This design comes from an exercise in tuning for small area, a short achievable clock period and few clock cycles on the open sky130 flow, not from production work. Where RTL was checked, it was by simulation tests only, not by an equivalence proof against the original. Not every run is shown, and edits may drop behaviour that the tests do not exercise. No functional check of the RTL was part of runs 5 to 10. Power is estimated from default activity; no workload was simulated.

==> flow/config.mk <==
export PLATFORM = sky130hd
export DESIGN_NAME = gemm_controller
export DESIGN_NICKNAME = gemm_controller
export VERILOG_FILES = /design/flow/design.v
export SDC_FILE = /design/flow/constraint.sdc
export NUM_CORES = 4
export LEC_CHECK = 0
export CAP_MARGIN = 20
export CORE_MARGIN = 2
export CORE_UTILIZATION = 40
export PLACE_DENSITY = 0.6
export SLEW_MARGIN = 20
==> flow/constraint.sdc <==
create_clock -name core_clock -period 8.0 [get_ports {clk}]
set_input_delay 1.6000 -clock core_clock [delete_from_list [all_inputs] [get_ports {clk}]]
set_output_delay 1.6000 -clock core_clock [all_outputs]
set_load 0.01 [all_outputs]
==> flow/design.v <==
package mp_types;
  typedef enum logic [1:0] {
    PREC_INT8  = 2'b00,
    PREC_FP16  = 2'b01,
    PREC_FP32  = 2'b10
  } prec_e;
  localparam int W_INT8 = 8;
  localparam int W_FP16 = 16;  
  localparam int W_FP32 = 32;  
  localparam int W_ACC_INT8 = 32;  
endpackage
module int8_mac (
  input  logic         clk,
  input  logic         rstn,
  input  logic         valid,
  input  logic  [7:0]  a,
  input  logic  [7:0]  b,
  input  logic  [31:0] acc_in,
  output logic  [31:0] acc_out
);
  logic signed [15:0] prod;
  assign prod = $signed(a) * $signed(b);
  assign acc_out = acc_in + {{16{prod[15]}}, prod};
endmodule
module pe_cell #(
  parameter mp_types::prec_e PREC = mp_types::PREC_INT8
)(
  input  logic clk,
  input  logic rstn,
  input  logic valid,
  input  logic [31:0] acc_in,
  input  logic [31:0] a_in,
  input  logic [31:0] b_in,
  output logic [31:0] acc_out
);
  generate
    if (PREC == mp_types::PREC_INT8) begin : g_int8
      int8_mac u_mac (
        .clk(clk), .rstn(rstn), .valid(valid),
        .a(a_in[7:0]), .b(b_in[7:0]),
        .acc_in(acc_in), .acc_out(acc_out)
      );
    end
  endgenerate
endmodule
module gemm_controller #(
  parameter int MAX_ELEMS = 16384,
  parameter mp_types::prec_e PREC = mp_types::PREC_INT8
)(
  input  logic        clk,
  input  logic        rstn,
  input  logic        start,
  input  logic [15:0] M, K, Ncols,    
  output logic        done,
  output logic [$clog2(MAX_ELEMS)-1:0] addr_A,
  input  logic [31:0]                  data_A,
  output logic [$clog2(MAX_ELEMS)-1:0] addr_B,
  input  logic [31:0]                  data_B,
  output logic [$clog2(MAX_ELEMS)-1:0] addr_C,
  output logic [31:0]                  data_C,
  output logic                         we_C
);
  typedef enum logic [2:0] {S_IDLE, S_LOAD, S_READ, S_MAC, S_STORE, S_NEXT, S_DONE} state_e;
  state_e s;
  logic [31:0] acc;
  logic [15:0] i,j,k;
  logic [31:0] acc_next;
  function automatic [$clog2(MAX_ELEMS)-1:0] idx_A(input integer r, input integer c);
    idx_A = r*K + c;
  endfunction
  function automatic [$clog2(MAX_ELEMS)-1:0] idx_B(input integer r, input integer c);
    idx_B = r*Ncols + c;
  endfunction
  function automatic [$clog2(MAX_ELEMS)-1:0] idx_C(input integer r, input integer c);
    idx_C = r*Ncols + c;
  endfunction
  pe_cell #(.PREC(PREC)) u_pe (
    .clk(clk), .rstn(rstn), .valid(s==S_MAC),
    .acc_in(acc), .a_in(data_A), .b_in(data_B), .acc_out(acc_next)
  );
  always_ff @(posedge clk) begin
    if (!rstn) begin
      s    <= S_IDLE; done <= 1'b0; we_C <= 1'b0;
      i<='0; j<='0; k<='0; acc<='0; addr_A<='0; addr_B<='0;
    end else begin
      we_C <= 1'b0; done <= 1'b0;
      unique case (s)
        S_IDLE: if (start) begin i<=0; j<=0; k<=0; acc<='0; s<=S_LOAD; end
        S_LOAD: begin
          addr_A <= idx_A(i,k);
          addr_B <= idx_B(k,j);
          s <= S_READ;
        end
        S_READ: begin
          s <= S_MAC;
        end
        S_MAC: begin
          acc <= acc_next;
          if (k+1 < K) begin
            k <= k+1;
            s <= S_LOAD;
          end else begin
            s <= S_STORE;
          end
        end
        S_STORE: begin
          addr_C <= idx_C(i,j);
          data_C <= acc;
          we_C   <= 1'b1;
          s <= S_NEXT;
        end
        S_NEXT: begin
          acc <= '0; k <= 0;
          if (j+1 < Ncols) begin j <= j+1; s <= S_LOAD; end
          else if (i+1 < M) begin j <= 0; i <= i+1; s <= S_LOAD; end
          else begin s <= S_DONE; end
        end
        S_DONE: begin done <= 1'b1; s <= S_IDLE; end
      endcase
    end
  end
endmodule
==> flow/run.sh <==
#!/bin/bash
# synth_recipe.tcl (not shown) runs the flow's synth.tcl, then flattens the netlist and writes it again
# the make line also repeats each setting of config.mk as NAME=value (left out here)
make -C /OpenROAD-flow-scripts/flow DESIGN_CONFIG=/design/flow/config.mk WORK_HOME=/design/flow/orfs CLKGATE_MAP_FILE= SYNTH_SCRIPT=/design/flow/synth_recipe.tcl finish
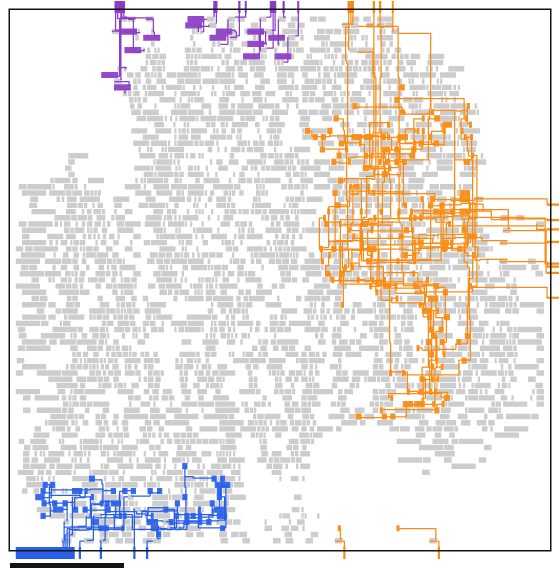
Figure 1: run 1, port wiring.
Bar = 50 um.
Key: Ncols = orange [direction input, edge 8 east, 6 north, 2 south, end cells 211, buffers 26, wire 4,100 um]; addr_A = purple [direction output, edge north, end cells 14, buffers 14, wire 353 um]; data_A = blue [direction input, edge south, end cells 64, buffers 18, wire 839 um]
number of ports placed on the die boundary: 191
number of input and output port buffers inserted: 142

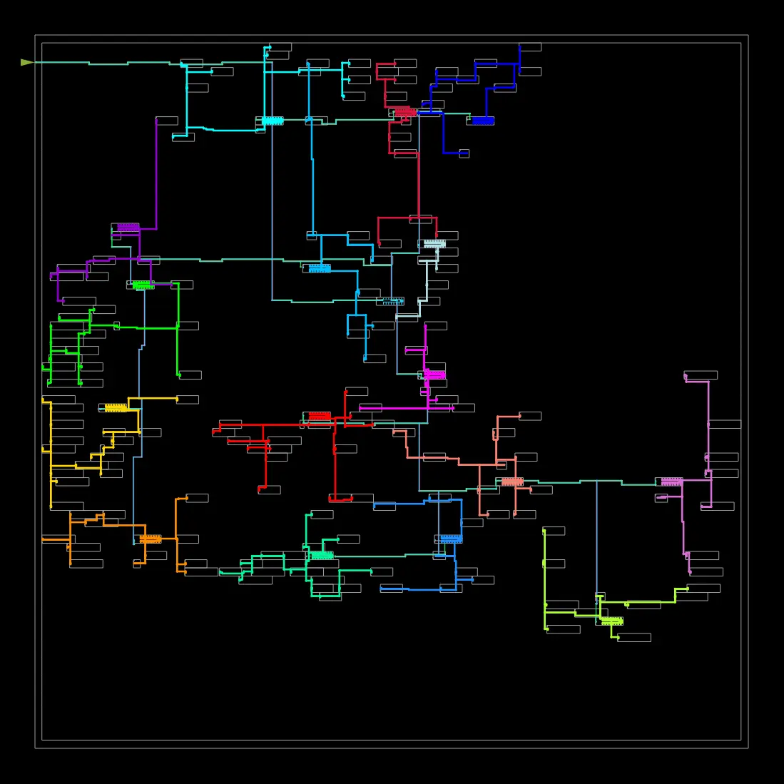
Figure 2: run 1, clock tree branches.
total clock buffers created by CTS: 17
sinks on the clock net: 159
number of levels the H-tree was split into: 4
count of flip-flops and latches: 159

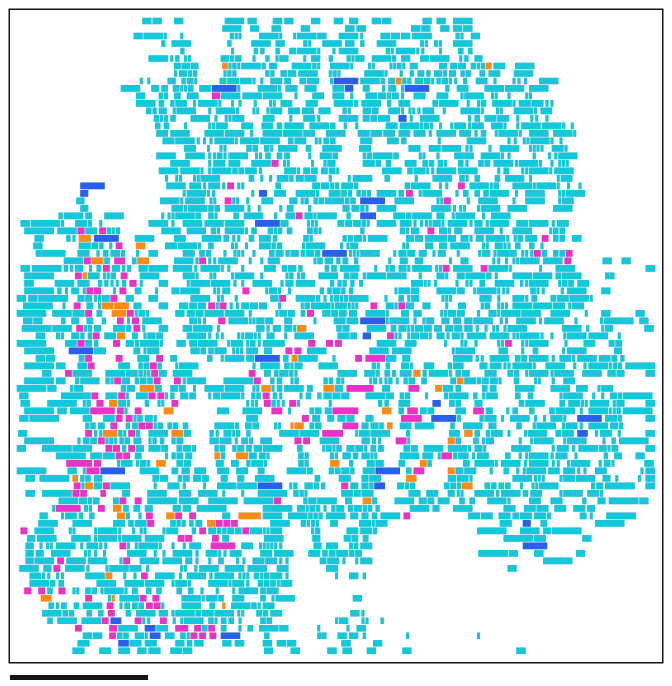
Figure 3: run 1, sizing map.
Bar = 50 um.
Key: drive 1 or less = cyan [cells 2,441]; drive 6 and up = blue [cells 32]; drive 2 = orange [cells 50]; drive 3 to 4 = magenta [cells 164]

==> flow_summary.json, run 1 <==
{
  "cp_slowest_cell": "fa_1",
  "place_congestion": 0.916,
  "cp_common_cell": "buf_4",
  "worst_clock_skew_ns": 0.0148,
  "post_route_cells_drive_above_1_share_pct": 9.16,
  "worstSetupPathType": "in2reg",
  "clk_slew_on_worst_s_h_paths_ns": 0.07,
  "grt_antenna_before_repair": 9,
  "firstDrtPassIters": 5,
  "mappedNetlistArea_sq_um": 21600,
  "synthesized_flop_and_latch_total": 159,
  "place.detailed.hpwl_um": 46700,
  "global_route_wire_length_before_repair_um": 96100,
  "timing.final.crit_period_ns": 7.80,
  "number_of_global_route_vias_before_repair": 18374,
  "routed_vias_inst": 5.18,
  "clock_tree_from_tritoncts": "yes",
  "die_width_um": 237,
  "max_cap_violations": 0,
  "clock_latency_ns": 0.49,
  "globalRouteTotalUtil_pct": 21.7,
  "synthesis.area_per_instance_sq_um": 8.74,
  "avgRoutedWirePerCell_um": 17.4,
  "largest_net_degree_at_the_start_of_global_routing": 58,
  "async_flop_share_pct": 0,
  "detailroute.via_count": 17540,
  "worst-slew-pin-transition_ns": 0.982,
  "slowest_delay_ns": 0.59,
  "syn_nets": 3085,
  "post_synthesis_cells": 2474,
  "number_of_setup_violations_in_the_final_report": 0,
  "critical_path.startpoint_type": "input port",
  "cts-resized-gates": 1,
  "footprint_of_the_flip_flops_and_latches_sq_um": 3640,
  "crit_path_setup_slack_layout_ns": 0.201,
  "period_share_pct": 97.5,
  "power_per_cell_area_nw_per_um2": 199,
  "ys.warnings.count": 1,
  "layout-area-overhead-vs-synth_pct": 17.4,
  "power.ir.vdd_worst_mv": 0.282,
  "drv_slew": 0,
  "critical_path_data_required_time_ns": 8.38,
  "final_design_area_no_fill_sq_um": 25400,
  "post_synth_num_cell_types": 81,
  "timing.critical_path.fanout_max": 7,
  "drc": 0,
  "layoutNonFillerInstCount": 3387,
  "dpl_worst_slack_ns": -0.503,
  "dominantRegCellSynth": "dfxtp_1",
  "fp.coreArea_sq_um": 53600,
  "arrival_ns": 8.18,
  "timing.slew.headroom_pct": 34.3,
  "grt.overflow.total": 0,
  "final-hold-violation-count": 0,
  "floorplan.die_area_sq_um": 56000,
  "dpl_cell_area_sq_um": 24600,
  "result_of_the_run": "no timing/DRC/antenna violations",
  "synth_seq_area_share_pct": 16.8,
  "clock_path_buffers": 2,
  "ant_nets": 0,
  "multi_input_comb_area_sq_um": 16300,
  "floorplan.initialDensity_pct": 40.4,
  "finish.net_count": 3285,
  "dp.cells": 3342,
  "cts-hold-fix-buffers": 0,
  "totalNegativeSetupSlack_ns": 0,
  "number_of_synthesized_flops_with_an_enable_pin": 46,
  "routed_wire_length_um": 58800,
  "worst_setup_path_end_kind": "flip-flop",
  "rows": 85,
  "power.leakage_nw": 12.2,
  "fmax_mhz": 128,
  "rsz0062_at_grt": "yes",
  "layout.filler_cells": 5156,
  "die-height_um": 237,
  "cts_root_buf": "clkbuf_16",
  "detailedRoute.firstIterationViolations": 1014,
  "postCtsSetupRepairBufs": 0,
  "timing.hold.worst.class": "reg2reg",
  "finalPower_w": 0.00506
}
Testbench counts for the RTL of run 1, summed over its fixed seeds: cycles 241,739.
run 1: cells by family (layout without fill, tap and decap cells):
| family | after synthesis | after routing | synth area share, % |
|---|---|---|---|
| xor gates and xnor gates | 183 | 183 | 7.54 |
| muxes | 2 | 2 | 0.0983 |
| buffers and inverters | 504 | 717 | 8.84 |
| DFF | 159 | 159 | 16.8 |
| adders and majority gates | 496 | 496 | 37.7 |
| AOI/OAI and AO/OA | 379 | 379 | 11.8 |
| and+or+nand+nor | 751 | 751 | 17.1 |
| other | 0 | 4 | 0 |
run 1: worst paths after layout:
check / cells past startpoint / endpoint / slack [ns] / from
max: 27 / acc[31] / 0.20 / data_A[7]
min: 2 / addr_A[6] / 0.45 / addr_A[6]
max reg2reg: 18 / addr_A[13] / 1.93 / i[9]
min reg2reg: 2 / addr_A[6] / 0.45 / addr_A[6]
run 1: layout make-up:
class                           count  area share, %
Sequential cell                   159           14.4
Antenna cell                        4         0.0394
Clock inverter                     13          0.473
Inverter                          397           5.87
Multi-Input combinational cell   1811           64.0
Clock buffer                       19           1.71
Tap cell                          696           3.43
Timing Repair Buffer              288           10.1
run 1: cell usage in the layout (no fill, tap or decap), types with 10 or more instances in the layout:
cell type        synthesis  layout
edfxtp_1                46      46
nor3_1                  27      24
o221ai_1                10      10
buf_4                    0     141
and2_1                 155     153
nor2b_1                 15      15
or3_1                   14      14
a211oi_1                17      14
nand4_1                 11      11
ha_1                   236     233
nand2b_1                12      11
o21ai_1                 11      16
o21bai_1                17      17
nand3_1                 36      36
a22oi_1                 17      17
dfxtp_1                113     113
a31oi_1                 15      14
clkdlybuf4s50_1          0     133
nor2_1                  95      93
o21a_1                  18      18
o21ai_0                 76      70
fa_1                   260     259
a21o_1                  32      32
and3_1                  36      35
clkbuf_16                0      17
xnor2_1                136     136
inv_1                  397     394
nand2_1                308     308
xor2_1                  45      45
a21oi_1                 92      87
run 1: sequential cells by signal, summed over array words and instances (netlist names), 3 cells and up:
name,flops
addr_A,14
i,16
k,16
s,3
addr_C,14
data_C,32
j,16
acc,32
addr_B,14
run 1: stage by stage:
stage | util, % | hold WS (ns)
6_report | 47.4 | 0.453
5_1_grt | 47.4 | 0.477
4_1_cts | 46.9 | 0.457
3_5_place_dp | 45.8 | 0.447
3_3_place_gp | 45.8 | 0.443
2_1_floorplan | - | 0.432
run 1: power breakdown:
part | internal (W) | switching [W] | total [W]
logic | 0.00164 | 0.00172 | 0.00336
registers | 0.000854 | 0.0000289 | 0.000883
clock network | 0.000409 | 0.000404 | 0.000813
run 1: cell usage after synthesis (4+ instances only):
cell type / n / area (sq um)
inv_1: 397 / 1490
nand2_1: 308 / 1160
fa_1: 260 / 5200
ha_1: 236 / 2950
and2_1: 155 / 970
xnor2_1: 136 / 1190
dfxtp_1: 113 / 2260
nor2_1: 95 / 357
a21oi_1: 92 / 460
clkbuf_1: 91 / 342
o21ai_0: 76 / 380
edfxtp_1: 46 / 1380
xor2_1: 45 / 394
and3_1: 36 / 225
nand3_1: 36 / 180
a21o_1: 32 / 240
nor3_1: 27 / 135
o21a_1: 18 / 135
a211oi_1: 17 / 128
a22oi_1: 17 / 128
o21bai_1: 17 / 128
a31oi_1: 15 / 93.8
nor2b_1: 15 / 93.8
or3_1: 14 / 87.6
nand2b_1: 12 / 75.1
nand4_1: 11 / 68.8
o21ai_1: 11 / 55.1
o221ai_1: 10 / 87.6
buf_1: 9 / 33.8
o211ai_1: 9 / 67.6
o221a_1: 9 / 101
and3_2: 6 / 45.0
nor4_1: 6 / 37.5
o2111ai_1: 6 / 52.6
a21boi_0: 5 / 37.5
and4_1: 5 / 43.8
buf_2: 5 / 25.0
or2_2: 5 / 31.3
and3_4: 4 / 45.0
o22ai_1: 4 / 25.0
run 1: critical path: cells and delay by family:
kind | cells | cell delay, ns
adder cells (fa/ha/maj) | 6 | 2.67
AND/OR/NAND/NOR | 5 | 1.04
XOR/XNOR | 1 | 0.33
AO/OA/AOI/OAI | 7 | 1.08
buffers and inverters | 8 | 1.44
run 1: per-layer routing:
layer | global-route usage, % | vias up | routed length [um]
li1 | - | 8402 | -
met1 | 27.7 | 8637 | 25600
met2 | 37.1 | 396 | 28400
met3 | 4.08 | 93 | 3000
met4 | 7.13 | 12 | 1640
met5 | 0 | - | 74
==> inputs of run 2 (changes only) <==
==> flow/design.v (replaced) <==
package mp_types;
  typedef enum logic [1:0] {
    PREC_INT8  = 2'b00,
    PREC_FP16  = 2'b01,
    PREC_FP32  = 2'b10
  } prec_e;
  localparam int W_INT8 = 8;
  localparam int W_FP16 = 16;  
  localparam int W_FP32 = 32;  
  localparam int W_ACC_INT8 = 32;  
endpackage
module gemm_controller #(
  parameter int MAX_ELEMS = 16384,
  parameter mp_types::prec_e PREC = mp_types::PREC_INT8
)(
  input  logic        clk,
  input  logic        rstn,
  input  logic        start,
  input  logic [15:0] M, K, Ncols,
  output logic        done,
  output logic [$clog2(MAX_ELEMS)-1:0] addr_A,
  input  logic [31:0]                  data_A,
  output logic [$clog2(MAX_ELEMS)-1:0] addr_B,
  input  logic [31:0]                  data_B,
  output logic [$clog2(MAX_ELEMS)-1:0] addr_C,
  output logic [31:0]                  data_C,
  output logic                         we_C
);
  localparam int AW = $clog2(MAX_ELEMS);
  logic          run;
  logic [AW-1:0] kc, jc, ic, rowbase;
  logic          kfirst;
  logic [AW:0]   kc1, jc1, ic1;
  logic [AW-1:0] addrA1;
  logic          lastk, lastj, lasti, go;
  assign kc1    = {1'b0, kc} + 1'b1;
  assign jc1    = {1'b0, jc} + 1'b1;
  assign ic1    = {1'b0, ic} + 1'b1;
  assign addrA1 = addr_A + 1'b1;
  assign lastk  = (kc1 == K[AW:0]);
  assign lastj  = (jc1 == Ncols[AW:0]);
  assign lasti  = (ic1 == M[AW:0]);
  assign go     = run | start;
  logic f1_first, f1_last, f1_final;
  logic f2_first, f2_last, f2_final;
  logic f3_first, f3_last, f3_final;
  always_ff @(posedge clk) begin
    if (!rstn) begin
      run <= 1'b0; kc <= '0; jc <= '0; ic <= '0; rowbase <= '0; kfirst <= 1'b1;
      addr_A <= '0; addr_B <= '0;
      f1_first <= 1'b0; f1_last <= 1'b0; f1_final <= 1'b0;
    end else begin
      f1_first <= go & kfirst;
      f1_last  <= go & lastk;
      f1_final <= go & lastk & lastj & lasti;
      if (go) begin
        if (!lastk) begin
          run    <= 1'b1;
          kfirst <= 1'b0;
          kc     <= kc1[AW-1:0];
          addr_A <= addrA1;
          addr_B <= addr_B + Ncols[AW-1:0];
        end else begin
          kfirst <= 1'b1;
          kc     <= '0;
          if (!lastj) begin
            run    <= 1'b1;
            jc     <= jc1[AW-1:0];
            addr_A <= rowbase;
            addr_B <= jc1[AW-1:0];
          end else begin
            jc     <= '0;
            addr_B <= '0;
            if (!lasti) begin
              run     <= 1'b1;
              ic      <= ic1[AW-1:0];
              addr_A  <= addrA1;
              rowbase <= addrA1;
            end else begin
              run     <= 1'b0;
              ic      <= '0;
              addr_A  <= '0;
              rowbase <= '0;
            end
          end
        end
      end
    end
  end
  logic signed [7:0]  a_r, b_r;
  logic signed [15:0] p;
  logic        [29:0] acc;
  always_ff @(posedge clk) begin
    a_r <= data_A[7:0];
    b_r <= data_B[7:0];
    p   <= a_r * b_r;
    acc <= (f3_first ? 30'd0 : acc) + {{14{p[15]}}, p};
  end
  always_ff @(posedge clk) begin
    if (!rstn) begin
      f2_first <= 1'b0; f2_last <= 1'b0; f2_final <= 1'b0;
      f3_first <= 1'b0; f3_last <= 1'b0; f3_final <= 1'b0;
      we_C <= 1'b0; done <= 1'b0; addr_C <= '0;
    end else begin
      f2_first <= f1_first; f2_last <= f1_last; f2_final <= f1_final;
      f3_first <= f2_first; f3_last <= f2_last; f3_final <= f2_final;
      we_C <= f3_last;
      done <= f3_final;
      if (done)      addr_C <= '0;
      else if (we_C) addr_C <= addr_C + 1'b1;
    end
  end
  assign data_C = {{2{acc[29]}}, acc};
endmodule
--- a/flow/config.mk
+++ b/flow/config.mk
@@ -11,2 +11,3 @@
 export PLACE_DENSITY = 0.6
+export SETUP_SLACK_MARGIN = 4
 export SLEW_MARGIN = 20
==> run 2 against run 1 <==
  * Synthesized cell count decreased by 38%
  * Combinational power decreased by 22%
  * Still clean
  * Wire length decreased by 43%
  * Sequential share of layout area increased by 7.5 points
  * Power decreased by 8.2%
  * Cell count decreased by 38%
  * Hold slack got worse by 0.024 ns
  * Clock-buffer cell count decreased by 1
  * Non-clock buffer count decreased by 88
  * Highest routed layer is now met4
  * Register-to-register slack improved by 1.7 ns
  * Flip-flop and latch count increased by 14
  * Area after synthesis decreased by 42%
==> flow_summary.json, run 2 <==
{
  "clk_slew_on_worst_s_h_paths_ns": 0.07,
  "die_width_um": 182,
  "cts-htree-levels": 4,
  "number_of_flip_flops_in_the_largest_register": 30,
  "number_of_synthesized_flops_with_an_enable_pin": 0,
  "result_of_the_run": "no timing/DRC/antenna violations",
  "floorplan.die_area_sq_um": 33000,
  "worstSetupPathType": "reg2reg",
  "place.detailed.hpwl_um": 23000,
  "timing.final.crit_period_ns": 4.40,
  "async_flop_share_pct": 0,
  "timing.critical_path.fanout_max": 8,
  "rows": 65,
  "largest-register": "acc",
  "mappedNetlistArea_sq_um": 12600,
  "power.ir.vdd_worst_mv": 0.155,
  "yosys-top-cells-area": "dfxtp_1 27%, fa_1 9.0%, ha_1 7.5%",
  "synth.top_cells.by_count": "173 x dfxtp_1, 136 x a21oi_1, 112 x inv_1",
  "crit_path_setup_slack_layout_ns": 3.60,
  "post-synth-top-count-cell": "dfxtp_1",
  "synth_seq_area_share_pct": 27.4,
  "finish.net_count": 1936,
  "synth_top_area_share_pct": 27.4,
  "firstDrtPassIters": 7,
  "arrival_ns": 4.74,
  "synthesized_flop_and_latch_total": 173,
  "global_route_wire_length_before_repair_um": 55100,
  "num_antenna_cells": 0,
  "post_synth_num_cell_types": 73,
  "timing.hold.worst.class": "reg2reg",
  "globalRouteTotalUtil_pct": 20.4,
  "max_cap_violations": 0,
  "final-hold-violation-count": 0,
  "clock_path_buffers": 2,
  "finish.utilization_pct": 51.2,
  "worst-slew-pin-transition_ns": 0.710,
  "largest_net_degree_at_the_start_of_global_routing": 54,
  "avgRoutedWirePerCell_um": 15.9,
  "period_share_pct": 54.9,
  "largestRegisters": "acc: 30 flops, p: 16 flops",
  "place_congestion": 0.838,
  "number_of_global_route_vias_before_repair": 10980,
  "routed_wire_length_um": 33500,
  "clock_tree_from_tritoncts": "yes",
  "most_frequent_cells_in_the_layout": "157 x dfxtp_1, 129 x a21oi_1, 122 x clkdlybuf4s50_1",
  "critical_path.startpoint_type": "flip-flop",
  "syn_nets": 1778,
  "drv_slew": 0,
  "dpl_worst_slack_ns": 2.38,
  "grt_antenna_before_repair": 1,
  "synth_top_area_cell": "dfxtp_1",
  "post_route_cells_drive_above_1_share_pct": 12.5,
  "finalPower_w": 0.00464,
  "numPortBuffers": 139,
  "final.hold.worst_slack_ns": 0.429,
  "floorplan.initialDensity_pct": 40.4,
  "detailedRoute.firstIterationViolations": 568,
  "die-height_um": 182,
  "fmax_mhz": 228,
  "ys.warnings.count": 1,
  "fp.coreArea_sq_um": 31300,
  "critical_path_data_required_time_ns": 8.34,
  "power_per_cell_area_nw_per_um2": 289,
  "cts_inserted_buffers": 17,
  "clock_latency_ns": 0.44,
  "totalNegativeSetupSlack_ns": 0,
  "ios": 191,
  "synthesis.area_per_instance_sq_um": 8.26,
  "worst_clock_skew_ns": 0.0150,
  "power.leakage_nw": 6.36,
  "number_of_setup_violations_in_the_final_report": 0,
  "post_synthesis_cells": 1530,
  "timing.slew.headroom_pct": 52.3,
  "detailroute.via_count": 11439,
  "layout.filler_cells": 2929,
  "dominantRegCellSynth": "dfxtp_1",
  "drc": 0,
  "worst_setup_path_end_kind": "flip-flop",
  "routed_vias_inst": 5.44,
  "ant_nets": 0,
  "layout-area-overhead-vs-synth_pct": 26.9,
  "rsz0062_at_grt": "yes",
  "grt.overflow.total": 0,
  "final_common_cell": "dfxtp_1"
}
Testbench counts for the RTL of run 2, summed over its fixed seeds: cycles 75,061.
-- run 2: changes by cell type in the layout (fill, tap and decap cells not counted), moves of 14 or more --
cell / delta
a21oi_1: +42
and2_1: -96
buf_4: -97
dfxtp_1: +44
edfxtp_1: -46
fa_1: -205
ha_1: -167
inv_1: -291
nand2_1: -231
nor2b_1: +29
nor3_1: +15
o21bai_1: -14
xnor2_1: -55
-- run 2: report_power, final --
group,internal (W),leakage [nW],switching (W)
combinational,0.00130,4.64,0.00132
sequential,0.00104,1.43,0.000105
clock,0.000499,0.292,0.000388
-- run 2: final timing paths --
check,start,endpoint,slack (ns),cells after the start
max,b_r[4],p[15],3.60,18
max reg2reg,b_r[4],p[15],3.60,18
min,f2_last,f3_last,0.43,1
min reg2reg,f2_last,f3_last,0.43,1
-- run 2: area by class of cell --
type	count	area (sq um)	area share [%]
timing repair buffer	200	1950	12.1
clock inverter	13	176	1.10
clock buffer	18	429	2.67
tap	402	503	3.13
inverter	112	420	2.62
sequential	173	3510	21.8
multi-input combinational	1184	9060	56.5
-- run 2: per-layer routing --
| metal | up-vias | share of wire [%] | GRT usage, % |
|---|---|---|---|
| li1 | 5682 | - | - |
| met1 | 5441 | 48 | 28.3 |
| met2 | 272 | 45 | 32.5 |
| met3 | 44 | 4.8 | 3.57 |
| met4 | 0 | 1.8 | 6.24 |
| met5 | - | 0 | 0 |
-- run 2: metrics by stage --
step                area (sq um)  cells
floorplan                  12800   1530
global placement           14400   2011
detailed placement         14400   2011
CTS                        15600   2082
global route               16000   2102
finish                     16000   2102
-- run 2: worst max-delay path, stage by stage, from the launching register on --
cell	delay, ns
dfxtp_4	0.38
and2_4	0.16
fa_1	0.54
inv_2	0.04
fa_1	0.47
inv_1	0.05
fa_1	0.48
inv_1	0.05
fa_1	0.49
inv_2	0.05
ha_4	0.22
inv_2	0.05
o21ai_2	0.06
a21oi_2	0.18
nor2b_2	0.08
o2111ai_2	0.20
nand3_2	0.12
o41a_1	0.42
xnor2_2	0.25
-- run 2: kinds of logic after synthesis --
group,synth area share (%)
AOI/OAI and AO/OA,17.5
adders and majority gates,16.5
xor gates and xnor gates,9.00
muxes,0.891
DFF,27.4
and+or+nand+nor,23.3
buffers and inverters,5.41
-- run 2: repair_timing --
item / CTS / global route
gates cloned: 4 / 1
pin swaps: 30 / 25
setup endpoints to repair: 89 / 89
hold buffers: 0 / 0
buffers inserted: 36 / 19
gates resized for setup: 73 / 68
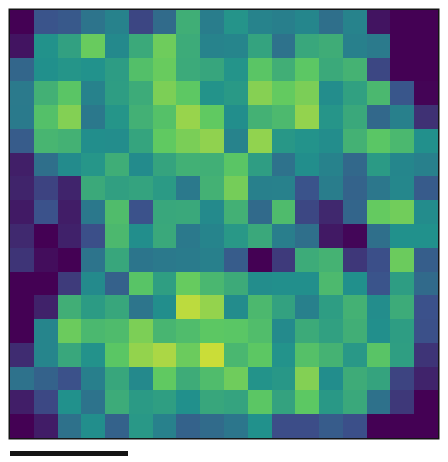
Figure 4: run 2, local utilization.
Bar = 50 um. 18 x 18 tiles, from dark purple (low) to yellow (high), 0 to 100% covered.
The fullest tile reaches 92%. 6.5% of the tiles are nearly empty. 9.6% of the tiles are over 75% full. The emptiest ninth of the die: west. The mean over all tiles is 47%.

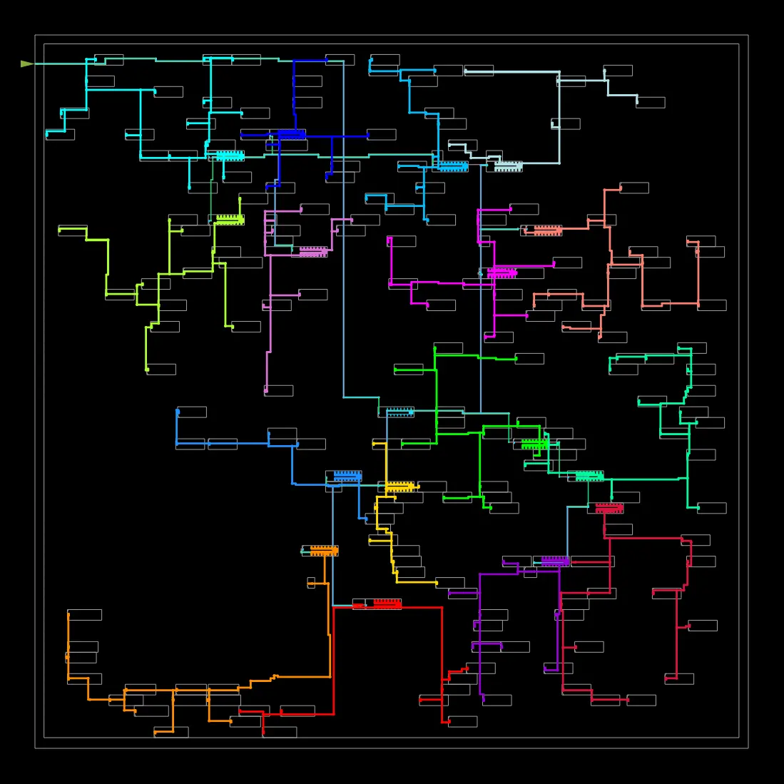
Figure 5: run 2, clock tree branches.
sinks on the clock net: 173
master cell of the clock root buffer: clkbuf_16
count of flip-flops and latches: 173

Figure 6. Placement by cell class (run 2).
Bar = 50 um.
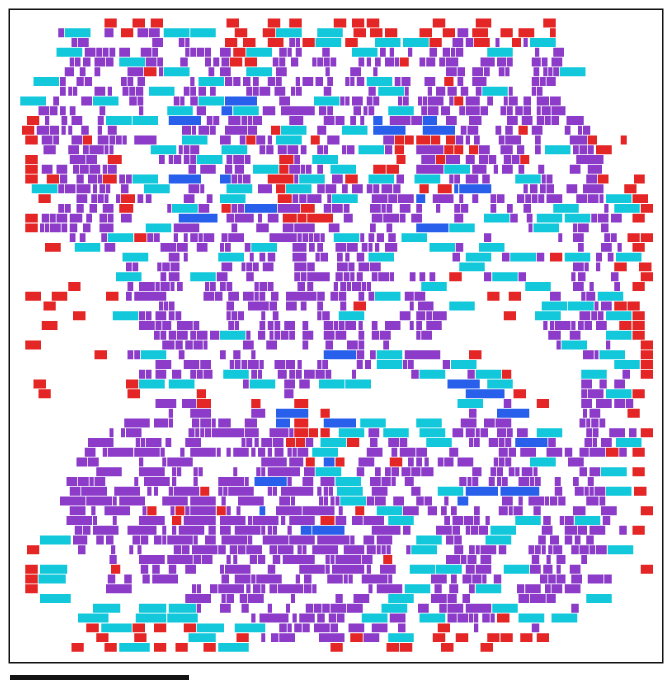

==> inputs of run 3 (changes only) <==
--- a/flow/config.mk
+++ b/flow/config.mk
@@ -11,3 +11,2 @@
 export PLACE_DENSITY = 0.6
-export SETUP_SLACK_MARGIN = 4
 export SLEW_MARGIN = 20
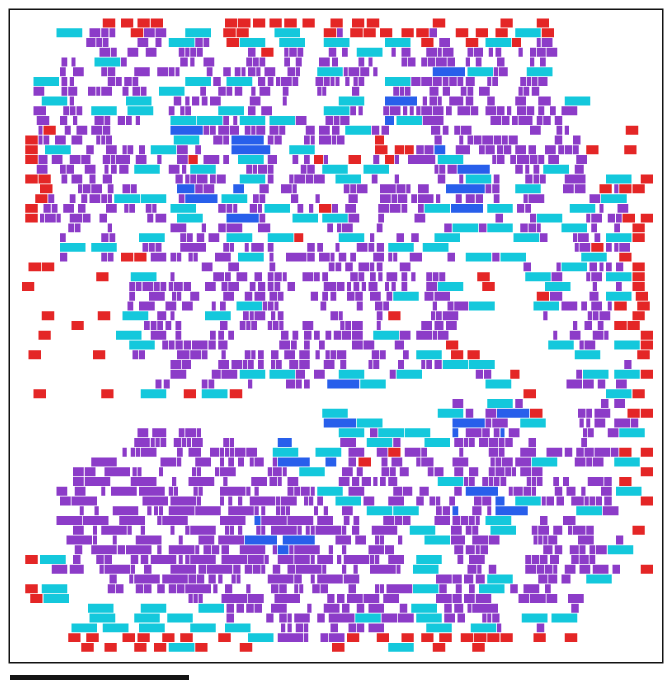
Figure 7: run 3, placement by cell class.
Bar = 50 um.
Key: clock drivers and dummy loads = blue [cells 31]; flip-flops = cyan [cells 173]; all other logic = purple [cells 1,291]; other buffers and delay cells = red [cells 148]

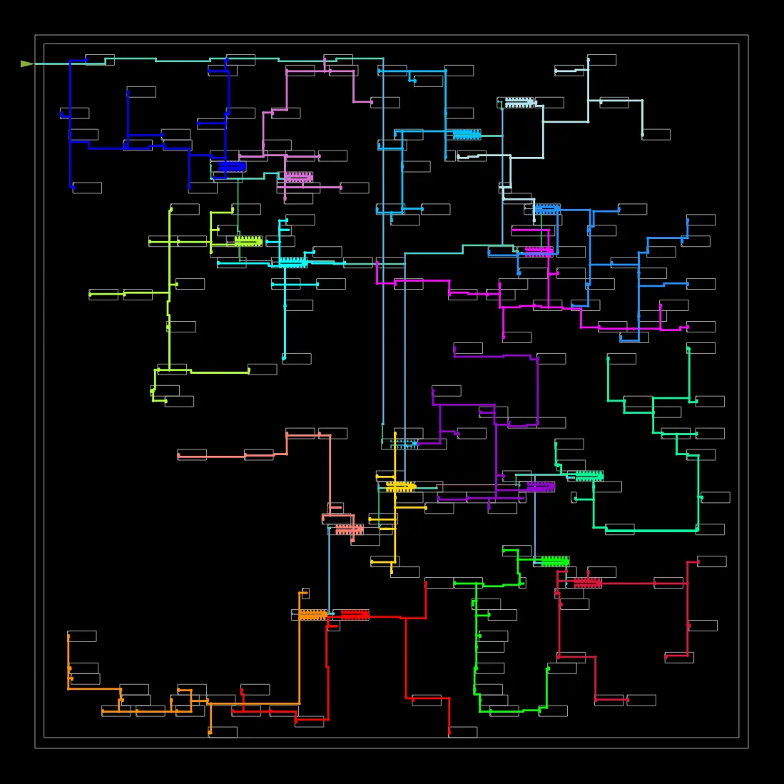
Figure 8: run 3, clock tree branches.

==> run 3 against run 2 <==
  * Still clean on timing, DRC and antenna
  * First-iteration DRC count grew 36%
  * Non-clock buffer count shrank 52
  * Via count is 3.8% lower
  * Clock power is 4.5% lower
  * Clock-buffer cell count grew 1
  * Die area did not move
  * Largest cell class unchanged
  * Largest power group unchanged
==> flow_summary.json, run 3 <==
{
  "final-hold-violation-count": 0,
  "routed_vias_inst": 5.38,
  "yosys-top-cells-area": "dfxtp_1 27%, fa_1 9.0%, ha_1 7.5%",
  "number_of_synthesized_flops_with_an_enable_pin": 0,
  "power.leakage_nw": 5.86,
  "power_per_cell_area_nw_per_um2": 288,
  "dpl_cell_area_sq_um": 14400,
  "power.share.clock_pct": 19.7,
  "totalNegativeSetupSlack_ns": 0,
  "arrival_ns": 5.69,
  "cell_internal_pwr_w": 0.00261,
  "routed_wire_length_um": 31500,
  "grt.overflow.total": 0,
  "p_sw_share_pct": 39.2,
  "clk_slew_on_worst_s_h_paths_ns": 0.07,
  "avgRoutedWirePerCell_um": 15.4,
  "clock_latency_ns": 0.44,
  "synth_top_area_share_pct": 27.4,
  "holdPathStages": 1,
  "clock_path_buffers": 2,
  "max_cap_violations": 0,
  "postCtsSetupRepairBufs": 0,
  "layout.filler_cells": 3087,
  "fp.coreArea_sq_um": 31300,
  "synthesized_flop_and_latch_total": 173,
  "timing.critical_path.fanout_max": 41,
  "largest-register": "acc",
  "post_synth_num_cell_types": 73,
  "dominantRegCellSynth": "dfxtp_1",
  "firstDrtPassIters": 5,
  "power.ir.vdd_worst_mv": 0.156,
  "power_switching_w": 0.00169,
  "post_synthesis_cells": 1530,
  "drv_slew": 0,
  "cts-htree-levels": 4,
  "number_of_setup_violations_in_the_final_report": 0,
  "number_of_flip_flops_in_the_largest_register": 30,
  "critical_path.startpoint_type": "input port",
  "global_route_wire_length_before_repair_um": 52700,
  "place_congestion": 0.851,
  "largest_net_degree_at_the_start_of_global_routing": 51,
  "layoutNonFillerInstCount": 2046,
  "numClockSinks": 173,
  "synthesis.area_per_instance_sq_um": 8.26,
  "final_design_area_no_fill_sq_um": 14900,
  "drc": 0,
  "dp.cells": 2014,
  "result_of_the_run": "no timing/DRC/antenna violations",
  "globalRouteTotalUtil_pct": 19.4,
  "finalPower_w": 0.00430,
  "cts-hold-fix-buffers": 0,
  "worst_setup_path_end_kind": "flip-flop",
  "floorplan.initialDensity_pct": 40.4,
  "cts-resized-gates": 0,
  "clock_tree_from_tritoncts": "yes",
  "numPortBuffers": 139,
  "grt_antenna_before_repair": 1,
  "ys.warnings.count": 1,
  "post-synth-top-count-cell": "dfxtp_1",
  "synth_top_area_cell": "dfxtp_1",
  "timing.hold.worst.class": "reg2reg",
  "critical_path_data_required_time_ns": 8.36,
  "syn_nets": 1778,
  "largestRegisters": "acc: 30 flops, p: 16 flops"
}
run 3: power groups by stage:
stage,sequential (W),clock [W],combinational (W)
global placement,0.00116,0,0.00227
global route,0.00116,0.000909,0.00260
detailed placement,0.00116,0,0.00229
floorplan,0.00118,0,0.00166
finish,0.00114,0.000847,0.00231
CTS,0.00115,0.000876,0.00232
run 3: final timing paths:
check | startpoint | to | slack, ns
hold / removal | f2_last | f3_last | 0.43
setup reg to reg | b_r[7] | p[14] | 3.06
setup / recovery | K[3] | rowbase[13] | 2.67
hold reg to reg | f2_last | f3_last | 0.43
run 3: stage by stage:
stage               hold slack [ns]  setup WS, ns
finish                        0.433          2.67
detailed placement            0.417          2.26
global placement              0.413          2.31
global route                  0.443          2.43
CTS                           0.432          2.71
floorplan                     0.412          3.58
run 3: layout make-up:
class                      instances  area, sq um  share of cell area (%)
clock buffer                      19          443                    2.97
clock inverter                    12          136                   0.913
multi-input combinational       1179         8510                    57.0
sequential                       173         3460                    23.2
tap                              402          503                    3.37
timing repair buffer             148         1460                    9.77
antenna                            1         2.50                  0.0168
inverter                         112          420                    2.81
run 3: metal layers:
| layer | wire length, um | part of all wire, % | global-route usage (%) | up-vias |
|---|---|---|---|---|
| li1 | - | - | - | 5556 |
| met1 | 15900 | 51 | 28.0 | 5183 |
| met2 | 13800 | 44 | 30.2 | 239 |
| met3 | 1330 | 4.2 | 3.15 | 24 |
| met4 | 426 | 1.4 | 4.94 | 0 |
| met5 | 0 | 0 | 0 | - |
run 3: logic make-up after synthesis:
| group | synth area share, % |
|---|---|
| compound gates | 17.5 |
| fa+ha+maj | 16.5 |
| mux | 0.891 |
| xor+xnor | 9.00 |
| flops | 27.4 |
| simple gates | 23.3 |
| buf+inv | 5.41 |
run 3: critical path, stage by stage:
cell,delay (ns)
clkdlybuf4s50_1,0.45
xor2_2,0.16
xnor2_1,0.13
or4_1,0.55
nor4_2,0.39
nand3_1,0.24
nor4_4,0.62
nand3_2,0.77
or3_1,0.61
a21oi_1,0.14
==> inputs of run 4 (changes only) <==
--- a/flow/config.mk
+++ b/flow/config.mk
@@ -7,2 +7,3 @@
 export LEC_CHECK = 0
+export ABC_CLOCK_PERIOD_IN_PS = 3000
 export CAP_MARGIN = 20
@@ -11,2 +12,3 @@
 export PLACE_DENSITY = 0.6
+export SETUP_SLACK_MARGIN = 5
 export SLEW_MARGIN = 20
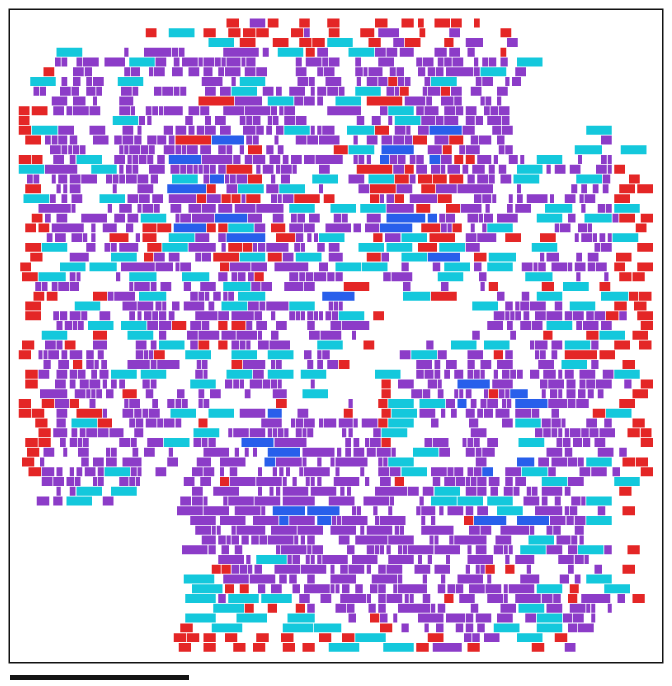
Figure 9: run 4, placement by cell class.
Bar = 50 um.
Key: clock drivers and dummy loads = blue [cells 32]; other buffers and delay cells = red [cells 241]; all other logic = purple [cells 1,301]; flip-flops = cyan [cells 173]

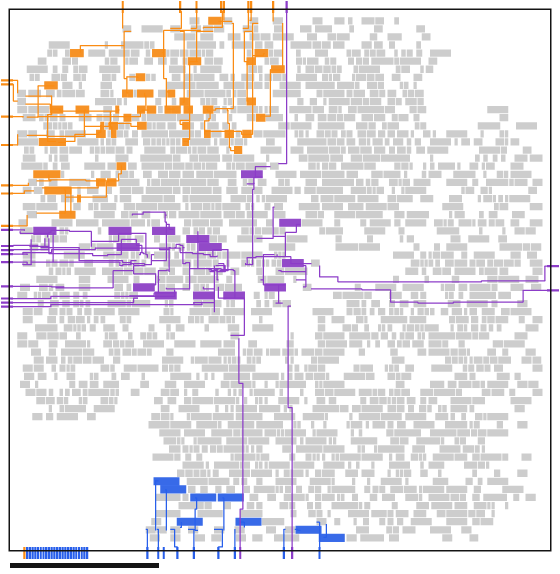
Figure 10: run 4, port wiring.
Bar = 50 um.
Key: data_A = blue [direction input, edge south, end cells 8, buffers 8, wire 135 um]; addr_A = purple [direction output, edge 9 west, 2 east, 2 south, 1 north, end cells 14, buffers 14, wire 1,370 um]; Ncols = orange [direction input, edge 8 north, 7 west, 1 south, end cells 45, buffers 15, wire 781 um]

==> run 4 against run 3 <==
  * Non-clock buffer count grew 93
  * Critical path type is now reg2reg
  * Utilization grew 8.2 points
  * Combinational power grew 13%
  * Wire length grew 17%
  * Still clean
  * Largest power group unchanged
==> flow_summary.json, run 4 <==
{
  "power.ir.vdd_worst_mv": 0.177,
  "finish.net_count": 1982,
  "crit-reg2reg-launch": "a_r[7]",
  "finalPower_w": 0.00469,
  "routed_vias_inst": 5.51,
  "drc": 0,
  "synth_top_area_share_pct": 27.4,
  "power_switching_w": 0.00183,
  "final_common_cell": "dfxtp_1",
  "synth_top_area_cell": "dfxtp_1",
  "critical_path.startpoint_type": "flip-flop",
  "cts-htree-levels": 4,
  "timing.slew.headroom_pct": 32.7,
  "numClockSinks": 173,
  "grtUsageMet2_pct": 34.9,
  "grt.overflow.total": 0,
  "number_of_flip_flops_in_the_largest_register": 30,
  "clk_slew_on_worst_s_h_paths_ns": 0.07,
  "die-height_um": 182,
  "rows": 65,
  "clock_latency_ns": 0.44,
  "worst_setup_path_start": "a_r[7]",
  "worst_setup_path_end_kind": "flip-flop",
  "final.hold.worst_slack_ns": 0.433,
  "floorplan.initialDensity_pct": 40.4,
  "synth_seq_area_share_pct": 27.4,
  "max_cap_violations": 0,
  "largest_net_degree_at_the_start_of_global_routing": 69,
  "worstHoldStart": "f3_final",
  "dominantRegCellSynth": "dfxtp_1",
  "rsz0062_at_grt": "yes",
  "floorplan.die_area_sq_um": 33000,
  "place.detailed.hpwl_um": 22600,
  "place_congestion": 0.892,
  "layout-area-overhead-vs-synth_pct": 38.4,
  "ys.warnings.count": 1,
  "die_width_um": 182,
  "ios": 191,
  "largest-register": "acc",
  "mappedNetlistArea_sq_um": 12600,
  "power_per_cell_area_nw_per_um2": 268,
  "fmax_mhz": 234,
  "post_synthesis_cells": 1530,
  "firstDrtPassIters": 7,
  "number_of_setup_violations_in_the_final_report": 0,
  "ant_nets": 0,
  "met3_usage_pct": 3.67,
  "syn_nets": 1778,
  "post_route_cells_drive_above_1_share_pct": 22.8,
  "grt_most_used_layer": "met2",
  "num_antenna_cells": 0,
  "worst-slew-pin-transition_ns": 1.01,
  "clock_path_buffers": 2,
  "grt_antenna_before_repair": 0,
  "timing.critical_path.fanout_max": 6,
  "detailedRoute.firstIterationViolations": 747,
  "timing.hold.worst.class": "reg2reg",
  "worst_clock_skew_ns": 0.0133,
  "totalNegativeSetupSlack_ns": 0,
  "result_of_the_run": "no timing/DRC/antenna violations",
  "synthesized_flop_and_latch_total": 173,
  "share_comb_of_total_power_pct": 56.0,
  "post-synth-top-count-cell": "dfxtp_1",
  "period_share_pct": 53.4,
  "power.leakage_nw": 7.10,
  "cts_root_buf": "clkbuf_16",
  "cts_inserted_buffers": 17,
  "detailroute.via_count": 11839,
  "routed_wire_length_um": 36800,
  "p_sw_share_pct": 39.0,
  "number_of_synthesized_flops_with_an_enable_pin": 0,
  "avgRoutedWirePerCell_um": 17.1,
  "register_share_of_total_power_pct": 24.5,
  "most_frequent_cells_in_the_layout": "142 x dfxtp_1, 105 x nor2_1, 102 x inv_1",
  "arrival_ns": 4.59,
  "synthesis.area_per_instance_sq_um": 8.26,
  "async_flop_share_pct": 0,
  "drv_slew": 0,
  "grtUsageMet1_pct": 30.3,
  "worstSetupPathType": "reg2reg",
  "cell_internal_pwr_w": 0.00286,
  "clock_tree_from_tritoncts": "yes",
  "fp.coreArea_sq_um": 31300,
  "final-hold-violation-count": 0,
  "critical_path_data_required_time_ns": 8.31,
  "numPortBuffers": 139,
  "number_of_global_route_vias_before_repair": 11391,
  "timing.final.crit_period_ns": 4.28,
  "largestRegisters": "acc: 30 flops, p: 16 flops",
  "yosys-top-cells-area": "dfxtp_1 27%, fa_1 9.0%, ha_1 7.5%",
  "power.share.clock_pct": 19.6,
  "post_synth_num_cell_types": 73,
  "synth.top_cells.by_count": "173 x dfxtp_1, 136 x a21oi_1, 112 x inv_1",
  "globalRouteTotalUtil_pct": 21.8,
  "global_route_wire_length_before_repair_um": 58800,
  "cts-hold-fix-buffers": 0
}
[run 4: cell counts after synthesis]
No cell type changed its count.
[run 4: cell families after synthesis]
kind of cell | after synthesis | synth area share [%]
AO/OA/AOI/OAI | 362 | 17.5
adder cells (fa/ha/maj) | 133 | 16.5
flip-flops | 173 | 27.4
buffers and inverters | 178 | 5.41
AND/OR/NAND/NOR | 544 | 23.3
XOR/XNOR | 129 | 9.00
multiplexers | 11 | 0.891
[run 4: repair_timing]
item                                    in CTS  in global routing
endpoints found under the setup margin     140                129
resized for setup                          199                182
pin swaps                                   83                 91
cloned                                      12                  3
buffers inserted                            63                 27
[run 4: worst max-delay path, cell delays in order, from the launching register on]
cell and delay, ns:
dfxtp_4 0.37, and2_4 0.18, fa_1 0.47, inv_1 0.05, fa_1 0.47, inv_1 0.05
fa_1 0.54, inv_2 0.04, fa_1 0.49, inv_2 0.05, ha_4 0.24, inv_2 0.05
o21ai_2 0.06, a21oi_2 0.17, nor2b_2 0.06, o2111ai_1 0.17, nand3_1 0.16, o41a_1 0.38
xnor2_2 0.16
[run 4: area by class of cell]
type                    instances  area (sq um)
repair buffers                241          2500
well taps                     402           503
multi-input cells            1189          9890
flip-flops and latches        173          3540
clock buffers                  19           453
inverters                     112           423
clock inverters                13           180
fillers                      2764         13800
[run 4: power groups by stage]
stage,sequential [W],combinational (W),clock (W)
floorplan,0.00118,0.00172,0
global placement,0.00117,0.00229,0
detailed placement,0.00117,0.00232,0
CTS,0.00115,0.00248,0.000937
global route,0.00117,0.00293,0.000970
finish,0.00115,0.00262,0.000918
[run 4: stage by stage]
stage | setup WS, ns | area, sq um | instances | util, %
finish | 3.72 | 17500 | 2149 | 55.9
global route | 3.57 | 17500 | 2149 | 55.9
CTS | 3.74 | 16600 | 2119 | 53.0
detailed placement | 2.34 | 14700 | 2012 | 47.0
global placement | 2.35 | 14700 | 2012 | 47.0
floorplan | 3.97 | 13100 | 1530 | -
[run 4: per-layer routing]
layer / share of wire [%] / wire (um)
met1: 47 / 17200
met2: 45 / 16700
met3: 5.8 / 2150
met4: 2.0 / 728
met5: 0 / 0
[run 4: final timing paths]
check | end | slack (ns) | cells after the start
min | done | 0.43 | 1
min reg2reg | done | 0.43 | 1
max | p[15] | 3.72 | 18
max reg2reg | p[15] | 3.72 | 18
Figure 11. Clock tree branches (run 4).
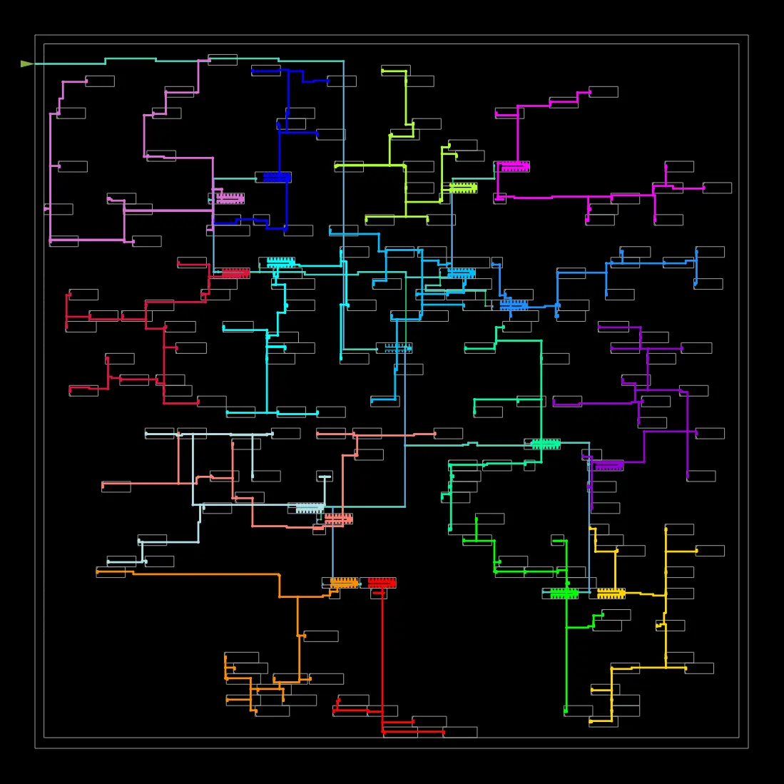

==> run 5: a larger rewrite; changed files in full <==
==> flow/design.v <==
package mp_types;
  typedef enum logic [1:0] {
    PREC_INT8  = 2'b00,
    PREC_FP16  = 2'b01,
    PREC_FP32  = 2'b10
  } prec_e;
  localparam int W_INT8 = 8;
  localparam int W_FP16 = 16;  
  localparam int W_FP32 = 32;  
  localparam int W_ACC_INT8 = 32;  
endpackage
module mul8_cs (
  input  logic [7:0]    a,
  input  logic [7:0]    b,
  output logic [14:0] s,
  output logic [14:0] c
);
  wire pp_0_0 = a[0] & b[0];
  wire pp_0_1 = a[1] & b[0];
  wire pp_0_2 = a[2] & b[0];
  wire pp_0_3 = a[3] & b[0];
  wire pp_0_4 = a[4] & b[0];
  wire pp_0_5 = a[5] & b[0];
  wire pp_0_6 = a[6] & b[0];
  wire pp_0_7 = ~(a[7] & b[0]);
  wire pp_1_0 = a[0] & b[1];
  wire pp_1_1 = a[1] & b[1];
  wire pp_1_2 = a[2] & b[1];
  wire pp_1_3 = a[3] & b[1];
  wire pp_1_4 = a[4] & b[1];
  wire pp_1_5 = a[5] & b[1];
  wire pp_1_6 = a[6] & b[1];
  wire pp_1_7 = ~(a[7] & b[1]);
  wire pp_2_0 = a[0] & b[2];
  wire pp_2_1 = a[1] & b[2];
  wire pp_2_2 = a[2] & b[2];
  wire pp_2_3 = a[3] & b[2];
  wire pp_2_4 = a[4] & b[2];
  wire pp_2_5 = a[5] & b[2];
  wire pp_2_6 = a[6] & b[2];
  wire pp_2_7 = ~(a[7] & b[2]);
  wire pp_3_0 = a[0] & b[3];
  wire pp_3_1 = a[1] & b[3];
  wire pp_3_2 = a[2] & b[3];
  wire pp_3_3 = a[3] & b[3];
  wire pp_3_4 = a[4] & b[3];
  wire pp_3_5 = a[5] & b[3];
  wire pp_3_6 = a[6] & b[3];
  wire pp_3_7 = ~(a[7] & b[3]);
  wire pp_4_0 = a[0] & b[4];
  wire pp_4_1 = a[1] & b[4];
  wire pp_4_2 = a[2] & b[4];
  wire pp_4_3 = a[3] & b[4];
  wire pp_4_4 = a[4] & b[4];
  wire pp_4_5 = a[5] & b[4];
  wire pp_4_6 = a[6] & b[4];
  wire pp_4_7 = ~(a[7] & b[4]);
  wire pp_5_0 = a[0] & b[5];
  wire pp_5_1 = a[1] & b[5];
  wire pp_5_2 = a[2] & b[5];
  wire pp_5_3 = a[3] & b[5];
  wire pp_5_4 = a[4] & b[5];
  wire pp_5_5 = a[5] & b[5];
  wire pp_5_6 = a[6] & b[5];
  wire pp_5_7 = ~(a[7] & b[5]);
  wire pp_6_0 = a[0] & b[6];
  wire pp_6_1 = a[1] & b[6];
  wire pp_6_2 = a[2] & b[6];
  wire pp_6_3 = a[3] & b[6];
  wire pp_6_4 = a[4] & b[6];
  wire pp_6_5 = a[5] & b[6];
  wire pp_6_6 = a[6] & b[6];
  wire pp_6_7 = ~(a[7] & b[6]);
  wire pp_7_0 = ~(a[0] & b[7]);
  wire pp_7_1 = ~(a[1] & b[7]);
  wire pp_7_2 = ~(a[2] & b[7]);
  wire pp_7_3 = ~(a[3] & b[7]);
  wire pp_7_4 = ~(a[4] & b[7]);
  wire pp_7_5 = ~(a[5] & b[7]);
  wire pp_7_6 = ~(a[6] & b[7]);
  wire pp_7_7 = a[7] & b[7];
  wire hs1 = pp_0_6 ^ pp_1_5;
  wire hc2 = pp_0_6 & pp_1_5;
  wire fs3 = pp_0_7 ^ pp_1_6 ^ pp_2_5;
  wire fc4 = (pp_0_7 & pp_1_6) | (pp_0_7 & pp_2_5) | (pp_1_6 & pp_2_5);
  wire hs5 = pp_3_4 ^ pp_4_3;
  wire hc6 = pp_3_4 & pp_4_3;
  wire fs7 = pp_1_7 ^ pp_2_6 ^ pp_3_5;
  wire fc8 = (pp_1_7 & pp_2_6) | (pp_1_7 & pp_3_5) | (pp_2_6 & pp_3_5);
  wire fs9 = pp_4_4 ^ pp_5_3 ^ pp_6_2;
  wire fc10 = (pp_4_4 & pp_5_3) | (pp_4_4 & pp_6_2) | (pp_5_3 & pp_6_2);
  wire fs11 = pp_2_7 ^ pp_3_6 ^ pp_4_5;
  wire fc12 = (pp_2_7 & pp_3_6) | (pp_2_7 & pp_4_5) | (pp_3_6 & pp_4_5);
  wire hs13 = pp_0_4 ^ pp_1_3;
  wire hc14 = pp_0_4 & pp_1_3;
  wire fs15 = pp_0_5 ^ pp_1_4 ^ pp_2_3;
  wire fc16 = (pp_0_5 & pp_1_4) | (pp_0_5 & pp_2_3) | (pp_1_4 & pp_2_3);
  wire hs17 = pp_3_2 ^ pp_4_1;
  wire hc18 = pp_3_2 & pp_4_1;
  wire fs19 = hs1 ^ pp_2_4 ^ pp_3_3;
  wire fc20 = (hs1 & pp_2_4) | (hs1 & pp_3_3) | (pp_2_4 & pp_3_3);
  wire fs21 = pp_4_2 ^ pp_5_1 ^ pp_6_0;
  wire fc22 = (pp_4_2 & pp_5_1) | (pp_4_2 & pp_6_0) | (pp_5_1 & pp_6_0);
  wire fs23 = fs3 ^ hs5 ^ pp_5_2;
  wire fc24 = (fs3 & hs5) | (fs3 & pp_5_2) | (hs5 & pp_5_2);
  wire fs25 = pp_6_1 ^ pp_7_0 ^ hc2;
  wire fc26 = (pp_6_1 & pp_7_0) | (pp_6_1 & hc2) | (pp_7_0 & hc2);
  wire fs27 = fs7 ^ fs9 ^ pp_7_1;
  wire fc28 = (fs7 & fs9) | (fs7 & pp_7_1) | (fs9 & pp_7_1);
  wire fs29 = 1'b1 ^ fc4 ^ hc6;
  wire fc30 = (1'b1 & fc4) | (1'b1 & hc6) | (fc4 & hc6);
  wire fs31 = fs11 ^ pp_5_4 ^ pp_6_3;
  wire fc32 = (fs11 & pp_5_4) | (fs11 & pp_6_3) | (pp_5_4 & pp_6_3);
  wire fs33 = pp_7_2 ^ fc8 ^ fc10;
  wire fc34 = (pp_7_2 & fc8) | (pp_7_2 & fc10) | (fc8 & fc10);
  wire fs35 = pp_3_7 ^ pp_4_6 ^ pp_5_5;
  wire fc36 = (pp_3_7 & pp_4_6) | (pp_3_7 & pp_5_5) | (pp_4_6 & pp_5_5);
  wire fs37 = pp_6_4 ^ pp_7_3 ^ fc12;
  wire fc38 = (pp_6_4 & pp_7_3) | (pp_6_4 & fc12) | (pp_7_3 & fc12);
  wire fs39 = pp_4_7 ^ pp_5_6 ^ pp_6_5;
  wire fc40 = (pp_4_7 & pp_5_6) | (pp_4_7 & pp_6_5) | (pp_5_6 & pp_6_5);
  wire hs41 = pp_0_3 ^ pp_1_2;
  wire hc42 = pp_0_3 & pp_1_2;
  wire fs43 = hs13 ^ pp_2_2 ^ pp_3_1;
  wire fc44 = (hs13 & pp_2_2) | (hs13 & pp_3_1) | (pp_2_2 & pp_3_1);
  wire fs45 = fs15 ^ hs17 ^ pp_5_0;
  wire fc46 = (fs15 & hs17) | (fs15 & pp_5_0) | (hs17 & pp_5_0);
  wire fs47 = fs19 ^ fs21 ^ fc16;
  wire fc48 = (fs19 & fs21) | (fs19 & fc16) | (fs21 & fc16);
  wire fs49 = fs23 ^ fs25 ^ fc20;
  wire fc50 = (fs23 & fs25) | (fs23 & fc20) | (fs25 & fc20);
  wire fs51 = fs27 ^ fs29 ^ fc24;
  wire fc52 = (fs27 & fs29) | (fs27 & fc24) | (fs29 & fc24);
  wire fs53 = fs31 ^ fs33 ^ fc28;
  wire fc54 = (fs31 & fs33) | (fs31 & fc28) | (fs33 & fc28);
  wire fs55 = fs35 ^ fs37 ^ fc32;
  wire fc56 = (fs35 & fs37) | (fs35 & fc32) | (fs37 & fc32);
  wire fs57 = fs39 ^ pp_7_4 ^ fc36;
  wire fc58 = (fs39 & pp_7_4) | (fs39 & fc36) | (pp_7_4 & fc36);
  wire fs59 = pp_5_7 ^ pp_6_6 ^ pp_7_5;
  wire fc60 = (pp_5_7 & pp_6_6) | (pp_5_7 & pp_7_5) | (pp_6_6 & pp_7_5);
  wire hs61 = pp_0_2 ^ pp_1_1;
  wire hc62 = pp_0_2 & pp_1_1;
  wire fs63 = hs41 ^ pp_2_1 ^ pp_3_0;
  wire fc64 = (hs41 & pp_2_1) | (hs41 & pp_3_0) | (pp_2_1 & pp_3_0);
  wire fs65 = fs43 ^ pp_4_0 ^ hc42;
  wire fc66 = (fs43 & pp_4_0) | (fs43 & hc42) | (pp_4_0 & hc42);
  wire fs67 = fs45 ^ hc14 ^ fc44;
  wire fc68 = (fs45 & hc14) | (fs45 & fc44) | (hc14 & fc44);
  wire fs69 = fs47 ^ hc18 ^ fc46;
  wire fc70 = (fs47 & hc18) | (fs47 & fc46) | (hc18 & fc46);
  wire fs71 = fs49 ^ fc22 ^ fc48;
  wire fc72 = (fs49 & fc22) | (fs49 & fc48) | (fc22 & fc48);
  wire fs73 = fs51 ^ fc26 ^ fc50;
  wire fc74 = (fs51 & fc26) | (fs51 & fc50) | (fc26 & fc50);
  wire fs75 = fs53 ^ fc30 ^ fc52;
  wire fc76 = (fs53 & fc30) | (fs53 & fc52) | (fc30 & fc52);
  wire fs77 = fs55 ^ fc34 ^ fc54;
  wire fc78 = (fs55 & fc34) | (fs55 & fc54) | (fc34 & fc54);
  wire fs79 = fs57 ^ fc38 ^ fc56;
  wire fc80 = (fs57 & fc38) | (fs57 & fc56) | (fc38 & fc56);
  wire fs81 = fs59 ^ fc40 ^ fc58;
  wire fc82 = (fs59 & fc40) | (fs59 & fc58) | (fc40 & fc58);
  wire fs83 = pp_6_7 ^ pp_7_6 ^ fc60;
  wire fc84 = (pp_6_7 & pp_7_6) | (pp_6_7 & fc60) | (pp_7_6 & fc60);
  assign s[0] = pp_0_0;
  assign c[0] = 1'b0;
  assign s[1] = pp_0_1;
  assign c[1] = pp_1_0;
  assign s[2] = hs61;
  assign c[2] = pp_2_0;
  assign s[3] = fs63;
  assign c[3] = hc62;
  assign s[4] = fs65;
  assign c[4] = fc64;
  assign s[5] = fs67;
  assign c[5] = fc66;
  assign s[6] = fs69;
  assign c[6] = fc68;
  assign s[7] = fs71;
  assign c[7] = fc70;
  assign s[8] = fs73;
  assign c[8] = fc72;
  assign s[9] = fs75;
  assign c[9] = fc74;
  assign s[10] = fs77;
  assign c[10] = fc76;
  assign s[11] = fs79;
  assign c[11] = fc78;
  assign s[12] = fs81;
  assign c[12] = fc80;
  assign s[13] = fs83;
  assign c[13] = fc82;
  assign s[14] = pp_7_7;
  assign c[14] = fc84;
endmodule
module gemm_controller #(
  parameter int MAX_ELEMS = 16384,
  parameter mp_types::prec_e PREC = mp_types::PREC_INT8
)(
  input  logic        clk,
  input  logic        rstn,
  input  logic        start,
  input  logic [15:0] M, K, Ncols,
  output logic        done,
  output logic [$clog2(MAX_ELEMS)-1:0] addr_A,
  input  logic [31:0]                  data_A,
  output logic [$clog2(MAX_ELEMS)-1:0] addr_B,
  input  logic [31:0]                  data_B,
  output logic [$clog2(MAX_ELEMS)-1:0] addr_C,
  output logic [31:0]                  data_C,
  output logic                         we_C
);
  localparam int AW = $clog2(MAX_ELEMS);
  logic          run;
  logic [AW-1:0] krem, jrem, irem;
  logic          lk, lj, li;       
  logic          kf;               
  logic          dk, dj;           
  logic [AW-1:0] Kw, Nw, Mw;
  assign Kw = K[AW-1:0];
  assign Nw = Ncols[AW-1:0];
  assign Mw = M[AW-1:0];
  always_ff @(posedge clk) begin
    if (!rstn) begin
      run <= 1'b0;
    end else if (!run) begin
      if (start) begin
        run    <= 1'b1;
        addr_A <= '0;
        addr_B <= '0;
        dk     <= 1'b1;
        dj     <= 1'b1;
        kf     <= 1'b1;
        krem   <= Kw;   lk <= (K == 16'd1);
        jrem   <= Nw;   lj <= (Ncols == 16'd1);
        irem   <= Mw;   li <= (M == 16'd1);
      end
    end else begin
      kf <= lk;
      if (!lk) begin
        addr_A <= dk ? addr_A + 1'b1 : addr_A - 1'b1;
        addr_B <= dk ? addr_B + Nw   : addr_B - Nw;
        krem   <= krem - 1'b1;
        lk     <= (krem == AW'(2));
      end else begin
        dk   <= ~dk;
        krem <= Kw;
        lk   <= (K == 16'd1);
        if (!lj) begin
          addr_B <= dj ? addr_B + 1'b1 : addr_B - 1'b1;
          jrem   <= jrem - 1'b1;
          lj     <= (jrem == AW'(2));
        end else begin
          dj   <= ~dj;
          jrem <= Nw;
          lj   <= (Ncols == 16'd1);
          if (!li) begin
            addr_A <= addr_A + Kw;
            irem   <= irem - 1'b1;
            li     <= (irem == AW'(2));
          end else begin
            run <= 1'b0;
          end
        end
      end
    end
  end
  logic f1_first, f1_last, f1_row, f1_fin;
  logic f2_first, f2_last, f2_row, f2_fin;
  logic f3_first, f3_last, f3_row, f3_fin;
  logic w_row, dc;
  always_ff @(posedge clk) begin
    if (!rstn) begin
      f1_last <= 1'b0; f1_fin <= 1'b0;
      f2_last <= 1'b0; f2_fin <= 1'b0;
      f3_last <= 1'b0; f3_fin <= 1'b0;
      we_C <= 1'b0; done <= 1'b0;
    end else begin
      f1_last <= run & lk;
      f1_fin  <= run & lk & lj & li;
      f2_last <= f1_last; f2_fin <= f1_fin;
      f3_last <= f2_last; f3_fin <= f2_fin;
      we_C <= f3_last;
      done <= f3_fin;
    end
  end
  always_ff @(posedge clk) begin
    f1_first <= kf;        f1_row <= lk & lj;
    f2_first <= f1_first;  f2_row <= f1_row;
    f3_first <= f2_first;  f3_row <= f2_row;
    w_row    <= f3_row;
  end
  always_ff @(posedge clk) begin
    if (start && !run) begin
      addr_C <= '0;
      dc     <= 1'b1;
    end else if (we_C) begin
      if (w_row) begin
        addr_C <= addr_C + Nw;
        dc     <= ~dc;
      end else begin
        addr_C <= dc ? addr_C + 1'b1 : addr_C - 1'b1;
      end
    end
  end
  logic [7:0]  a_r, b_r;
  logic [14:0] ms, mc, s_r, c_r;
  logic [29:0] acc;
  mul8_cs u_mul (.a(a_r), .b(b_r), .s(ms), .c(mc));
  always_ff @(posedge clk) begin
    a_r <= data_A[7:0];
    b_r <= data_B[7:0];
    s_r <= ms;
    c_r <= mc;
    acc <= (f3_first ? 30'd0 : acc) + {15'h7fff, s_r} + {15'd0, c_r};
  end
  assign data_C = {{2{acc[29]}}, acc};
endmodule
==> flow/config.mk <==
export PLATFORM = sky130hd
export DESIGN_NAME = gemm_controller
export DESIGN_NICKNAME = gemm_controller
export VERILOG_FILES = /design/flow/design.v
export SDC_FILE = /design/flow/constraint.sdc
export NUM_CORES = 4
export LEC_CHECK = 0
export CAP_MARGIN = 20
export CORE_MARGIN = 2
export CORE_UTILIZATION = 40
export PLACE_DENSITY = 0.6
export SETUP_SLACK_MARGIN = 5
export SLEW_MARGIN = 20
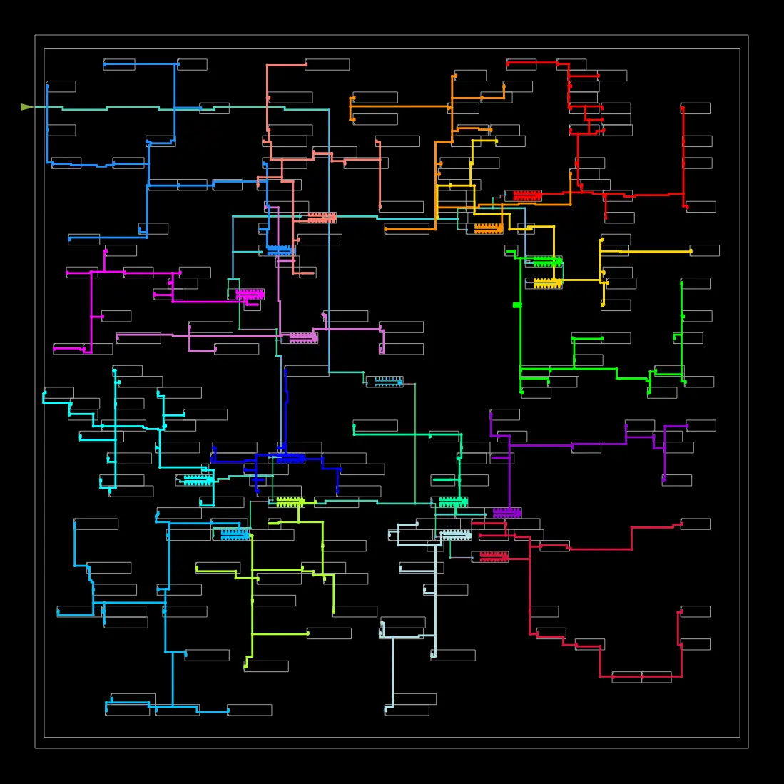
Figure 12: run 5, clock tree branches.
sinks on the clock net: 182
count of flip-flops and latches: 182

==> run 5 against run 4 <==
  * Still clean
  * Non-clock buffer count decreased by 11
  * Area after synthesis decreased by 4.9%
  * Wire length decreased by 21%
  * Combinational power decreased by 22%
  * Power decreased by 11%
  * Hold slack got worse by 0.11 ns
  * Global-route usage decreased by 3.3 points
  * First-iteration DRC count decreased by 50%
  * Critical path type is now in2reg
  * Largest cell class unchanged
==> flow_summary.json, run 5 <==
{
  "timing.slew.headroom_pct": 32.1,
  "ios": 191,
  "grt_antenna_before_repair": 0,
  "number_of_flip_flops_in_the_largest_register": 30,
  "post_synth_num_cell_types": 58,
  "avgRoutedWirePerCell_um": 15.6,
  "arrival_ns": 4.00,
  "detailroute.via_count": 9599,
  "synthesis.area_per_instance_sq_um": 9.56,
  "cpLargestDelayFamily": "simple AND/OR/NAND/NOR gates",
  "critical_path.reg2reg.endpoint": "addr_A[11]",
  "post_synthesis_cells": 1258,
  "most_frequent_cells_in_the_layout": "90 x dfxtp_1, 79 x nor2_1, 79 x inv_1, 79 x clkdlybuf4s50_1, 77 x and2_1",
  "place_congestion": 0.819,
  "result_of_the_run": "no timing/DRC/antenna violations",
  "final_common_cell": "dfxtp_1",
  "crit_path_setup_slack_layout_ns": 4.18,
  "drv_slew": 0,
  "sequence_of_cells_on_the_critical_path": "buf_12 > nor4_4 > nand2_2 > buf_6 > nor4_4 > nor2_1 > xor2_1 > o21a_1 > ha_4 > nand3_2 > o311a_1 > buf_4 > xnor2_1 > and2_1",
  "dpl_worst_slack_ns": 2.95,
  "synth_top_area_share_pct": 19.0,
  "min_delay_worst_endpoint": "f2_first",
  "finish.net_count": 1718,
  "worst-slew-pin-transition_ns": 1.02,
  "timing.final.crit_period_ns": 3.82,
  "finalPower_w": 0.00416,
  "largest_net_degree_at_the_start_of_global_routing": 70,
  "number_of_global_route_vias_before_repair": 9498,
  "worst_clock_skew_ns": 0.0250,
  "clock_latency_ns": 0.45,
  "cts_root_buf": "clkbuf_16",
  "synthesized_flop_and_latch_total": 182,
  "place.detailed.hpwl_um": 21000,
  "synth.top_cells.by_count": "106 x dfxtp_1, 88 x inv_1, 85 x ha_1",
  "worstHoldStart": "f1_first",
  "max_cap_violations": 0,
  "rsz0062_at_grt": "yes",
  "worstSetupPathType": "in2reg",
  "critical_path.startpoint_type": "input port",
  "die_width_um": 177,
  "dp.cells": 1755,
  "critical_path_data_required_time_ns": 8.18,
  "ys.warnings.count": 1,
  "firstDrtPassIters": 4,
  "final-hold-violation-count": 0,
  "global_route_wire_length_before_repair_um": 46800,
  "dominantRegCellSynth": "dfxtp_1",
  "power.leakage_nw": 7.09,
  "cp_slowest_cell": "o311a_1",
  "worst_setup_path_start": "Ncols[5]",
  "layout-area-overhead-vs-synth_pct": 35.4,
  "largestRegisters": "acc: 30 flops, s_r: 15 flops",
  "async_flop_share_pct": 0,
  "yosys-top-cells-area": "edfxtp_1 19%, dfxtp_1 18%, ha_1 8.8%",
  "synth_top_area_cell": "edfxtp_1",
  "num_antenna_cells": 0,
  "syn_nets": 1511,
  "routed_vias_inst": 5.14,
  "clk_slew_on_worst_s_h_paths_ns": 0.08,
  "grt.overflow.total": 0,
  "routed_wire_length_um": 29100,
  "number_of_setup_violations_in_the_final_report": 0,
  "post-synth-top-count-cell": "dfxtp_1",
  "detailedRoute.firstIterationViolations": 370,
  "cts_inserted_buffers": 17,
  "cts-htree-levels": 4,
  "worstPathBufferInverterCount": 3,
  "mappedNetlistArea_sq_um": 12000,
  "post_route_cells_drive_above_1_share_pct": 20.1,
  "totalNegativeSetupSlack_ns": 0,
  "clock_tree_from_tritoncts": "yes",
  "cp_common_cell": "nor4_4",
  "floorplan.initialDensity_pct": 40.6,
  "largest-register": "acc",
  "floorplan.die_area_sq_um": 31500,
  "fmax_mhz": 262,
  "layoutNonFillerInstCount": 1868
}
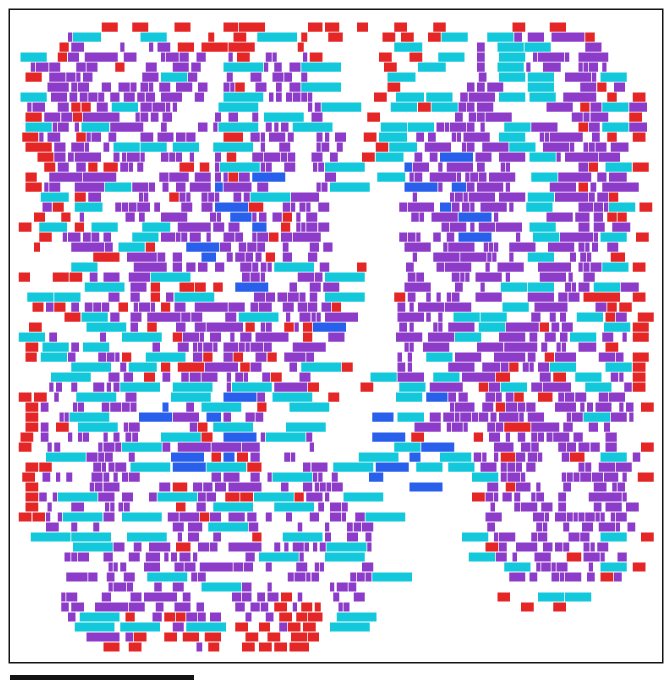
Figure 13: run 5, placement by cell class.
Bar = 50 um.
Key: clock drivers and dummy loads = blue [cells 32]; flip-flops = cyan [cells 182]; other buffers and delay cells = red [cells 230]; all other logic = purple [cells 1,034]
sequential share of cell area: 27.2%
core area: 29,600 sq um
cell row count: 63
final core utilization: 54.9%
cell area after layout: 16,300 sq um

-- run 5: changes by cell type in the layout (fill, tap and decap cells not counted), sizes merged, moves of 18 or more --
cell / before / now
inv: 116 / 97
and2: 60 / 78
nor2: 111 / 83
nor2b: 48 / 25
o21ai: 87 / 61
xnor2: 84 / 59
nand3: 59 / 18
or3: 25 / 3
edfxtp: 0 / 76
a21o: 22 / 48
a21oi: 136 / 72
dfxtp: 173 / 106
-- run 5: worst max path at each step --
stage / endpoint / cells after the start
finish: addr_B[10] / 14
global route: addr_B[10] / 14
CTS: addr_B[13] / 13
detailed placement: addr_B[12] / 14
global placement: addr_B[12] / 14
floorplan: addr_B[13] / 14
-- run 5: metrics by stage --
stage	area [sq um]	hold WS, ns
2_1_floorplan	12300	0.310
3_5_place_dp	14100	0.315
3_3_place_gp	14100	0.310
4_1_cts	15600	0.320
5_1_grt	16300	0.324
6_report	16300	0.325
-- run 5: final cells by class --
cell class	instances	area [sq um]
fillers	2660	13400
multi-input cells	945	8150
flip-flops and latches	182	4430
repair buffers	230	2250
well taps	390	488
clock buffers	18	450
inverters	89	367
clock inverters	14	149
-- run 5: repair_timing --
action                     CTS  global route
cloned                       1             0
hold buffers                 0             0
setup endpoints to repair  116           110
resized for setup          203           110
buffers inserted            51            29
pin swaps                   69            76
hold endpoints to repair     0             0
-- run 5: power breakdown --
| group | internal (W) | switching, W | leakage [nW] |
|---|---|---|---|
| Clock | 0.000439 | 0.000430 | 0.299 |
| Combinational | 0.00105 | 0.000996 | 5.18 |
| Sequential | 0.00115 | 0.0000967 | 1.61 |
| Total | 0.00264 | 0.00152 | 7.09 |
-- run 5: kinds of logic (layout without fill, tap and decap cells) --
| logic type | Yosys count | count (layout) | synth area share, % |
|---|---|---|---|
| xor gates and xnor gates | 94 | 94 | 6.85 |
| DFF | 182 | 182 | 36.6 |
| muxes | 17 | 17 | 1.43 |
| AOI/OAI and AO/OA | 284 | 284 | 15.4 |
| adders and majority gates | 138 | 138 | 17.7 |
| buffers and inverters | 131 | 351 | 4.15 |
| and+or+nand+nor | 412 | 412 | 17.9 |
-- run 5: metal layers --
layer  GRT usage, %  part of all wire (%)  vias up
met5              0                     0        -
met4           4.88                   1.7        0
li1               -                     -     4835
met2           33.0                    50      146
met1           22.9                    45     4590
met3           3.53                   3.2       28
Figure 14. Local utilization (run 5).
Bar = 50 um. 18 x 18 tiles, from dark purple (low) to yellow (high), 0 to 100% covered.
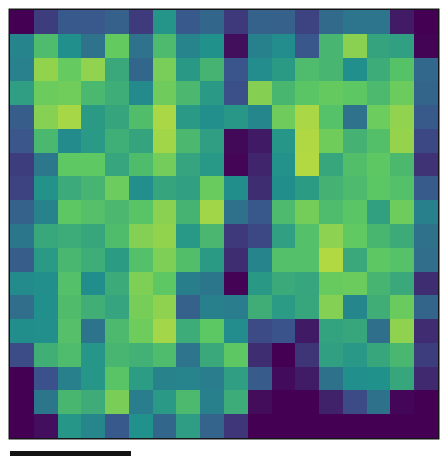

==> inputs of run 6 (changes only) <==
--- a/flow/config.mk
+++ b/flow/config.mk
@@ -11,3 +11,2 @@
 export PLACE_DENSITY = 0.6
-export SETUP_SLACK_MARGIN = 5
 export SLEW_MARGIN = 20
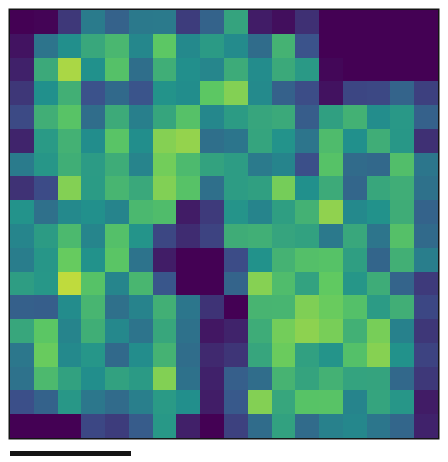
Figure 15: run 6, local utilization.
Bar = 50 um. 18 x 18 tiles, from dark purple (low) to yellow (high), 0 to 100% covered.
The mean over all tiles is 44%. The fullest tile reaches 90%. 7.4% of the tiles are over 75% full. 8.0% of the tiles are nearly empty.
final core utilization: 48.8%
effective utilization at floorplan: 40.6%

==> run 6 against run 5 <==
  * Still clean on timing, DRC and antenna
  * Register-to-register slack lost 0.50 ns
  * Utilization shrank 6.2 points
  * Die area is the same
  * Cell area shrank 11%
  * Area after synthesis is the same
==> flow_summary.json, run 6 <==
{
  "firstDrtPassIters": 5,
  "num_antenna_cells": 0,
  "ys.warnings.count": 1,
  "layout-area-overhead-vs-synth_pct": 20.2,
  "largestRegisters": "acc: 30 flops, s_r: 15 flops",
  "numPortBuffers": 142,
  "yosys-top-cells-area": "edfxtp_1 19%, dfxtp_1 18%, ha_1 8.8%",
  "avgRoutedWirePerCell_um": 15.5,
  "crit-reg2reg-launch": "lk",
  "post_synthesis_cells": 1258,
  "critical_path.reg2reg.endpoint": "addr_B[12]",
  "die_width_um": 177,
  "synth_top_area_cell": "edfxtp_1",
  "synthesized_flop_and_latch_total": 182,
  "detailroute.wirelength.met3_um": 1240,
  "worstPathBufferInverterCount": 2,
  "number_of_setup_violations_in_the_final_report": 0,
  "post_route_cells_drive_above_1_share_pct": 3.36,
  "worst_clock_skew_ns": 0.0162,
  "cp_slowest_cell": "a2111oi_0",
  "place.detailed.hpwl_um": 20900,
  "postCtsSetupRepairBufs": 0,
  "power.leakage_nw": 6.13,
  "number_of_synthesized_flops_with_an_enable_pin": 76,
  "largest_net_degree_at_the_start_of_global_routing": 70,
  "detailroute.via_count": 9297,
  "cts_inserted_buffers": 17,
  "final_common_cell": "clkdlybuf4s50_1",
  "top_layer": "met4",
  "clock_tree_from_tritoncts": "yes",
  "place_congestion": 0.823,
  "period_share_pct": 61.7,
  "dpl_worst_slack_ns": 2.67,
  "drc": 0,
  "timing.final.crit_period_ns": 4.94,
  "timing.critical_path.fanout_max": 6,
  "timing.hold.worst.class": "reg2reg",
  "largest-register": "acc",
  "final.hold.worst_slack_ns": 0.328,
  "cts-htree-levels": 4,
  "detailedRoute.firstIterationViolations": 482,
  "numClockSinks": 182,
  "power_per_cell_area_nw_per_um2": 254,
  "number_of_global_route_vias_before_repair": 9131,
  "fp.coreArea_sq_um": 29600,
  "crit_path_setup_slack_layout_ns": 3.06,
  "rsz0062_at_grt": "no",
  "critical_path_depth": 14,
  "number_of_flip_flops_in_the_largest_register": 30,
  "die-height_um": 177,
  "timing.slew.headroom_pct": 32.2,
  "r2r_setup_slack_ns": 4.11,
  "worst_setup_path_start": "Ncols[0]",
  "wirelength_met1_um": 13100,
  "synth_seq_area_share_pct": 36.6,
  "floorplan.die_area_sq_um": 31500,
  "grt.overflow.total": 0,
  "ios": 191,
  "most_frequent_cells_in_the_layout": "142 x clkdlybuf4s50_1, 105 x dfxtp_1, 88 x inv_1",
  "dominantRegCellSynth": "dfxtp_1",
  "clock_path_buffers": 2,
  "mappedNetlistArea_sq_um": 12000,
  "max_cap_violations": 0,
  "critical_path.startpoint_type": "input port",
  "clock_latency_ns": 0.44,
  "slowest_delay_ns": 0.65,
  "async_flop_share_pct": 0,
  "result_of_the_run": "no timing/DRC/antenna violations",
  "worst_r2r_path_depth": 11,
  "synth.top_cells.by_count": "106 x dfxtp_1, 88 x inv_1, 85 x ha_1",
  "power.ir.vdd_worst_mv": 0.173,
  "totalNegativeSetupSlack_ns": 0,
  "routed_vias_inst": 5.20,
  "arrival_ns": 5.12,
  "syn_nets": 1511,
  "post_synth_num_cell_types": 58,
  "globalRouteTotalUtil_pct": 18.1,
  "critical_path_data_required_time_ns": 8.19,
  "worst-slew-pin-transition_ns": 1.02,
  "final-hold-violation-count": 0,
  "drv_slew": 0,
  "worst_setup_path_end_kind": "flip-flop",
  "synth_top_area_share_pct": 19.0,
  "sequence_of_cells_on_the_critical_path": "clkdlybuf4s50_1 > inv_1 > ha_1 > nor2_1 > a21oi_1 > o21a_1 > fa_1 > a21o_1 > a21o_1 > a2111oi_0 > o311a_1 > a21oi_1 > xor2_1 > and2_1",
  "timing.critical_path.to": "addr_B[12]",
  "fmax_mhz": 203,
  "cts-hold-fix-buffers": 0,
  "post-synth-top-count-cell": "dfxtp_1",
  "rows": 63,
  "cpLargestDelayFamily": "compound AO/OA/AOI/OAI gates",
  "met2WireLength_um": 13000,
  "synthesis.area_per_instance_sq_um": 9.56,
  "cts-resized-gates": 0,
  "grt_antenna_before_repair": 0,
  "routed_wire_length_um": 27600,
  "clk_slew_on_worst_s_h_paths_ns": 0.07,
  "worstSetupPathType": "in2reg",
  "finish.net_count": 1638,
  "global_route_wire_length_before_repair_um": 45900,
  "cts_root_buf": "clkbuf_16",
  "ant_nets": 0
}
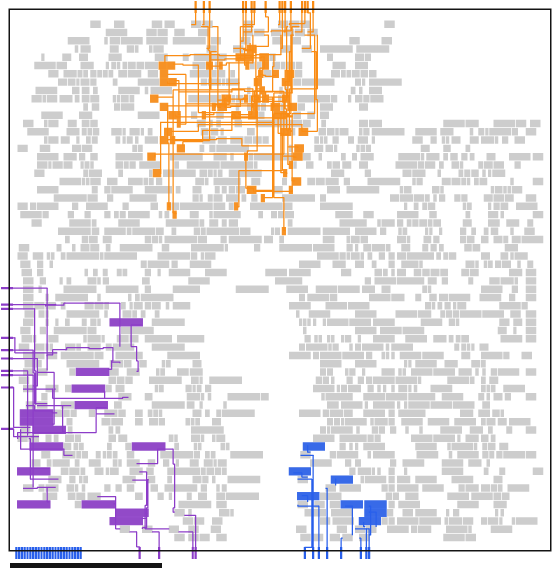
Figure 16: run 6, port wiring.
Bar = 50 um.
Key: addr_A = purple [direction output, edge 10 west, 4 south, end cells 14, buffers 14, wire 728 um]; data_A = blue [direction input, edge south, end cells 8, buffers 8, wire 179 um]; Ncols = orange [direction input, edge north, end cells 62, buffers 16, wire 1,630 um]

==> run 6: cell counts after synthesis <==
Identical to the previous run, type by type.
==> run 6: how the worst min path moves through the flow <==
stage / slack (ns) / endpoint / depth (start not counted) / start
global placement: 0.31 / f3_first / 0 / f2_first
detailed placement: 0.31 / f2_row / 0 / f1_row
global route: 0.33 / w_row / 0 / f3_row
CTS: 0.33 / f2_row / 0 / f1_row
floorplan: 0.31 / f2_first / 0 / f1_first
finish: 0.33 / f2_row / 0 / f1_row
==> run 6: cell type report <==
cell class / instances / area (sq um)
Clock buffer: 19 / 464
Multi-Input combinational cell: 945 / 7130
Sequential cell: 182 / 4410
Timing Repair Buffer: 150 / 1480
Fill cell: 2827 / 15200
Tap cell: 390 / 488
Clock inverter: 13 / 149
Inverter: 89 / 334
==> run 6: cells by family (layout without fill, tap and decap cells) <==
family,Yosys count,after routing,share of synthesized area (%)
AOI/OAI and AO/OA,284,284,15.4
xor gates and xnor gates,94,94,6.85
adders and majority gates,138,138,17.7
buffers and inverters,131,271,4.15
DFF,182,182,36.6
muxes,17,17,1.43
and+or+nand+nor,412,412,17.9
==> run 6: per-stage QoR <==
stage          area (sq um)  std cells  total power (W)
6_report              14500       1788          0.00367
5_1_grt               14500       1788          0.00394
4_1_cts               14400       1788          0.00370
3_5_place_dp          13800       1756          0.00281
3_3_place_gp          13800       1756          0.00279
2_1_floorplan         12000       1258          0.00233
==> run 6: power breakdown <==
group | total (W) | internal, W | switching, W
sequential | 0.00125 | 0.00115 | 0.000101
combinational | 0.00154 | 0.000739 | 0.000802
clock | 0.000879 | 0.000448 | 0.000431
total | 0.00367 | 0.00233 | 0.00133
==> run 6: layer usage <==
layer	vias up	track usage [%]
li1	4667	-
met3	23	3.04
met1	4417	24.3
met5	-	0
met4	0	4.06
met2	190	30.5
Figure 17. Clock tree branches (run 6).
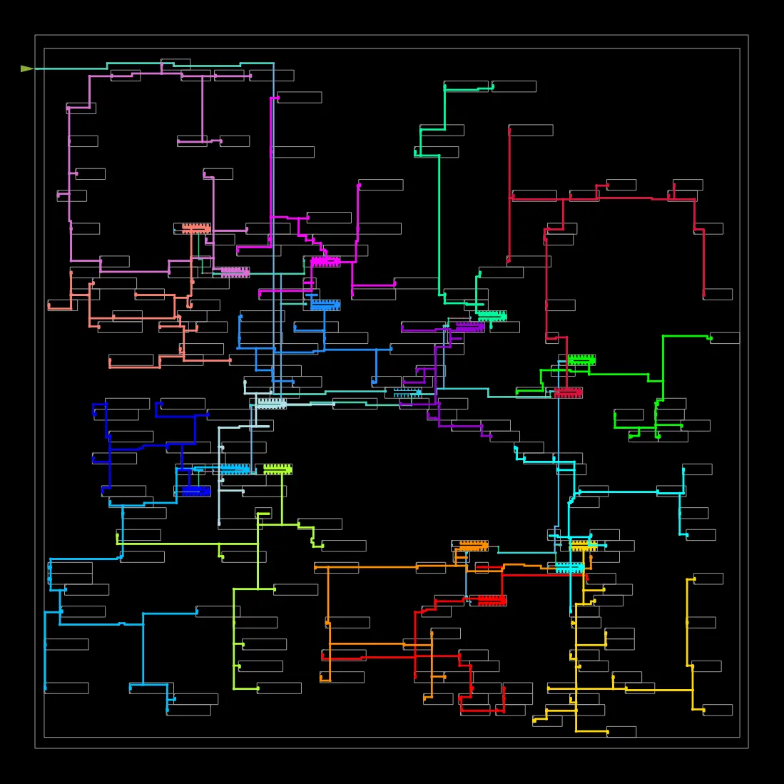

==> inputs of run 7 (changes only) <==
--- a/flow/design.v
+++ b/flow/design.v
@@ -223,24 +223,41 @@
   assign Mw = M[AW-1:0];
+  logic [AW-1:0] Kr, Nr;
   always_ff @(posedge clk) begin
-    if (!rstn) begin
-      run <= 1'b0;
-    end else if (!run) begin
-      if (start) begin
-        run    <= 1'b1;
-        addr_A <= '0;
-        addr_B <= '0;
-        dk     <= 1'b1;
-        dj     <= 1'b1;
-        kf     <= 1'b1;
-        krem   <= Kw;   lk <= (K == 16'd1);
-        jrem   <= Nw;   lj <= (Ncols == 16'd1);
-        irem   <= Mw;   li <= (M == 16'd1);
-      end
+    Kr <= Kw;
+    Nr <= Nw;
+  end
+  logic [AW-1:0] csel, cdec;
+  logic          cis2;
+  assign csel = !lk ? krem : (!lj ? jrem : irem);
+  assign cdec = csel - 1'b1;
+  assign cis2 = (csel == AW'(2));
+  logic [AW-1:0] opA, opB, sumA, sumB;
+  logic          negB;
+  assign opA  = lk ? Kr : {{(AW-1){~dk}}, 1'b1};
+  assign negB = lk ? ~dj : ~dk;
+  assign opB  = (lk ? AW'(1) : Nr) ^ {AW{negB}};
+  assign sumA = addr_A + opA;
+  assign sumB = addr_B + opB + AW'(negB);
+  always_ff @(posedge clk) begin
+    if (!rstn)     run <= 1'b0;
+    else if (!run) run <= start;
+    else           run <= ~(lk & lj & li);
+  end
+  always_ff @(posedge clk) begin
+    if (!run) begin
+      addr_A <= '0;
+      addr_B <= '0;
+      dk     <= 1'b1;
+      dj     <= 1'b1;
+      kf     <= 1'b1;
+      krem   <= Kw;   lk <= (K == 16'd1);
+      jrem   <= Nw;   lj <= (Ncols == 16'd1);
+      irem   <= Mw;   li <= (M == 16'd1);
     end else begin
       kf <= lk;
+      if (!lk | lj) addr_A <= sumA;    
+      if (!lk | !lj) addr_B <= sumB;   
       if (!lk) begin
-        addr_A <= dk ? addr_A + 1'b1 : addr_A - 1'b1;
-        addr_B <= dk ? addr_B + Nw   : addr_B - Nw;
-        krem   <= krem - 1'b1;
-        lk     <= (krem == AW'(2));
+        krem <= cdec;
+        lk   <= cis2;
       end else begin
@@ -250,5 +267,4 @@
         if (!lj) begin
-          addr_B <= dj ? addr_B + 1'b1 : addr_B - 1'b1;
-          jrem   <= jrem - 1'b1;
-          lj     <= (jrem == AW'(2));
+          jrem <= cdec;
+          lj   <= cis2;
         end else begin
@@ -257,9 +273,4 @@
           lj   <= (Ncols == 16'd1);
-          if (!li) begin
-            addr_A <= addr_A + Kw;
-            irem   <= irem - 1'b1;
-            li     <= (irem == AW'(2));
-          end else begin
-            run <= 1'b0;
-          end
+          irem <= cdec;
+          li   <= cis2;
         end
@@ -293,4 +304,6 @@
   end
+  logic [AW-1:0] sumC;
+  assign sumC = addr_C + (w_row ? Nr : {{(AW-1){~dc}}, 1'b1});
   always_ff @(posedge clk) begin
-    if (start && !run) begin
+    if (start) begin
       addr_C <= '0;
@@ -298,8 +311,4 @@
     end else if (we_C) begin
-      if (w_row) begin
-        addr_C <= addr_C + Nw;
-        dc     <= ~dc;
-      end else begin
-        addr_C <= dc ? addr_C + 1'b1 : addr_C - 1'b1;
-      end
+      addr_C <= sumC;
+      if (w_row) dc <= ~dc;
     end
@@ -310,2 +319,14 @@
   mul8_cs u_mul (.a(a_r), .b(b_r), .s(ms), .c(mc));
+  logic [29:0] aeff;
+  logic [14:0] x, y;
+  logic [16:0] lows;
+  logic [14:0] hi, hinc, hdec, hnew;
+  assign aeff = f3_first ? 30'd0 : acc;
+  assign x    = aeff[14:0] ^ s_r ^ c_r;
+  assign y    = (aeff[14:0] & s_r) | (aeff[14:0] & c_r) | (s_r & c_r);
+  assign lows = {2'b0, x} + {1'b0, y, 1'b0};
+  assign hi   = aeff[29:15];
+  assign hinc = hi + 1'b1;
+  assign hdec = hi - 1'b1;
+  assign hnew = lows[16] ? hinc : (lows[15] ? hi : hdec);
   always_ff @(posedge clk) begin
@@ -315,3 +336,3 @@
     c_r <= mc;
-    acc <= (f3_first ? 30'd0 : acc) + {15'h7fff, s_r} + {15'd0, c_r};
+    acc <= {hnew, lows[14:0]};
   end
--- a/flow/config.mk
+++ b/flow/config.mk
@@ -11,2 +11,3 @@
 export PLACE_DENSITY = 0.6
+export SETUP_SLACK_MARGIN = 4
 export SLEW_MARGIN = 20
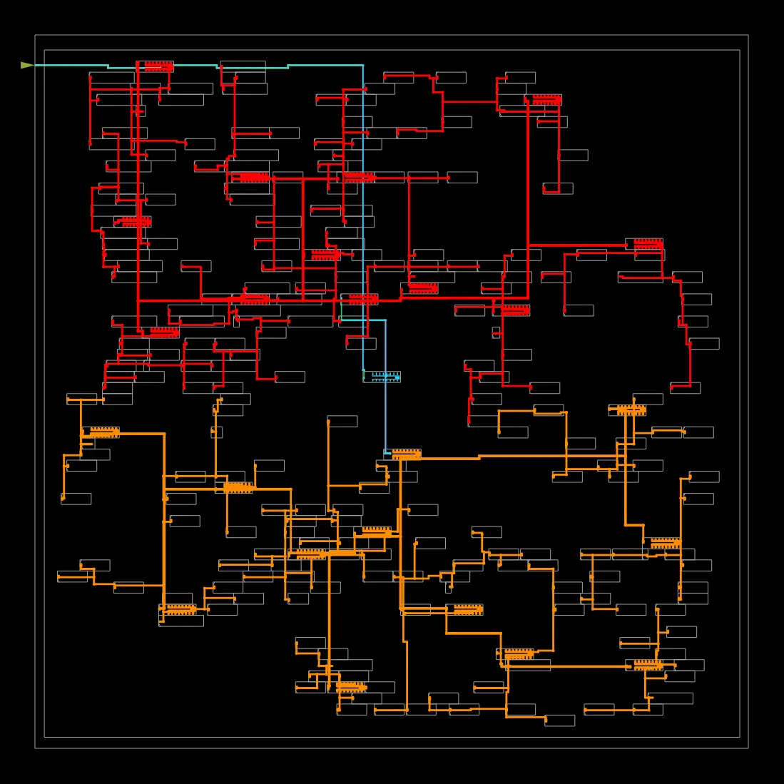
Figure 18: run 7, clock tree branches.
number of levels the H-tree was split into: 1
total clock buffers created by CTS: 25

==> run 7 against run 6 <==
  * Area after synthesis is 2.7% lower
  * Non-clock buffer count stayed put
  * Cell area is 0.24% higher
  * Die area is 2.6% lower
  * Critical path depth is 13 lower
  * Sequential power is 12% higher
  * Hold slack worse by 0.0023 ns
  * Clock skew is 0.0011 ns higher
  * Setup slack better by 1.2 ns
  * Combinational power is 6% lower
  * Maximum frequency is 31% higher
  * Cell count is 0.56% higher
  * Critical path type is now reg2out
==> flow_summary.json, run 7 <==
{
  "max_cap_violations": 0,
  "grt.overflow.total": 0,
  "timing.hold.worst.class": "reg2reg",
  "fmax_mhz": 264,
  "most_frequent_cells_in_the_layout": "178 x dfxtp_1, 142 x clkdlybuf4s50_1, 132 x nand2_1",
  "floorplan.die_area_sq_um": 30600,
  "number_of_setup_violations_in_the_final_report": 0,
  "timing.critical_path.fanout_max": 21,
  "drv_slew": 0,
  "clk_slew_on_worst_s_h_paths_ns": 0.06,
  "worstSetupPathType": "reg2out",
  "finish.net_count": 1628,
  "mappedNetlistArea_sq_um": 11700,
  "detailroute.via_count": 9082,
  "ant_nets": 0,
  "async_flop_share_pct": 0,
  "final-hold-violation-count": 0,
  "clock_latency_ns": 0.52,
  "rows": 62,
  "finish.utilization_pct": 50.3,
  "synthesis.area_per_instance_sq_um": 9.24,
  "largestRegisters": "acc: 30 flops, s_r: 15 flops",
  "numClockSinks": 210,
  "period_share_pct": 47.3,
  "grt_antenna_before_repair": 0,
  "synth.top_cells.by_count": "180 x dfxtp_1, 132 x nand2_1, 105 x inv_1",
  "result_of_the_run": "no timing/DRC/antenna violations",
  "worstPathBufferInverterCount": 1,
  "syn_nets": 1499,
  "cts_root_buf": "clkbuf_16",
  "globalRouteTotalUtil_pct": 18.0,
  "timing.final.crit_period_ns": 3.78,
  "post_route_cells_drive_above_1_share_pct": 5.59,
  "cts-hold-fix-buffers": 0,
  "yosys-top-cells-area": "dfxtp_1 31%, fa_1 9.1%, edfxtp_1 7.7%",
  "die_width_um": 175,
  "worst-slew-pin-transition_ns": 1.02,
  "global_route_wire_length_before_repair_um": 45600,
  "worst_setup_path_end_kind": "output pin",
  "routed_vias_inst": 5.05,
  "synth_seq_area_share_pct": 38.5,
  "rsz0062_at_grt": "yes",
  "avgRoutedWirePerCell_um": 15.2,
  "largest-register": "acc",
  "routed_wire_length_um": 27400,
  "power_per_cell_area_nw_per_um2": 287,
  "fp.coreArea_sq_um": 28800,
  "power.leakage_nw": 6.27,
  "arrival_ns": 2.18,
  "worst_clock_skew_ns": 0.0174,
  "clock_tree_from_tritoncts": "yes",
  "synth_top_area_share_pct": 30.8,
  "num_antenna_cells": 0,
  "power.ir.vdd_worst_mv": 0.144,
  "totalNegativeSetupSlack_ns": 0,
  "largest_net_degree_at_the_start_of_global_routing": 46,
  "ys.warnings.count": 1,
  "layout-area-overhead-vs-synth_pct": 23.8,
  "place.detailed.hpwl_um": 20400,
  "post-synth-top-count-cell": "dfxtp_1",
  "post_synthesis_cells": 1267,
  "sequence_of_cells_on_the_critical_path": "clkdlybuf4s50_1",
  "detailedRoute.firstIterationViolations": 575,
  "clock_path_buffers": 3,
  "final_common_cell": "dfxtp_1",
  "synthesized_flop_and_latch_total": 210,
  "number_of_global_route_vias_before_repair": 9040,
  "cpLargestDelayFamily": "flip-flops",
  "critical_path_data_required_time_ns": 6.40,
  "place_congestion": 0.867,
  "number_of_synthesized_flops_with_an_enable_pin": 30,
  "drc": 0,
  "timing.slew.headroom_pct": 31.7,
  "number_of_flip_flops_in_the_largest_register": 30,
  "critical_path.startpoint_type": "flip-flop",
  "cp_slowest_cell": "dfxtp_1",
  "slowest_delay_ns": 0.96,
  "final.hold.worst_slack_ns": 0.325,
  "die-height_um": 175,
  "floorplan.initialDensity_pct": 40.7,
  "numPortBuffers": 142,
  "dominantRegCellSynth": "dfxtp_1"
}
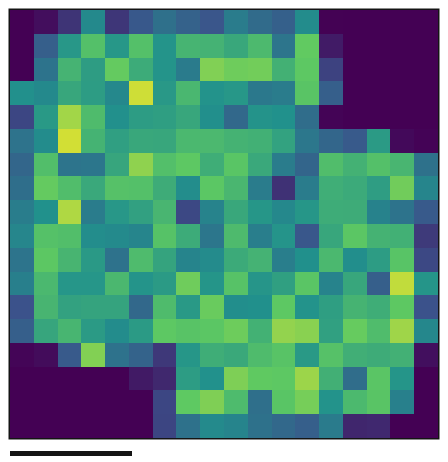
Figure 19: run 7, local utilization.
Bar = 50 um. 18 x 18 tiles, from dark purple (low) to yellow (high), 0 to 100% covered.
The fullest tile reaches 93%. 8.0% of the tiles are over 75% full. The emptiest ninth of the die: north-east. 15% of the tiles are nearly empty.

[run 7: what timing repair did]
item | CTS | global route
gates resized for setup | 2 | 8
pin swaps | 0 | 1
gates cloned | 1 | 0
buffers inserted | 0 | 3
setup endpoints to repair | 15 | 16
[run 7: path summary, 6_finish.rpt]
check,start,endpoint,slack [ns],cells past startpoint
worst max-delay path,we_C,we_C,4.22,1
worst min-delay path,f3_row,w_row,0.33,0
worst max register to register,f3_first,acc[24],4.22,15
worst min register to register,f3_row,w_row,0.33,0
[run 7: final cells by class]
cell class | count | area [sq um]
Clock inverter | 11 | 238
Timing Repair inverter | 1 | 7.51
Timing Repair Buffer | 150 | 1500
Clock buffer | 34 | 732
Tap cell | 384 | 480
Fill cell | 2662 | 14300
Sequential cell | 210 | 4510
Multi-Input combinational cell | 901 | 6620
Inverter | 107 | 405
[run 7: metrics by stage]
| step | instances | setup slack, ns | instance area (sq um) | power (W) |
|---|---|---|---|---|
| after detailed placement | 1749 | 3.54 | 13400 | 0.00285 |
| after global routing | 1798 | 3.95 | 14500 | 0.00445 |
| after global placement | 1749 | 3.58 | 13400 | 0.00284 |
| after floorplan | 1267 | 4.03 | 11700 | 0.00240 |
| final | 1798 | 4.22 | 14500 | 0.00416 |
| after CTS | 1795 | 4.00 | 14400 | 0.00419 |
[run 7: cell families (layout without fill, tap and decap cells)]
family	count (synthesis)	count (layout)	synth area share [%]
compound gates	278	278	15.5
xor+xnor	73	73	5.46
fa+ha+maj	117	117	15.9
buf+inv	156	303	5.22
flops	210	210	38.5
mux	32	32	2.80
simple gates	401	401	16.6
[run 7: report_power, final]
part / leakage (nW) / switching, W / internal, W
sequential: 1.80 / 0.000142 / 0.00126
clock: 0.471 / 0.000444 / 0.000866
combinational: 4.00 / 0.000747 / 0.000703
[run 7: metal layers]
| layer | GRT usage (%) | routed length [um] | vias to the layer above |
|---|---|---|---|
| li1 | - | - | 4615 |
| met2 | 29.3 | 12300 | 219 |
| met3 | 2.81 | 1450 | 42 |
| met4 | 4.97 | 669 | 0 |
| met1 | 25.0 | 13000 | 4206 |
| met5 | 0 | 0 | - |
==> inputs of run 8 (changes only) <==
--- a/flow/config.mk
+++ b/flow/config.mk
@@ -11,3 +11,3 @@
 export PLACE_DENSITY = 0.6
-export SETUP_SLACK_MARGIN = 4
+export SETUP_SLACK_MARGIN = 5
 export SLEW_MARGIN = 20
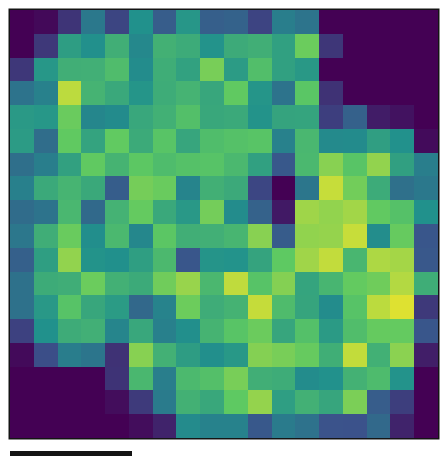
Figure 20: run 8, local utilization.
Bar = 50 um. 18 x 18 tiles, from dark purple (low) to yellow (high), 0 to 100% covered.
18% of the tiles are over 75% full. The mean over all tiles is 49%. The densest ninth of the die: east.
final core utilization: 53.9%
effective utilization at floorplan: 40.7%
core area: 28,800 sq um

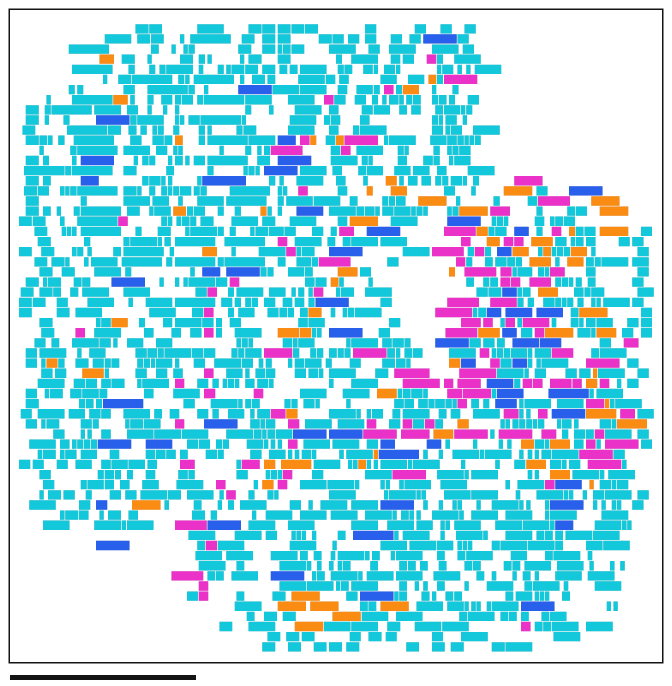
Figure 21: run 8, sizing map.
Bar = 50 um.
Key: drive 6 and up = blue [cells 56]; drive 2 = orange [cells 70]; drive 1 or less = cyan [cells 1,246]; drive 3 to 4 = magenta [cells 105]

==> run 8 against run 7 <==
  * Die area unchanged
  * Sequential power about the same
  * Still clean
  * Clock power decreased by 5%
==> flow_summary.json, run 8 <==
{
  "largest-register": "acc",
  "die_width_um": 175,
  "synth.top_cells.by_count": "180 x dfxtp_1, 132 x nand2_1, 105 x inv_1",
  "share_comb_of_total_power_pct": 41.1,
  "timing.final.crit_period_ns": 3.30,
  "totalNegativeSetupSlack_ns": 0,
  "power.ir.vdd_worst_mv": 0.240,
  "clk_slew_on_worst_s_h_paths_ns": 0.06,
  "final-hold-violation-count": 0,
  "grt_antenna_before_repair": 0,
  "cpLargestDelayFamily": "compound AO/OA/AOI/OAI gates",
  "timing.slew.headroom_pct": 31.2,
  "worstSetupPathType": "reg2reg",
  "ant_nets": 0,
  "min_delay_worst_endpoint": "f2_row",
  "global_route_wire_length_before_repair_um": 48200,
  "detailroute.via_count": 9535,
  "place.detailed.hpwl_um": 20500,
  "number_of_global_route_vias_before_repair": 9526,
  "arrival_ns": 3.70,
  "yosys-mux-area-fraction_pct": 2.80,
  "timing.hold.worst.class": "reg2reg",
  "drc": 0,
  "p_sw_share_pct": 34.1,
  "routed_vias_inst": 5.12,
  "finish.net_count": 1689,
  "number_of_setup_violations_in_the_final_report": 0,
  "crit_path_setup_slack_layout_ns": 4.70,
  "synth_top_area_cell": "dfxtp_1",
  "finalPower_w": 0.00452,
  "synthesized_flop_and_latch_total": 210,
  "fmax_mhz": 303,
  "synth_seq_area_share_pct": 38.5,
  "final_common_cell": "dfxtp_1",
  "max_cap_violations": 0,
  "ios": 191,
  "yosys.area_share.adder_pct": 15.9,
  "post_synthesis_cells": 1267,
  "mappedNetlistArea_sq_um": 11700,
  "clock_tree_from_tritoncts": "yes",
  "dominant_combinational_cell_family_by_area_after_synthesis": "simple AND/OR/NAND/NOR gates",
  "period_share_pct": 41.2,
  "worst_setup_path_end_kind": "flip-flop",
  "critical_path_data_required_time_ns": 8.40,
  "cell_internal_pwr_w": 0.00298,
  "drv_slew": 0,
  "largestRegisters": "acc: 30 flops, s_r: 15 flops",
  "sequence_of_cells_on_the_critical_path": "inv_12 > buf_12 > nand2_1 > fa_1 > inv_2 > ha_4 > nand4b_1 > a21oi_4 > nand3_4 > a211oi_2 > a32oi_2 > mux2_4",
  "synth-compound-area-share_pct": 15.5,
  "clock_latency_ns": 0.52,
  "synthSimpleGateAreaFrac_pct": 16.6,
  "critical_path.startpoint_type": "flip-flop",
  "power_switching_w": 0.00154,
  "r2r_setup_slack_ns": 4.70,
  "clock_path_buffers": 3,
  "worst-slew-pin-transition_ns": 1.03,
  "firstDrtPassIters": 6,
  "slowest_delay_ns": 0.55,
  "worst_r2r_path_depth": 12,
  "place_congestion": 0.870,
  "numPortBuffers": 142,
  "cts-htree-levels": 1,
  "yosys-top-cells-area": "dfxtp_1 31%, fa_1 9.1%, edfxtp_1 7.7%",
  "final_design_area_no_fill_sq_um": 15500,
  "globalRouteTotalUtil_pct": 19.3,
  "number_of_flip_flops_in_the_largest_register": 30,
  "detailedRoute.firstIterationViolations": 515,
  "avgRoutedWirePerCell_um": 16.0,
  "most_frequent_cells_in_the_layout": "154 x dfxtp_1, 129 x nand2_1, 100 x inv_1",
  "cp_slowest_cell": "fa_1",
  "num_antenna_cells": 0,
  "yosys.area_share.xor_xnor_pct": 5.46,
  "number_of_synthesized_flops_with_an_enable_pin": 30,
  "cts_root_buf": "clkbuf_16",
  "numClockSinks": 210,
  "post_route_cells_drive_above_1_share_pct": 15.6,
  "post_synth_num_cell_types": 74,
  "layout-area-overhead-vs-synth_pct": 32.6,
  "power.share.clock_pct": 27.6,
  "critical_path.reg2reg.endpoint": "acc[24]",
  "power_per_cell_area_nw_per_um2": 292,
  "power.leakage_nw": 6.93,
  "crit-reg2reg-launch": "f3_first",
  "floorplan.die_area_sq_um": 30600,
  "die-height_um": 175,
  "dpl_worst_slack_ns": 4.19,
  "cts-hold-fix-buffers": 0,
  "holdPathStages": 0,
  "worstPathBufferInverterCount": 3,
  "ys.warnings.count": 1,
  "routed_wire_length_um": 29700,
  "dominantRegCellSynth": "dfxtp_1",
  "worst_clock_skew_ns": 0.00936,
  "post-synth-top-count-cell": "dfxtp_1",
  "rsz0062_at_grt": "yes",
  "syn_nets": 1499,
  "timing.critical_path.fanout_max": 8,
  "result_of_the_run": "no timing/DRC/antenna violations",
  "cts_inserted_buffers": 26,
  "register_share_of_total_power_pct": 31.3,
  "worstHoldStart": "f1_row",
  "dpl_cell_area_sq_um": 13600,
  "grt.overflow.total": 0,
  "async_flop_share_pct": 0,
  "synthesis.area_per_instance_sq_um": 9.24,
  "rows": 62,
  "largest_net_degree_at_the_start_of_global_routing": 46,
  "synth_top_area_share_pct": 30.8
}
[run 8: worst max-delay path by stage]
stage	start	to	slack, ns	cells after the start
floorplan	f3_first	acc[24]	4.68	15
global placement	f3_first	acc[24]	4.22	15
detailed placement	f3_first	acc[24]	4.19	15
CTS	f3_first	acc[24]	4.74	15
global route	f3_first	acc[24]	4.57	12
finish	f3_first	acc[24]	4.70	12
[run 8: routing by layer]
| layer | part of all wire (%) | GRT usage, % | vias to the layer above |
|---|---|---|---|
| li1 | - | - | 4715 |
| met1 | 45 | 25.3 | 4538 |
| met2 | 48 | 33.2 | 228 |
| met3 | 4.6 | 3.05 | 54 |
| met4 | 2.3 | 5.07 | 0 |
| met5 | 0 | 0 | - |
[run 8: layout make-up]
class | instances | area, sq um
Clock buffer | 33 | 738
Inverter | 107 | 414
Timing Repair Buffer | 209 | 1990
Sequential cell | 210 | 4560
Clock inverter | 15 | 196
Tap cell | 384 | 480
Fill cell | 2601 | 13300
Multi-Input combinational cell | 902 | 7120
Timing Repair inverter | 1 | 16.3
[run 8: metrics by stage]
| stage | hold WS (ns) | instances |
|---|---|---|
| after floorplan | 0.310 | 1267 |
| after global placement | 0.310 | 1748 |
| after detailed placement | 0.313 | 1748 |
| after CTS | 0.320 | 1840 |
| after global routing | 0.332 | 1861 |
| final | 0.320 | 1861 |
[run 8: cell families (layout without fill, tap and decap cells)]
group	count (synthesis)	in the layout
AO/OA/AOI/OAI	278	278
XOR/XNOR	73	73
adder cells (fa/ha/maj)	117	117
buffers and inverters	156	365
flip-flops	210	210
multiplexers	32	32
AND/OR/NAND/NOR	401	402
[run 8: power by group through the flow]
stage	registers [W]	clock network [W]	logic, W
2_1_floorplan	0.00140	0	0.00107
3_3_place_gp	0.00142	0	0.00150
3_5_place_dp	0.00142	0	0.00151
4_1_cts	0.00141	0.00128	0.00173
5_1_grt	0.00144	0.00133	0.00206
6_report	0.00142	0.00125	0.00186
[run 8: timing repair]
action,4_1_cts,5_1_grt
buffers inserted,42,20
gates cloned,2,1
gates resized for setup,166,42
setup endpoints to repair,123,30
pin swaps,36,27
==> inputs of run 9 (changes only) <==
==> flow/flow/run.sh (new file) <==
#!/bin/bash
set -euo pipefail
bash standard.sh BUFFER_PORTS_ARGS="-buffer_cell sky130_fd_sc_hd__buf_1" finish > standard_flow.log 2>&1
==> flow/standard.sh (new file) <==
#!/bin/bash
# synth_recipe.tcl (not shown) runs the flow's synth.tcl, then flattens the netlist and writes it again
# the make line also repeats each setting of config.mk as NAME=value (left out here)
make -C /OpenROAD-flow-scripts/flow DESIGN_CONFIG=/design/flow/config.mk WORK_HOME=/design/flow/orfs CLKGATE_MAP_FILE= SYNTH_SCRIPT=/design/flow/synth_recipe.tcl "${@:-finish}"
removed: flow/run.sh
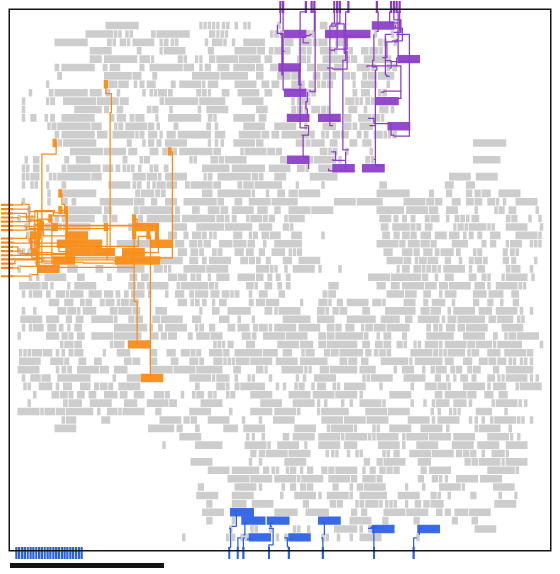
Figure 22: run 9, port wiring.
Bar = 50 um.
Key: addr_A = purple [direction output, edge north, end cells 14, buffers 14, wire 599 um]; data_A = blue [direction input, edge south, end cells 8, buffers 8, wire 75.3 um]; Ncols = orange [direction input, edge west, end cells 33, buffers 16, wire 868 um]

==> run 9 against run 8 <==
  * Still clean
  * Sequential share of layout area increased by 1.9 points
  * Maximum frequency increased by 0.42%
  * Flip-flop and latch count unchanged
  * Clock power about the same
  * Via count decreased by 0.12%
  * Die area unchanged
  * Power decreased by 3.7%
  * Clock-buffer cell count unchanged
  * Sequential power about the same
  * Clock skew increased by 0.0060 ns
==> flow_summary.json, run 9 <==
{
  "totalNegativeSetupSlack_ns": 0,
  "synth-compound-area-share_pct": 15.5,
  "mappedNetlistArea_sq_um": 11700,
  "worst-slew-pin-transition_ns": 1.02,
  "drc": 0,
  "timing.final.crit_period_ns": 3.29,
  "numPortBuffers": 142,
  "p_sw_share_pct": 34.5,
  "number_of_setup_violations_in_the_final_report": 0,
  "clock_path_buffers": 3,
  "die_width_um": 175,
  "dominant_combinational_cell_family_by_area_after_synthesis": "simple AND/OR/NAND/NOR gates",
  "synthesized_flop_and_latch_total": 210,
  "routed_vias_inst": 5.13,
  "finish.net_count": 1686,
  "detailedRoute.firstIterationViolations": 602,
  "power.ir.vdd_worst_mv": 0.176,
  "numClockSinks": 210,
  "power.leakage_nw": 6.23,
  "largestRegisters": "acc: 30 flops, s_r: 15 flops",
  "post_synth_num_cell_types": 74,
  "timing.slew.headroom_pct": 31.8,
  "worstHoldStart": "f1_row",
  "place_congestion": 0.895,
  "grt.overflow.total": 0,
  "power.share.clock_pct": 28.3,
  "yosys-mux-area-fraction_pct": 2.80,
  "cts-htree-levels": 1,
  "routed_wire_length_um": 29400,
  "ant_nets": 0,
  "register_share_of_total_power_pct": 32.2,
  "syn_nets": 1499,
  "avgRoutedWirePerCell_um": 15.8,
  "synth_seq_area_share_pct": 38.5,
  "fmax_mhz": 304,
  "layout-area-overhead-vs-synth_pct": 23.8,
  "async_flop_share_pct": 0,
  "period_share_pct": 41.1,
  "arrival_ns": 3.70,
  "timing.hold.worst.class": "reg2reg",
  "max_cap_violations": 0,
  "worst_clock_skew_ns": 0.0154,
  "firstDrtPassIters": 5,
  "final_common_cell": "dfxtp_1",
  "post_route_cells_drive_above_1_share_pct": 13.8,
  "floorplan.die_area_sq_um": 30600,
  "fp.coreArea_sq_um": 28800,
  "rows": 62,
  "floorplan.initialDensity_pct": 40.7,
  "drv_slew": 0,
  "num_antenna_cells": 0,
  "rsz0062_at_grt": "yes",
  "place.detailed.hpwl_um": 20400,
  "synthSimpleGateAreaFrac_pct": 16.6,
  "power_switching_w": 0.00150,
  "number_of_synthesized_flops_with_an_enable_pin": 30,
  "crit-reg2reg-launch": "f3_first",
  "worst_setup_path_end_kind": "flip-flop",
  "r2r_setup_slack_ns": 4.71,
  "cts_inserted_buffers": 25,
  "synth_top_area_cell": "dfxtp_1",
  "timing.critical_path.fanout_max": 8,
  "yosys.area_share.xor_xnor_pct": 5.46,
  "critical_path.startpoint_type": "flip-flop",
  "ios": 191,
  "die-height_um": 175,
  "globalRouteTotalUtil_pct": 19.0,
  "largest-register": "acc",
  "final-hold-violation-count": 0,
  "largest_net_degree_at_the_start_of_global_routing": 46,
  "cts_root_buf": "clkbuf_16",
  "critical_path_data_required_time_ns": 8.42,
  "number_of_global_route_vias_before_repair": 9233,
  "synth_top_area_share_pct": 30.8,
  "global_route_wire_length_before_repair_um": 47500,
  "finalPower_w": 0.00436,
  "clock_tree_from_tritoncts": "yes",
  "result_of_the_run": "no timing/DRC/antenna violations",
  "post-synth-top-count-cell": "dfxtp_1",
  "post_synthesis_cells": 1267,
  "synthesis.area_per_instance_sq_um": 9.24,
  "grt_antenna_before_repair": 0,
  "dominantRegCellSynth": "dfxtp_1",
  "clk_slew_on_worst_s_h_paths_ns": 0.06,
  "detailroute.via_count": 9524,
  "share_comb_of_total_power_pct": 39.5,
  "worst_setup_path_start": "f3_first",
  "worstSetupPathType": "reg2reg",
  "ys.warnings.count": 1,
  "yosys.area_share.adder_pct": 15.9,
  "most_frequent_cells_in_the_layout": "170 x dfxtp_1, 142 x buf_1, 127 x nand2_1",
  "yosys-top-cells-area": "dfxtp_1 31%, fa_1 9.1%, edfxtp_1 7.7%",
  "power_per_cell_area_nw_per_um2": 301,
  "cell_internal_pwr_w": 0.00285,
  "number_of_flip_flops_in_the_largest_register": 30,
  "clock_latency_ns": 0.53,
  "synth.top_cells.by_count": "180 x dfxtp_1, 132 x nand2_1, 105 x inv_1"
}
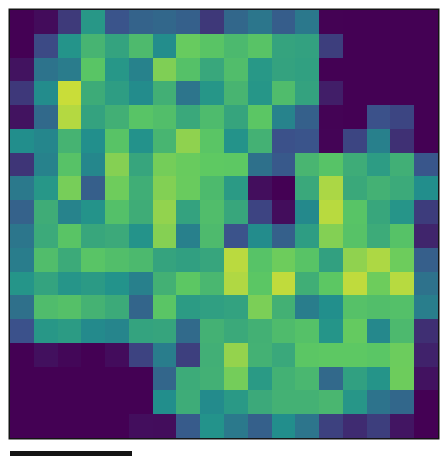
Figure 23: run 9, local utilization.
Bar = 50 um. 18 x 18 tiles, from dark purple (low) to yellow (high), 0 to 100% covered.
10% of the tiles are over 75% full. The emptiest ninth of the die: north-east. The mean over all tiles is 46%.
final core utilization: 50.3%

[run 9: cell counts after synthesis]
No cell type changed its count.
[run 9: cell families after synthesis]
family,Yosys count
simple gates,401
compound gates,278
flops,210
buf+inv,156
fa+ha+maj,117
xor+xnor,73
mux,32
[run 9: final cells by class]
cell class / count / area (sq um)
clock buffer: 33 / 707
clock inverter: 13 / 194
fill: 2727 / 14300
inverter: 107 / 414
multi-input combinational: 902 / 7050
sequential: 210 / 4530
tap: 384 / 480
timing repair buffer: 206 / 1090
timing repair inverter: 2 / 17.5
[run 9: per-stage QoR]
stage	instances	hold WS (ns)	setup slack, ns	instance area, sq um
after floorplan	1267	0.310	4.68	12000
after global placement	1748	0.312	4.20	12700
after detailed placement	1748	0.312	4.20	12700
after CTS	1825	0.320	4.77	14100
after global routing	1857	0.327	4.61	14500
final	1857	0.316	4.71	14500
[run 9: final timing paths]
check | cells after the start | end
min reg2reg | 0 | f2_row
max reg2reg | 15 | acc[24]
min | 0 | f2_row
max | 15 | acc[24]
[run 9: critical path, cell delays in order (launching register included)]
cell	delay, ns
dfxtp_4	0.47
inv_12	0.07
nand2_2	0.06
fa_1	0.40
inv_1	0.07
ha_2	0.18
inv_2	0.04
fa_2	0.37
nor2b_4	0.14
o2111ai_2	0.15
nand3_2	0.15
a31oi_4	0.13
xnor2_4	0.28
nor2_4	0.11
a32oi_2	0.20
mux2_2	0.35
[run 9: power by group through the flow]
stage               sequential [W]  combinational [W]  clock (W)
global placement           0.00142            0.00137          0
global route               0.00142            0.00192    0.00131
floorplan                  0.00140            0.00107          0
detailed placement         0.00142            0.00139          0
CTS                        0.00140            0.00158    0.00126
finish                     0.00140            0.00172    0.00123
[run 9: routing by layer]
metal / global-route usage, % / vias to the layer above / share of wire [%]
li1: - / 4712 / -
met1: 25.5 / 4559 / 46
met2: 31.3 / 205 / 47
met3: 3.50 / 48 / 5.4
met4: 5.28 / 0 / 2.4
met5: 0 / - / 0
[run 9: repair_timing]
item | in CTS | in global routing
pin swaps | 22 | 28
gates resized for setup | 56 | 43
gates cloned | 3 | 2
endpoints found under the setup margin | 53 | 27
buffers inserted | 28 | 30
hold buffers | 0 | 0
endpoints found under the hold margin | 0 | 0
==> inputs of run 10 (changes only) <==
--- a/flow/design.v
+++ b/flow/design.v
@@ -282,2 +282,3 @@
   logic f3_first, f3_last, f3_row, f3_fin;
+  logic f4_first, f4_last, f4_row, f4_fin;
   logic w_row, dc;
@@ -288,2 +289,3 @@
       f3_last <= 1'b0; f3_fin <= 1'b0;
+      f4_last <= 1'b0; f4_fin <= 1'b0;
       we_C <= 1'b0; done <= 1'b0;
@@ -294,4 +296,5 @@
       f3_last <= f2_last; f3_fin <= f2_fin;
-      we_C <= f3_last;
-      done <= f3_fin;
+      f4_last <= f3_last; f4_fin <= f3_fin;
+      we_C <= f4_last;
+      done <= f4_fin;
     end
@@ -302,3 +305,4 @@
     f3_first <= f2_first;  f3_row <= f2_row;
-    w_row    <= f3_row;
+    f4_first <= f3_first;  f4_row <= f3_row;
+    w_row    <= f4_row;
   end
@@ -317,2 +321,3 @@
   logic [14:0] ms, mc, s_r, c_r;
+  logic [15:0] p;
   logic [29:0] acc;
@@ -320,13 +325,10 @@
   logic [29:0] aeff;
-  logic [14:0] x, y;
   logic [16:0] lows;
-  logic [14:0] hi, hinc, hdec, hnew;
-  assign aeff = f3_first ? 30'd0 : acc;
-  assign x    = aeff[14:0] ^ s_r ^ c_r;
-  assign y    = (aeff[14:0] & s_r) | (aeff[14:0] & c_r) | (s_r & c_r);
-  assign lows = {2'b0, x} + {1'b0, y, 1'b0};
-  assign hi   = aeff[29:15];
+  logic [13:0] hi, hinc, hdec, hnew;
+  assign aeff = f4_first ? 30'd0 : acc;
+  assign lows = {1'b0, aeff[15:0]} + {1'b0, p};
+  assign hi   = aeff[29:16];
   assign hinc = hi + 1'b1;
   assign hdec = hi - 1'b1;
-  assign hnew = lows[16] ? hinc : (lows[15] ? hi : hdec);
+  assign hnew = (lows[16] & ~p[15]) ? hinc : ((~lows[16] & p[15]) ? hdec : hi);
   always_ff @(posedge clk) begin
@@ -336,3 +338,4 @@
     c_r <= mc;
-    acc <= {hnew, lows[14:0]};
+    p   <= {1'b0, s_r} + {1'b0, c_r} - 16'h8000;
+    acc <= {hnew, lows[15:0]};
   end
==> flow/run.sh (new file) <==
#!/bin/bash
# synth_recipe.tcl (not shown) runs the flow's synth.tcl, then flattens the netlist and writes it again
# the make line also repeats each setting of config.mk as NAME=value (left out here)
make -C /OpenROAD-flow-scripts/flow DESIGN_CONFIG=/design/flow/config.mk WORK_HOME=/design/flow/orfs CLKGATE_MAP_FILE= SYNTH_SCRIPT=/design/flow/synth_recipe.tcl finish
removed: flow/flow/run.sh
removed: flow/standard.sh
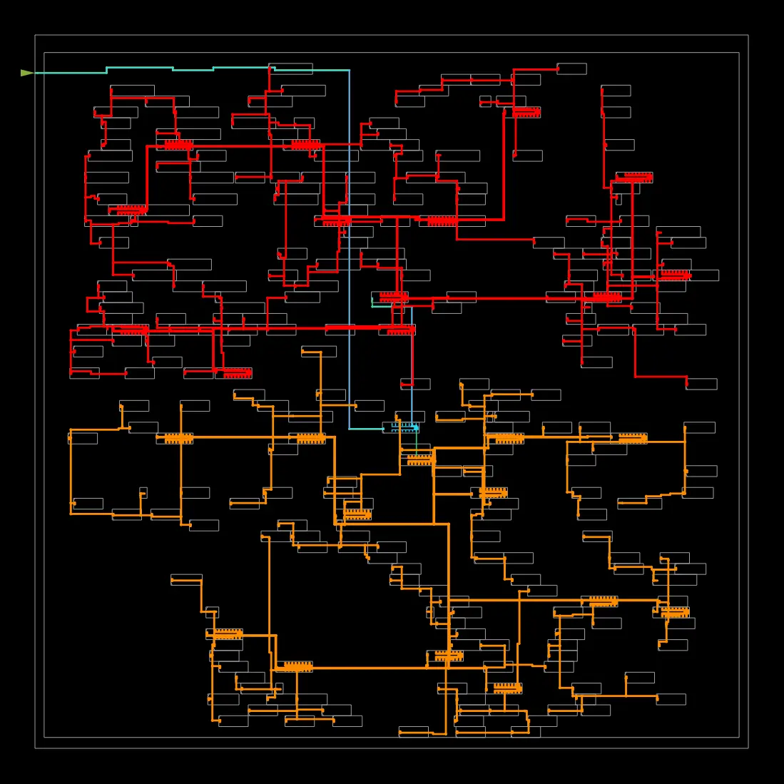
Figure 24: run 10, clock tree branches.
total clock buffers created by CTS: 27
sinks on the clock net: 230
count of flip-flops and latches: 230

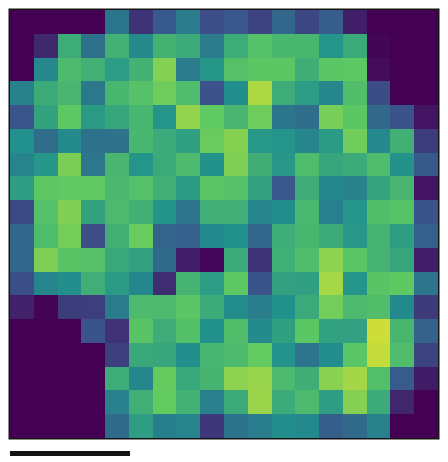
Figure 25: run 10, local utilization.
Bar = 50 um. 18 x 18 tiles, from dark purple (low) to yellow (high), 0 to 100% covered.
The mean over all tiles is 47%. The emptiest ninth of the die: south-west. 12% of the tiles are nearly empty. 9.9% of the tiles are over 75% full. The fullest tile reaches 92%.
final core utilization: 52.2%
core area: 29,800 sq um
effective utilization at floorplan: 40.9%

==> run 10 against run 9 <==
  * Sequential power up 11%
  * Area after synthesis increased by 4.1%
  * First-iteration DRC count shrank 0.33%
  * Critical path type unchanged
  * Die area grew 4.0%
  * Sequential share of layout area is 0.54 points higher
  * Clock power up 5%
==> flow_summary.json, run 10 <==
{
  "sequence_of_cells_on_the_critical_path": "buf_6 > nor2b_4 > ha_4 > or3_4 > a31oi_4 > a211oi_4 > nor3_2 > o41ai_2 > buf_4 > or3_4 > or3_4 > mux2_4 > o221ai_2",
  "avgRoutedWirePerCell_um": 15.4,
  "grt_antenna_before_repair": 0,
  "final_common_cell": "dfxtp_1",
  "post_synthesis_cells": 1315,
  "number_of_setup_violations_in_the_final_report": 0,
  "period_share_pct": 39.6,
  "clock_path_buffers": 3,
  "power_per_cell_area_nw_per_um2": 269,
  "cts-htree-levels": 1,
  "most_frequent_cells_in_the_layout": "175 x dfxtp_1, 132 x nand2_1, 94 x nor2_1",
  "yosys-top-cells-area": "dfxtp_1 33%, ha_1 8.1%, edfxtp_1 7.4%",
  "arrival_ns": 3.61,
  "worst_clock_skew_ns": 0.0140,
  "final_design_area_no_fill_sq_um": 15600,
  "post_synth_num_cell_types": 64,
  "critical_path.startpoint_type": "flip-flop",
  "die_width_um": 178,
  "routed_vias_inst": 5.05,
  "worst_setup_path_end_kind": "flip-flop",
  "timing.hold.worst.class": "reg2reg",
  "yosys.area_share.xor_xnor_pct": 5.90,
  "number_of_synthesized_flops_with_an_enable_pin": 30,
  "post-synth-top-count-cell": "dfxtp_1",
  "global_route_wire_length_before_repair_um": 47000,
  "worstSetupPathType": "reg2reg",
  "multi_input_comb_area_sq_um": 7110,
  "number_of_flip_flops_in_the_largest_register": 30,
  "finish.net_count": 1726,
  "detailroute.via_count": 9614,
  "drc": 0,
  "final-hold-violation-count": 0,
  "synthesized_flop_and_latch_total": 230,
  "synth.top_cells.by_count": "200 x dfxtp_1, 132 x nand2_1, 101 x o21ai_0",
  "clock_latency_ns": 0.52,
  "ys.warnings.count": 1,
  "ios": 191,
  "slowest_delay_ns": 0.39,
  "synthesis.area_per_instance_sq_um": 9.26,
  "rows": 63,
  "dominantRegCellSynth": "dfxtp_1",
  "synth_seq_area_share_pct": 40.3,
  "result_of_the_run": "no timing/DRC/antenna violations",
  "dpl_cell_area_sq_um": 14000,
  "drv_slew": 0,
  "cp_slowest_cell": "or3_4",
  "globalRouteTotalUtil_pct": 18.2,
  "max_cap_violations": 0,
  "totalNegativeSetupSlack_ns": 0,
  "layout-area-overhead-vs-synth_pct": 27.8,
  "synth_top_area_share_pct": 32.9,
  "synth-compound-area-share_pct": 14.0,
  "fmax_mhz": 315,
  "synthSimpleGateAreaFrac_pct": 18.8,
  "detailedRoute.firstIterationViolations": 600,
  "firstDrtPassIters": 4,
  "synth_top_area_cell": "dfxtp_1",
  "power.leakage_nw": 6.95,
  "ant_nets": 0,
  "largest-register": "acc",
  "critical_path_data_required_time_ns": 8.44,
  "footprint_of_the_flip_flops_and_latches_sq_um": 4950,
  "routed_wire_length_um": 29200,
  "dominant_combinational_cell_family_by_area_after_synthesis": "simple AND/OR/NAND/NOR gates",
  "die-height_um": 178,
  "grt.overflow.total": 0,
  "worst-slew-pin-transition_ns": 1.03,
  "syn_nets": 1549,
  "place.detailed.hpwl_um": 20200,
  "async_flop_share_pct": 0,
  "power.ir.vdd_worst_mv": 0.154,
  "place_congestion": 0.814,
  "timing.final.crit_period_ns": 3.17,
  "layout.filler_cells": 2739,
  "number_of_global_route_vias_before_repair": 9267,
  "yosys-mux-area-fraction_pct": 2.61,
  "cp_common_cell": "or3_4",
  "floorplan.die_area_sq_um": 31900,
  "timing.slew.headroom_pct": 31.4,
  "largestRegisters": "acc: 30 flops, p: 16 flops, s_r: 15 flops",
  "mappedNetlistArea_sq_um": 12200,
  "yosys.area_share.adder_pct": 14.7,
  "num_antenna_cells": 0
}
==> run 10: changes by cell type after synthesis, moves of 10 or more <==
cell      before  now
inv_1        105   69
o21ai_0       83  101
a21boi_0       4   15
fa_1          53   40
nor2b_1       13   36
xnor2_1       37   47
ha_1          64   79
dfxtp_1      180  200
==> run 10: cell families after synthesis <==
logic type | after synthesis
simple gates | 461
xor+xnor | 82
flops | 230
mux | 31
fa+ha+maj | 119
buf+inv | 117
compound gates | 275
==> run 10: worst paths after layout <==
kind,cells past startpoint,start,endpoint,slack [ns]
worst max-delay path,13,f4_first,acc[29],4.83
worst min-delay path,0,f3_first,f4_first,0.33
worst max register to register,13,f4_first,acc[29],4.83
worst min register to register,0,f3_first,f4_first,0.33
==> run 10: power by group <==
part	switching, W	total, W	leakage [nW]	internal (W)
Clock	0.000484	0.00129	0.460	0.000806
Combinational	0.000677	0.00134	4.52	0.000667
Sequential	0.000151	0.00155	1.97	0.00139
==> run 10: final cells by class <==
class	instances	area share (%)
multi-input combinational	968	45.7
sequential	230	31.8
timing repair buffer	195	11.6
clock buffer	33	4.68
tap	390	3.14
clock inverter	16	1.38
inverter	70	1.69
==> run 10: stage by stage <==
stage | utilization [%] | cells | hold WS (ns) | worst slack [ns] | total power [W]
6_report | 52.2 | 1902 | 0.325 | 4.83 | 0.00418
3_5_place_dp | 47.1 | 1807 | 0.312 | 4.36 | 0.00281
5_1_grt | 52.2 | 1902 | 0.336 | 4.70 | 0.00446
2_1_floorplan | - | 1315 | 0.309 | 4.80 | 0.00239
4_1_cts | 51.0 | 1879 | 0.328 | 4.77 | 0.00417
3_3_place_gp | 47.1 | 1807 | 0.310 | 4.40 | 0.00279
==> run 10: worst max-delay path: cells and delay by family (launching register included) <==
family	cells	cell delay, ns
fa+ha+maj	1	0.21
flops	1	0.37
simple gates	5	1.39
buf+inv	2	0.28
mux	1	0.31
compound gates	4	0.52
==> run 10: per-layer routing <==
layer | up-vias | wire (um) | track usage, %
met5 | - | 0 | 0
met4 | 0 | 371 | 3.59
met3 | 31 | 1330 | 2.90
met2 | 172 | 13300 | 30.3
met1 | 4517 | 14200 | 25.0
li1 | 4894 | - | -
==> run 10: what timing repair did <==
| item | 4_1_cts | 5_1_grt |
|---|---|---|
| gates cloned | 1 | 1 |
| pin swaps | 13 | 16 |
| buffers inserted | 22 | 22 |
| setup endpoints to repair | 106 | 41 |
| hold buffers | 0 | 0 |
| resized for setup | 115 | 45 |

[separate check: timing with driven ports]
The results above use ideal ports. As a check the final layouts listed here were re-extracted and re-timed, cells and wires unchanged.
Step 1 assumes that a clkbuf_16 drives the clock port and a buf_2 every other input.
Step 2 also shifts input and output timing later by t, the mid clock arrival at the registers, as if the neighbouring blocks saw the same clock.
Slacks: no drivers / after step 1 / after step 2; pairs: no drivers / after step 1.
| run | t (ns) | setup slack, ns | hold slack, ns |
|---|---|---|---|
| run 1 | 0.539 | 0.201 / 0.230 / -0.309 | 0.453 / 0.453 / 0.453 |
| run 2 | 0.485 | 3.605 / 3.605 / 3.605 | 0.429 / 0.429 / 0.429 |
| run 3 | 0.486 | 2.668 / 2.694 / 2.207 | 0.433 / 0.433 / 0.433 |
| run 4 | 0.482 | 3.725 / 3.725 / 3.617 | 0.433 / 0.433 / 0.433 |
| run 5 | 0.485 | 4.180 / 4.182 / 3.696 | 0.325 / 0.325 / 0.325 |
| run 6 | 0.478 | 3.065 / 3.088 / 2.610 | 0.328 / 0.328 / 0.328 |
| run 7 | 0.556 | 4.219 / 4.173 / 4.222 | 0.325 / 0.325 / 0.325 |
| run 8 | 0.565 | 4.701 / 4.701 / 4.677 | 0.320 / 0.320 / 0.320 |
| run 9 | 0.568 | 4.715 / 4.715 / 4.715 | 0.316 / 0.316 / 0.316 |
| run 10 | 0.568 | 4.829 / 4.829 / 4.780 | 0.325 / 0.325 / 0.325 |
With both steps, setup timing fails in run 1, where it was met with ideal ports. For run 1, which loses most, drivers alone change the setup slack by +0.029 ns; drivers and shift together by -0.510 ns.
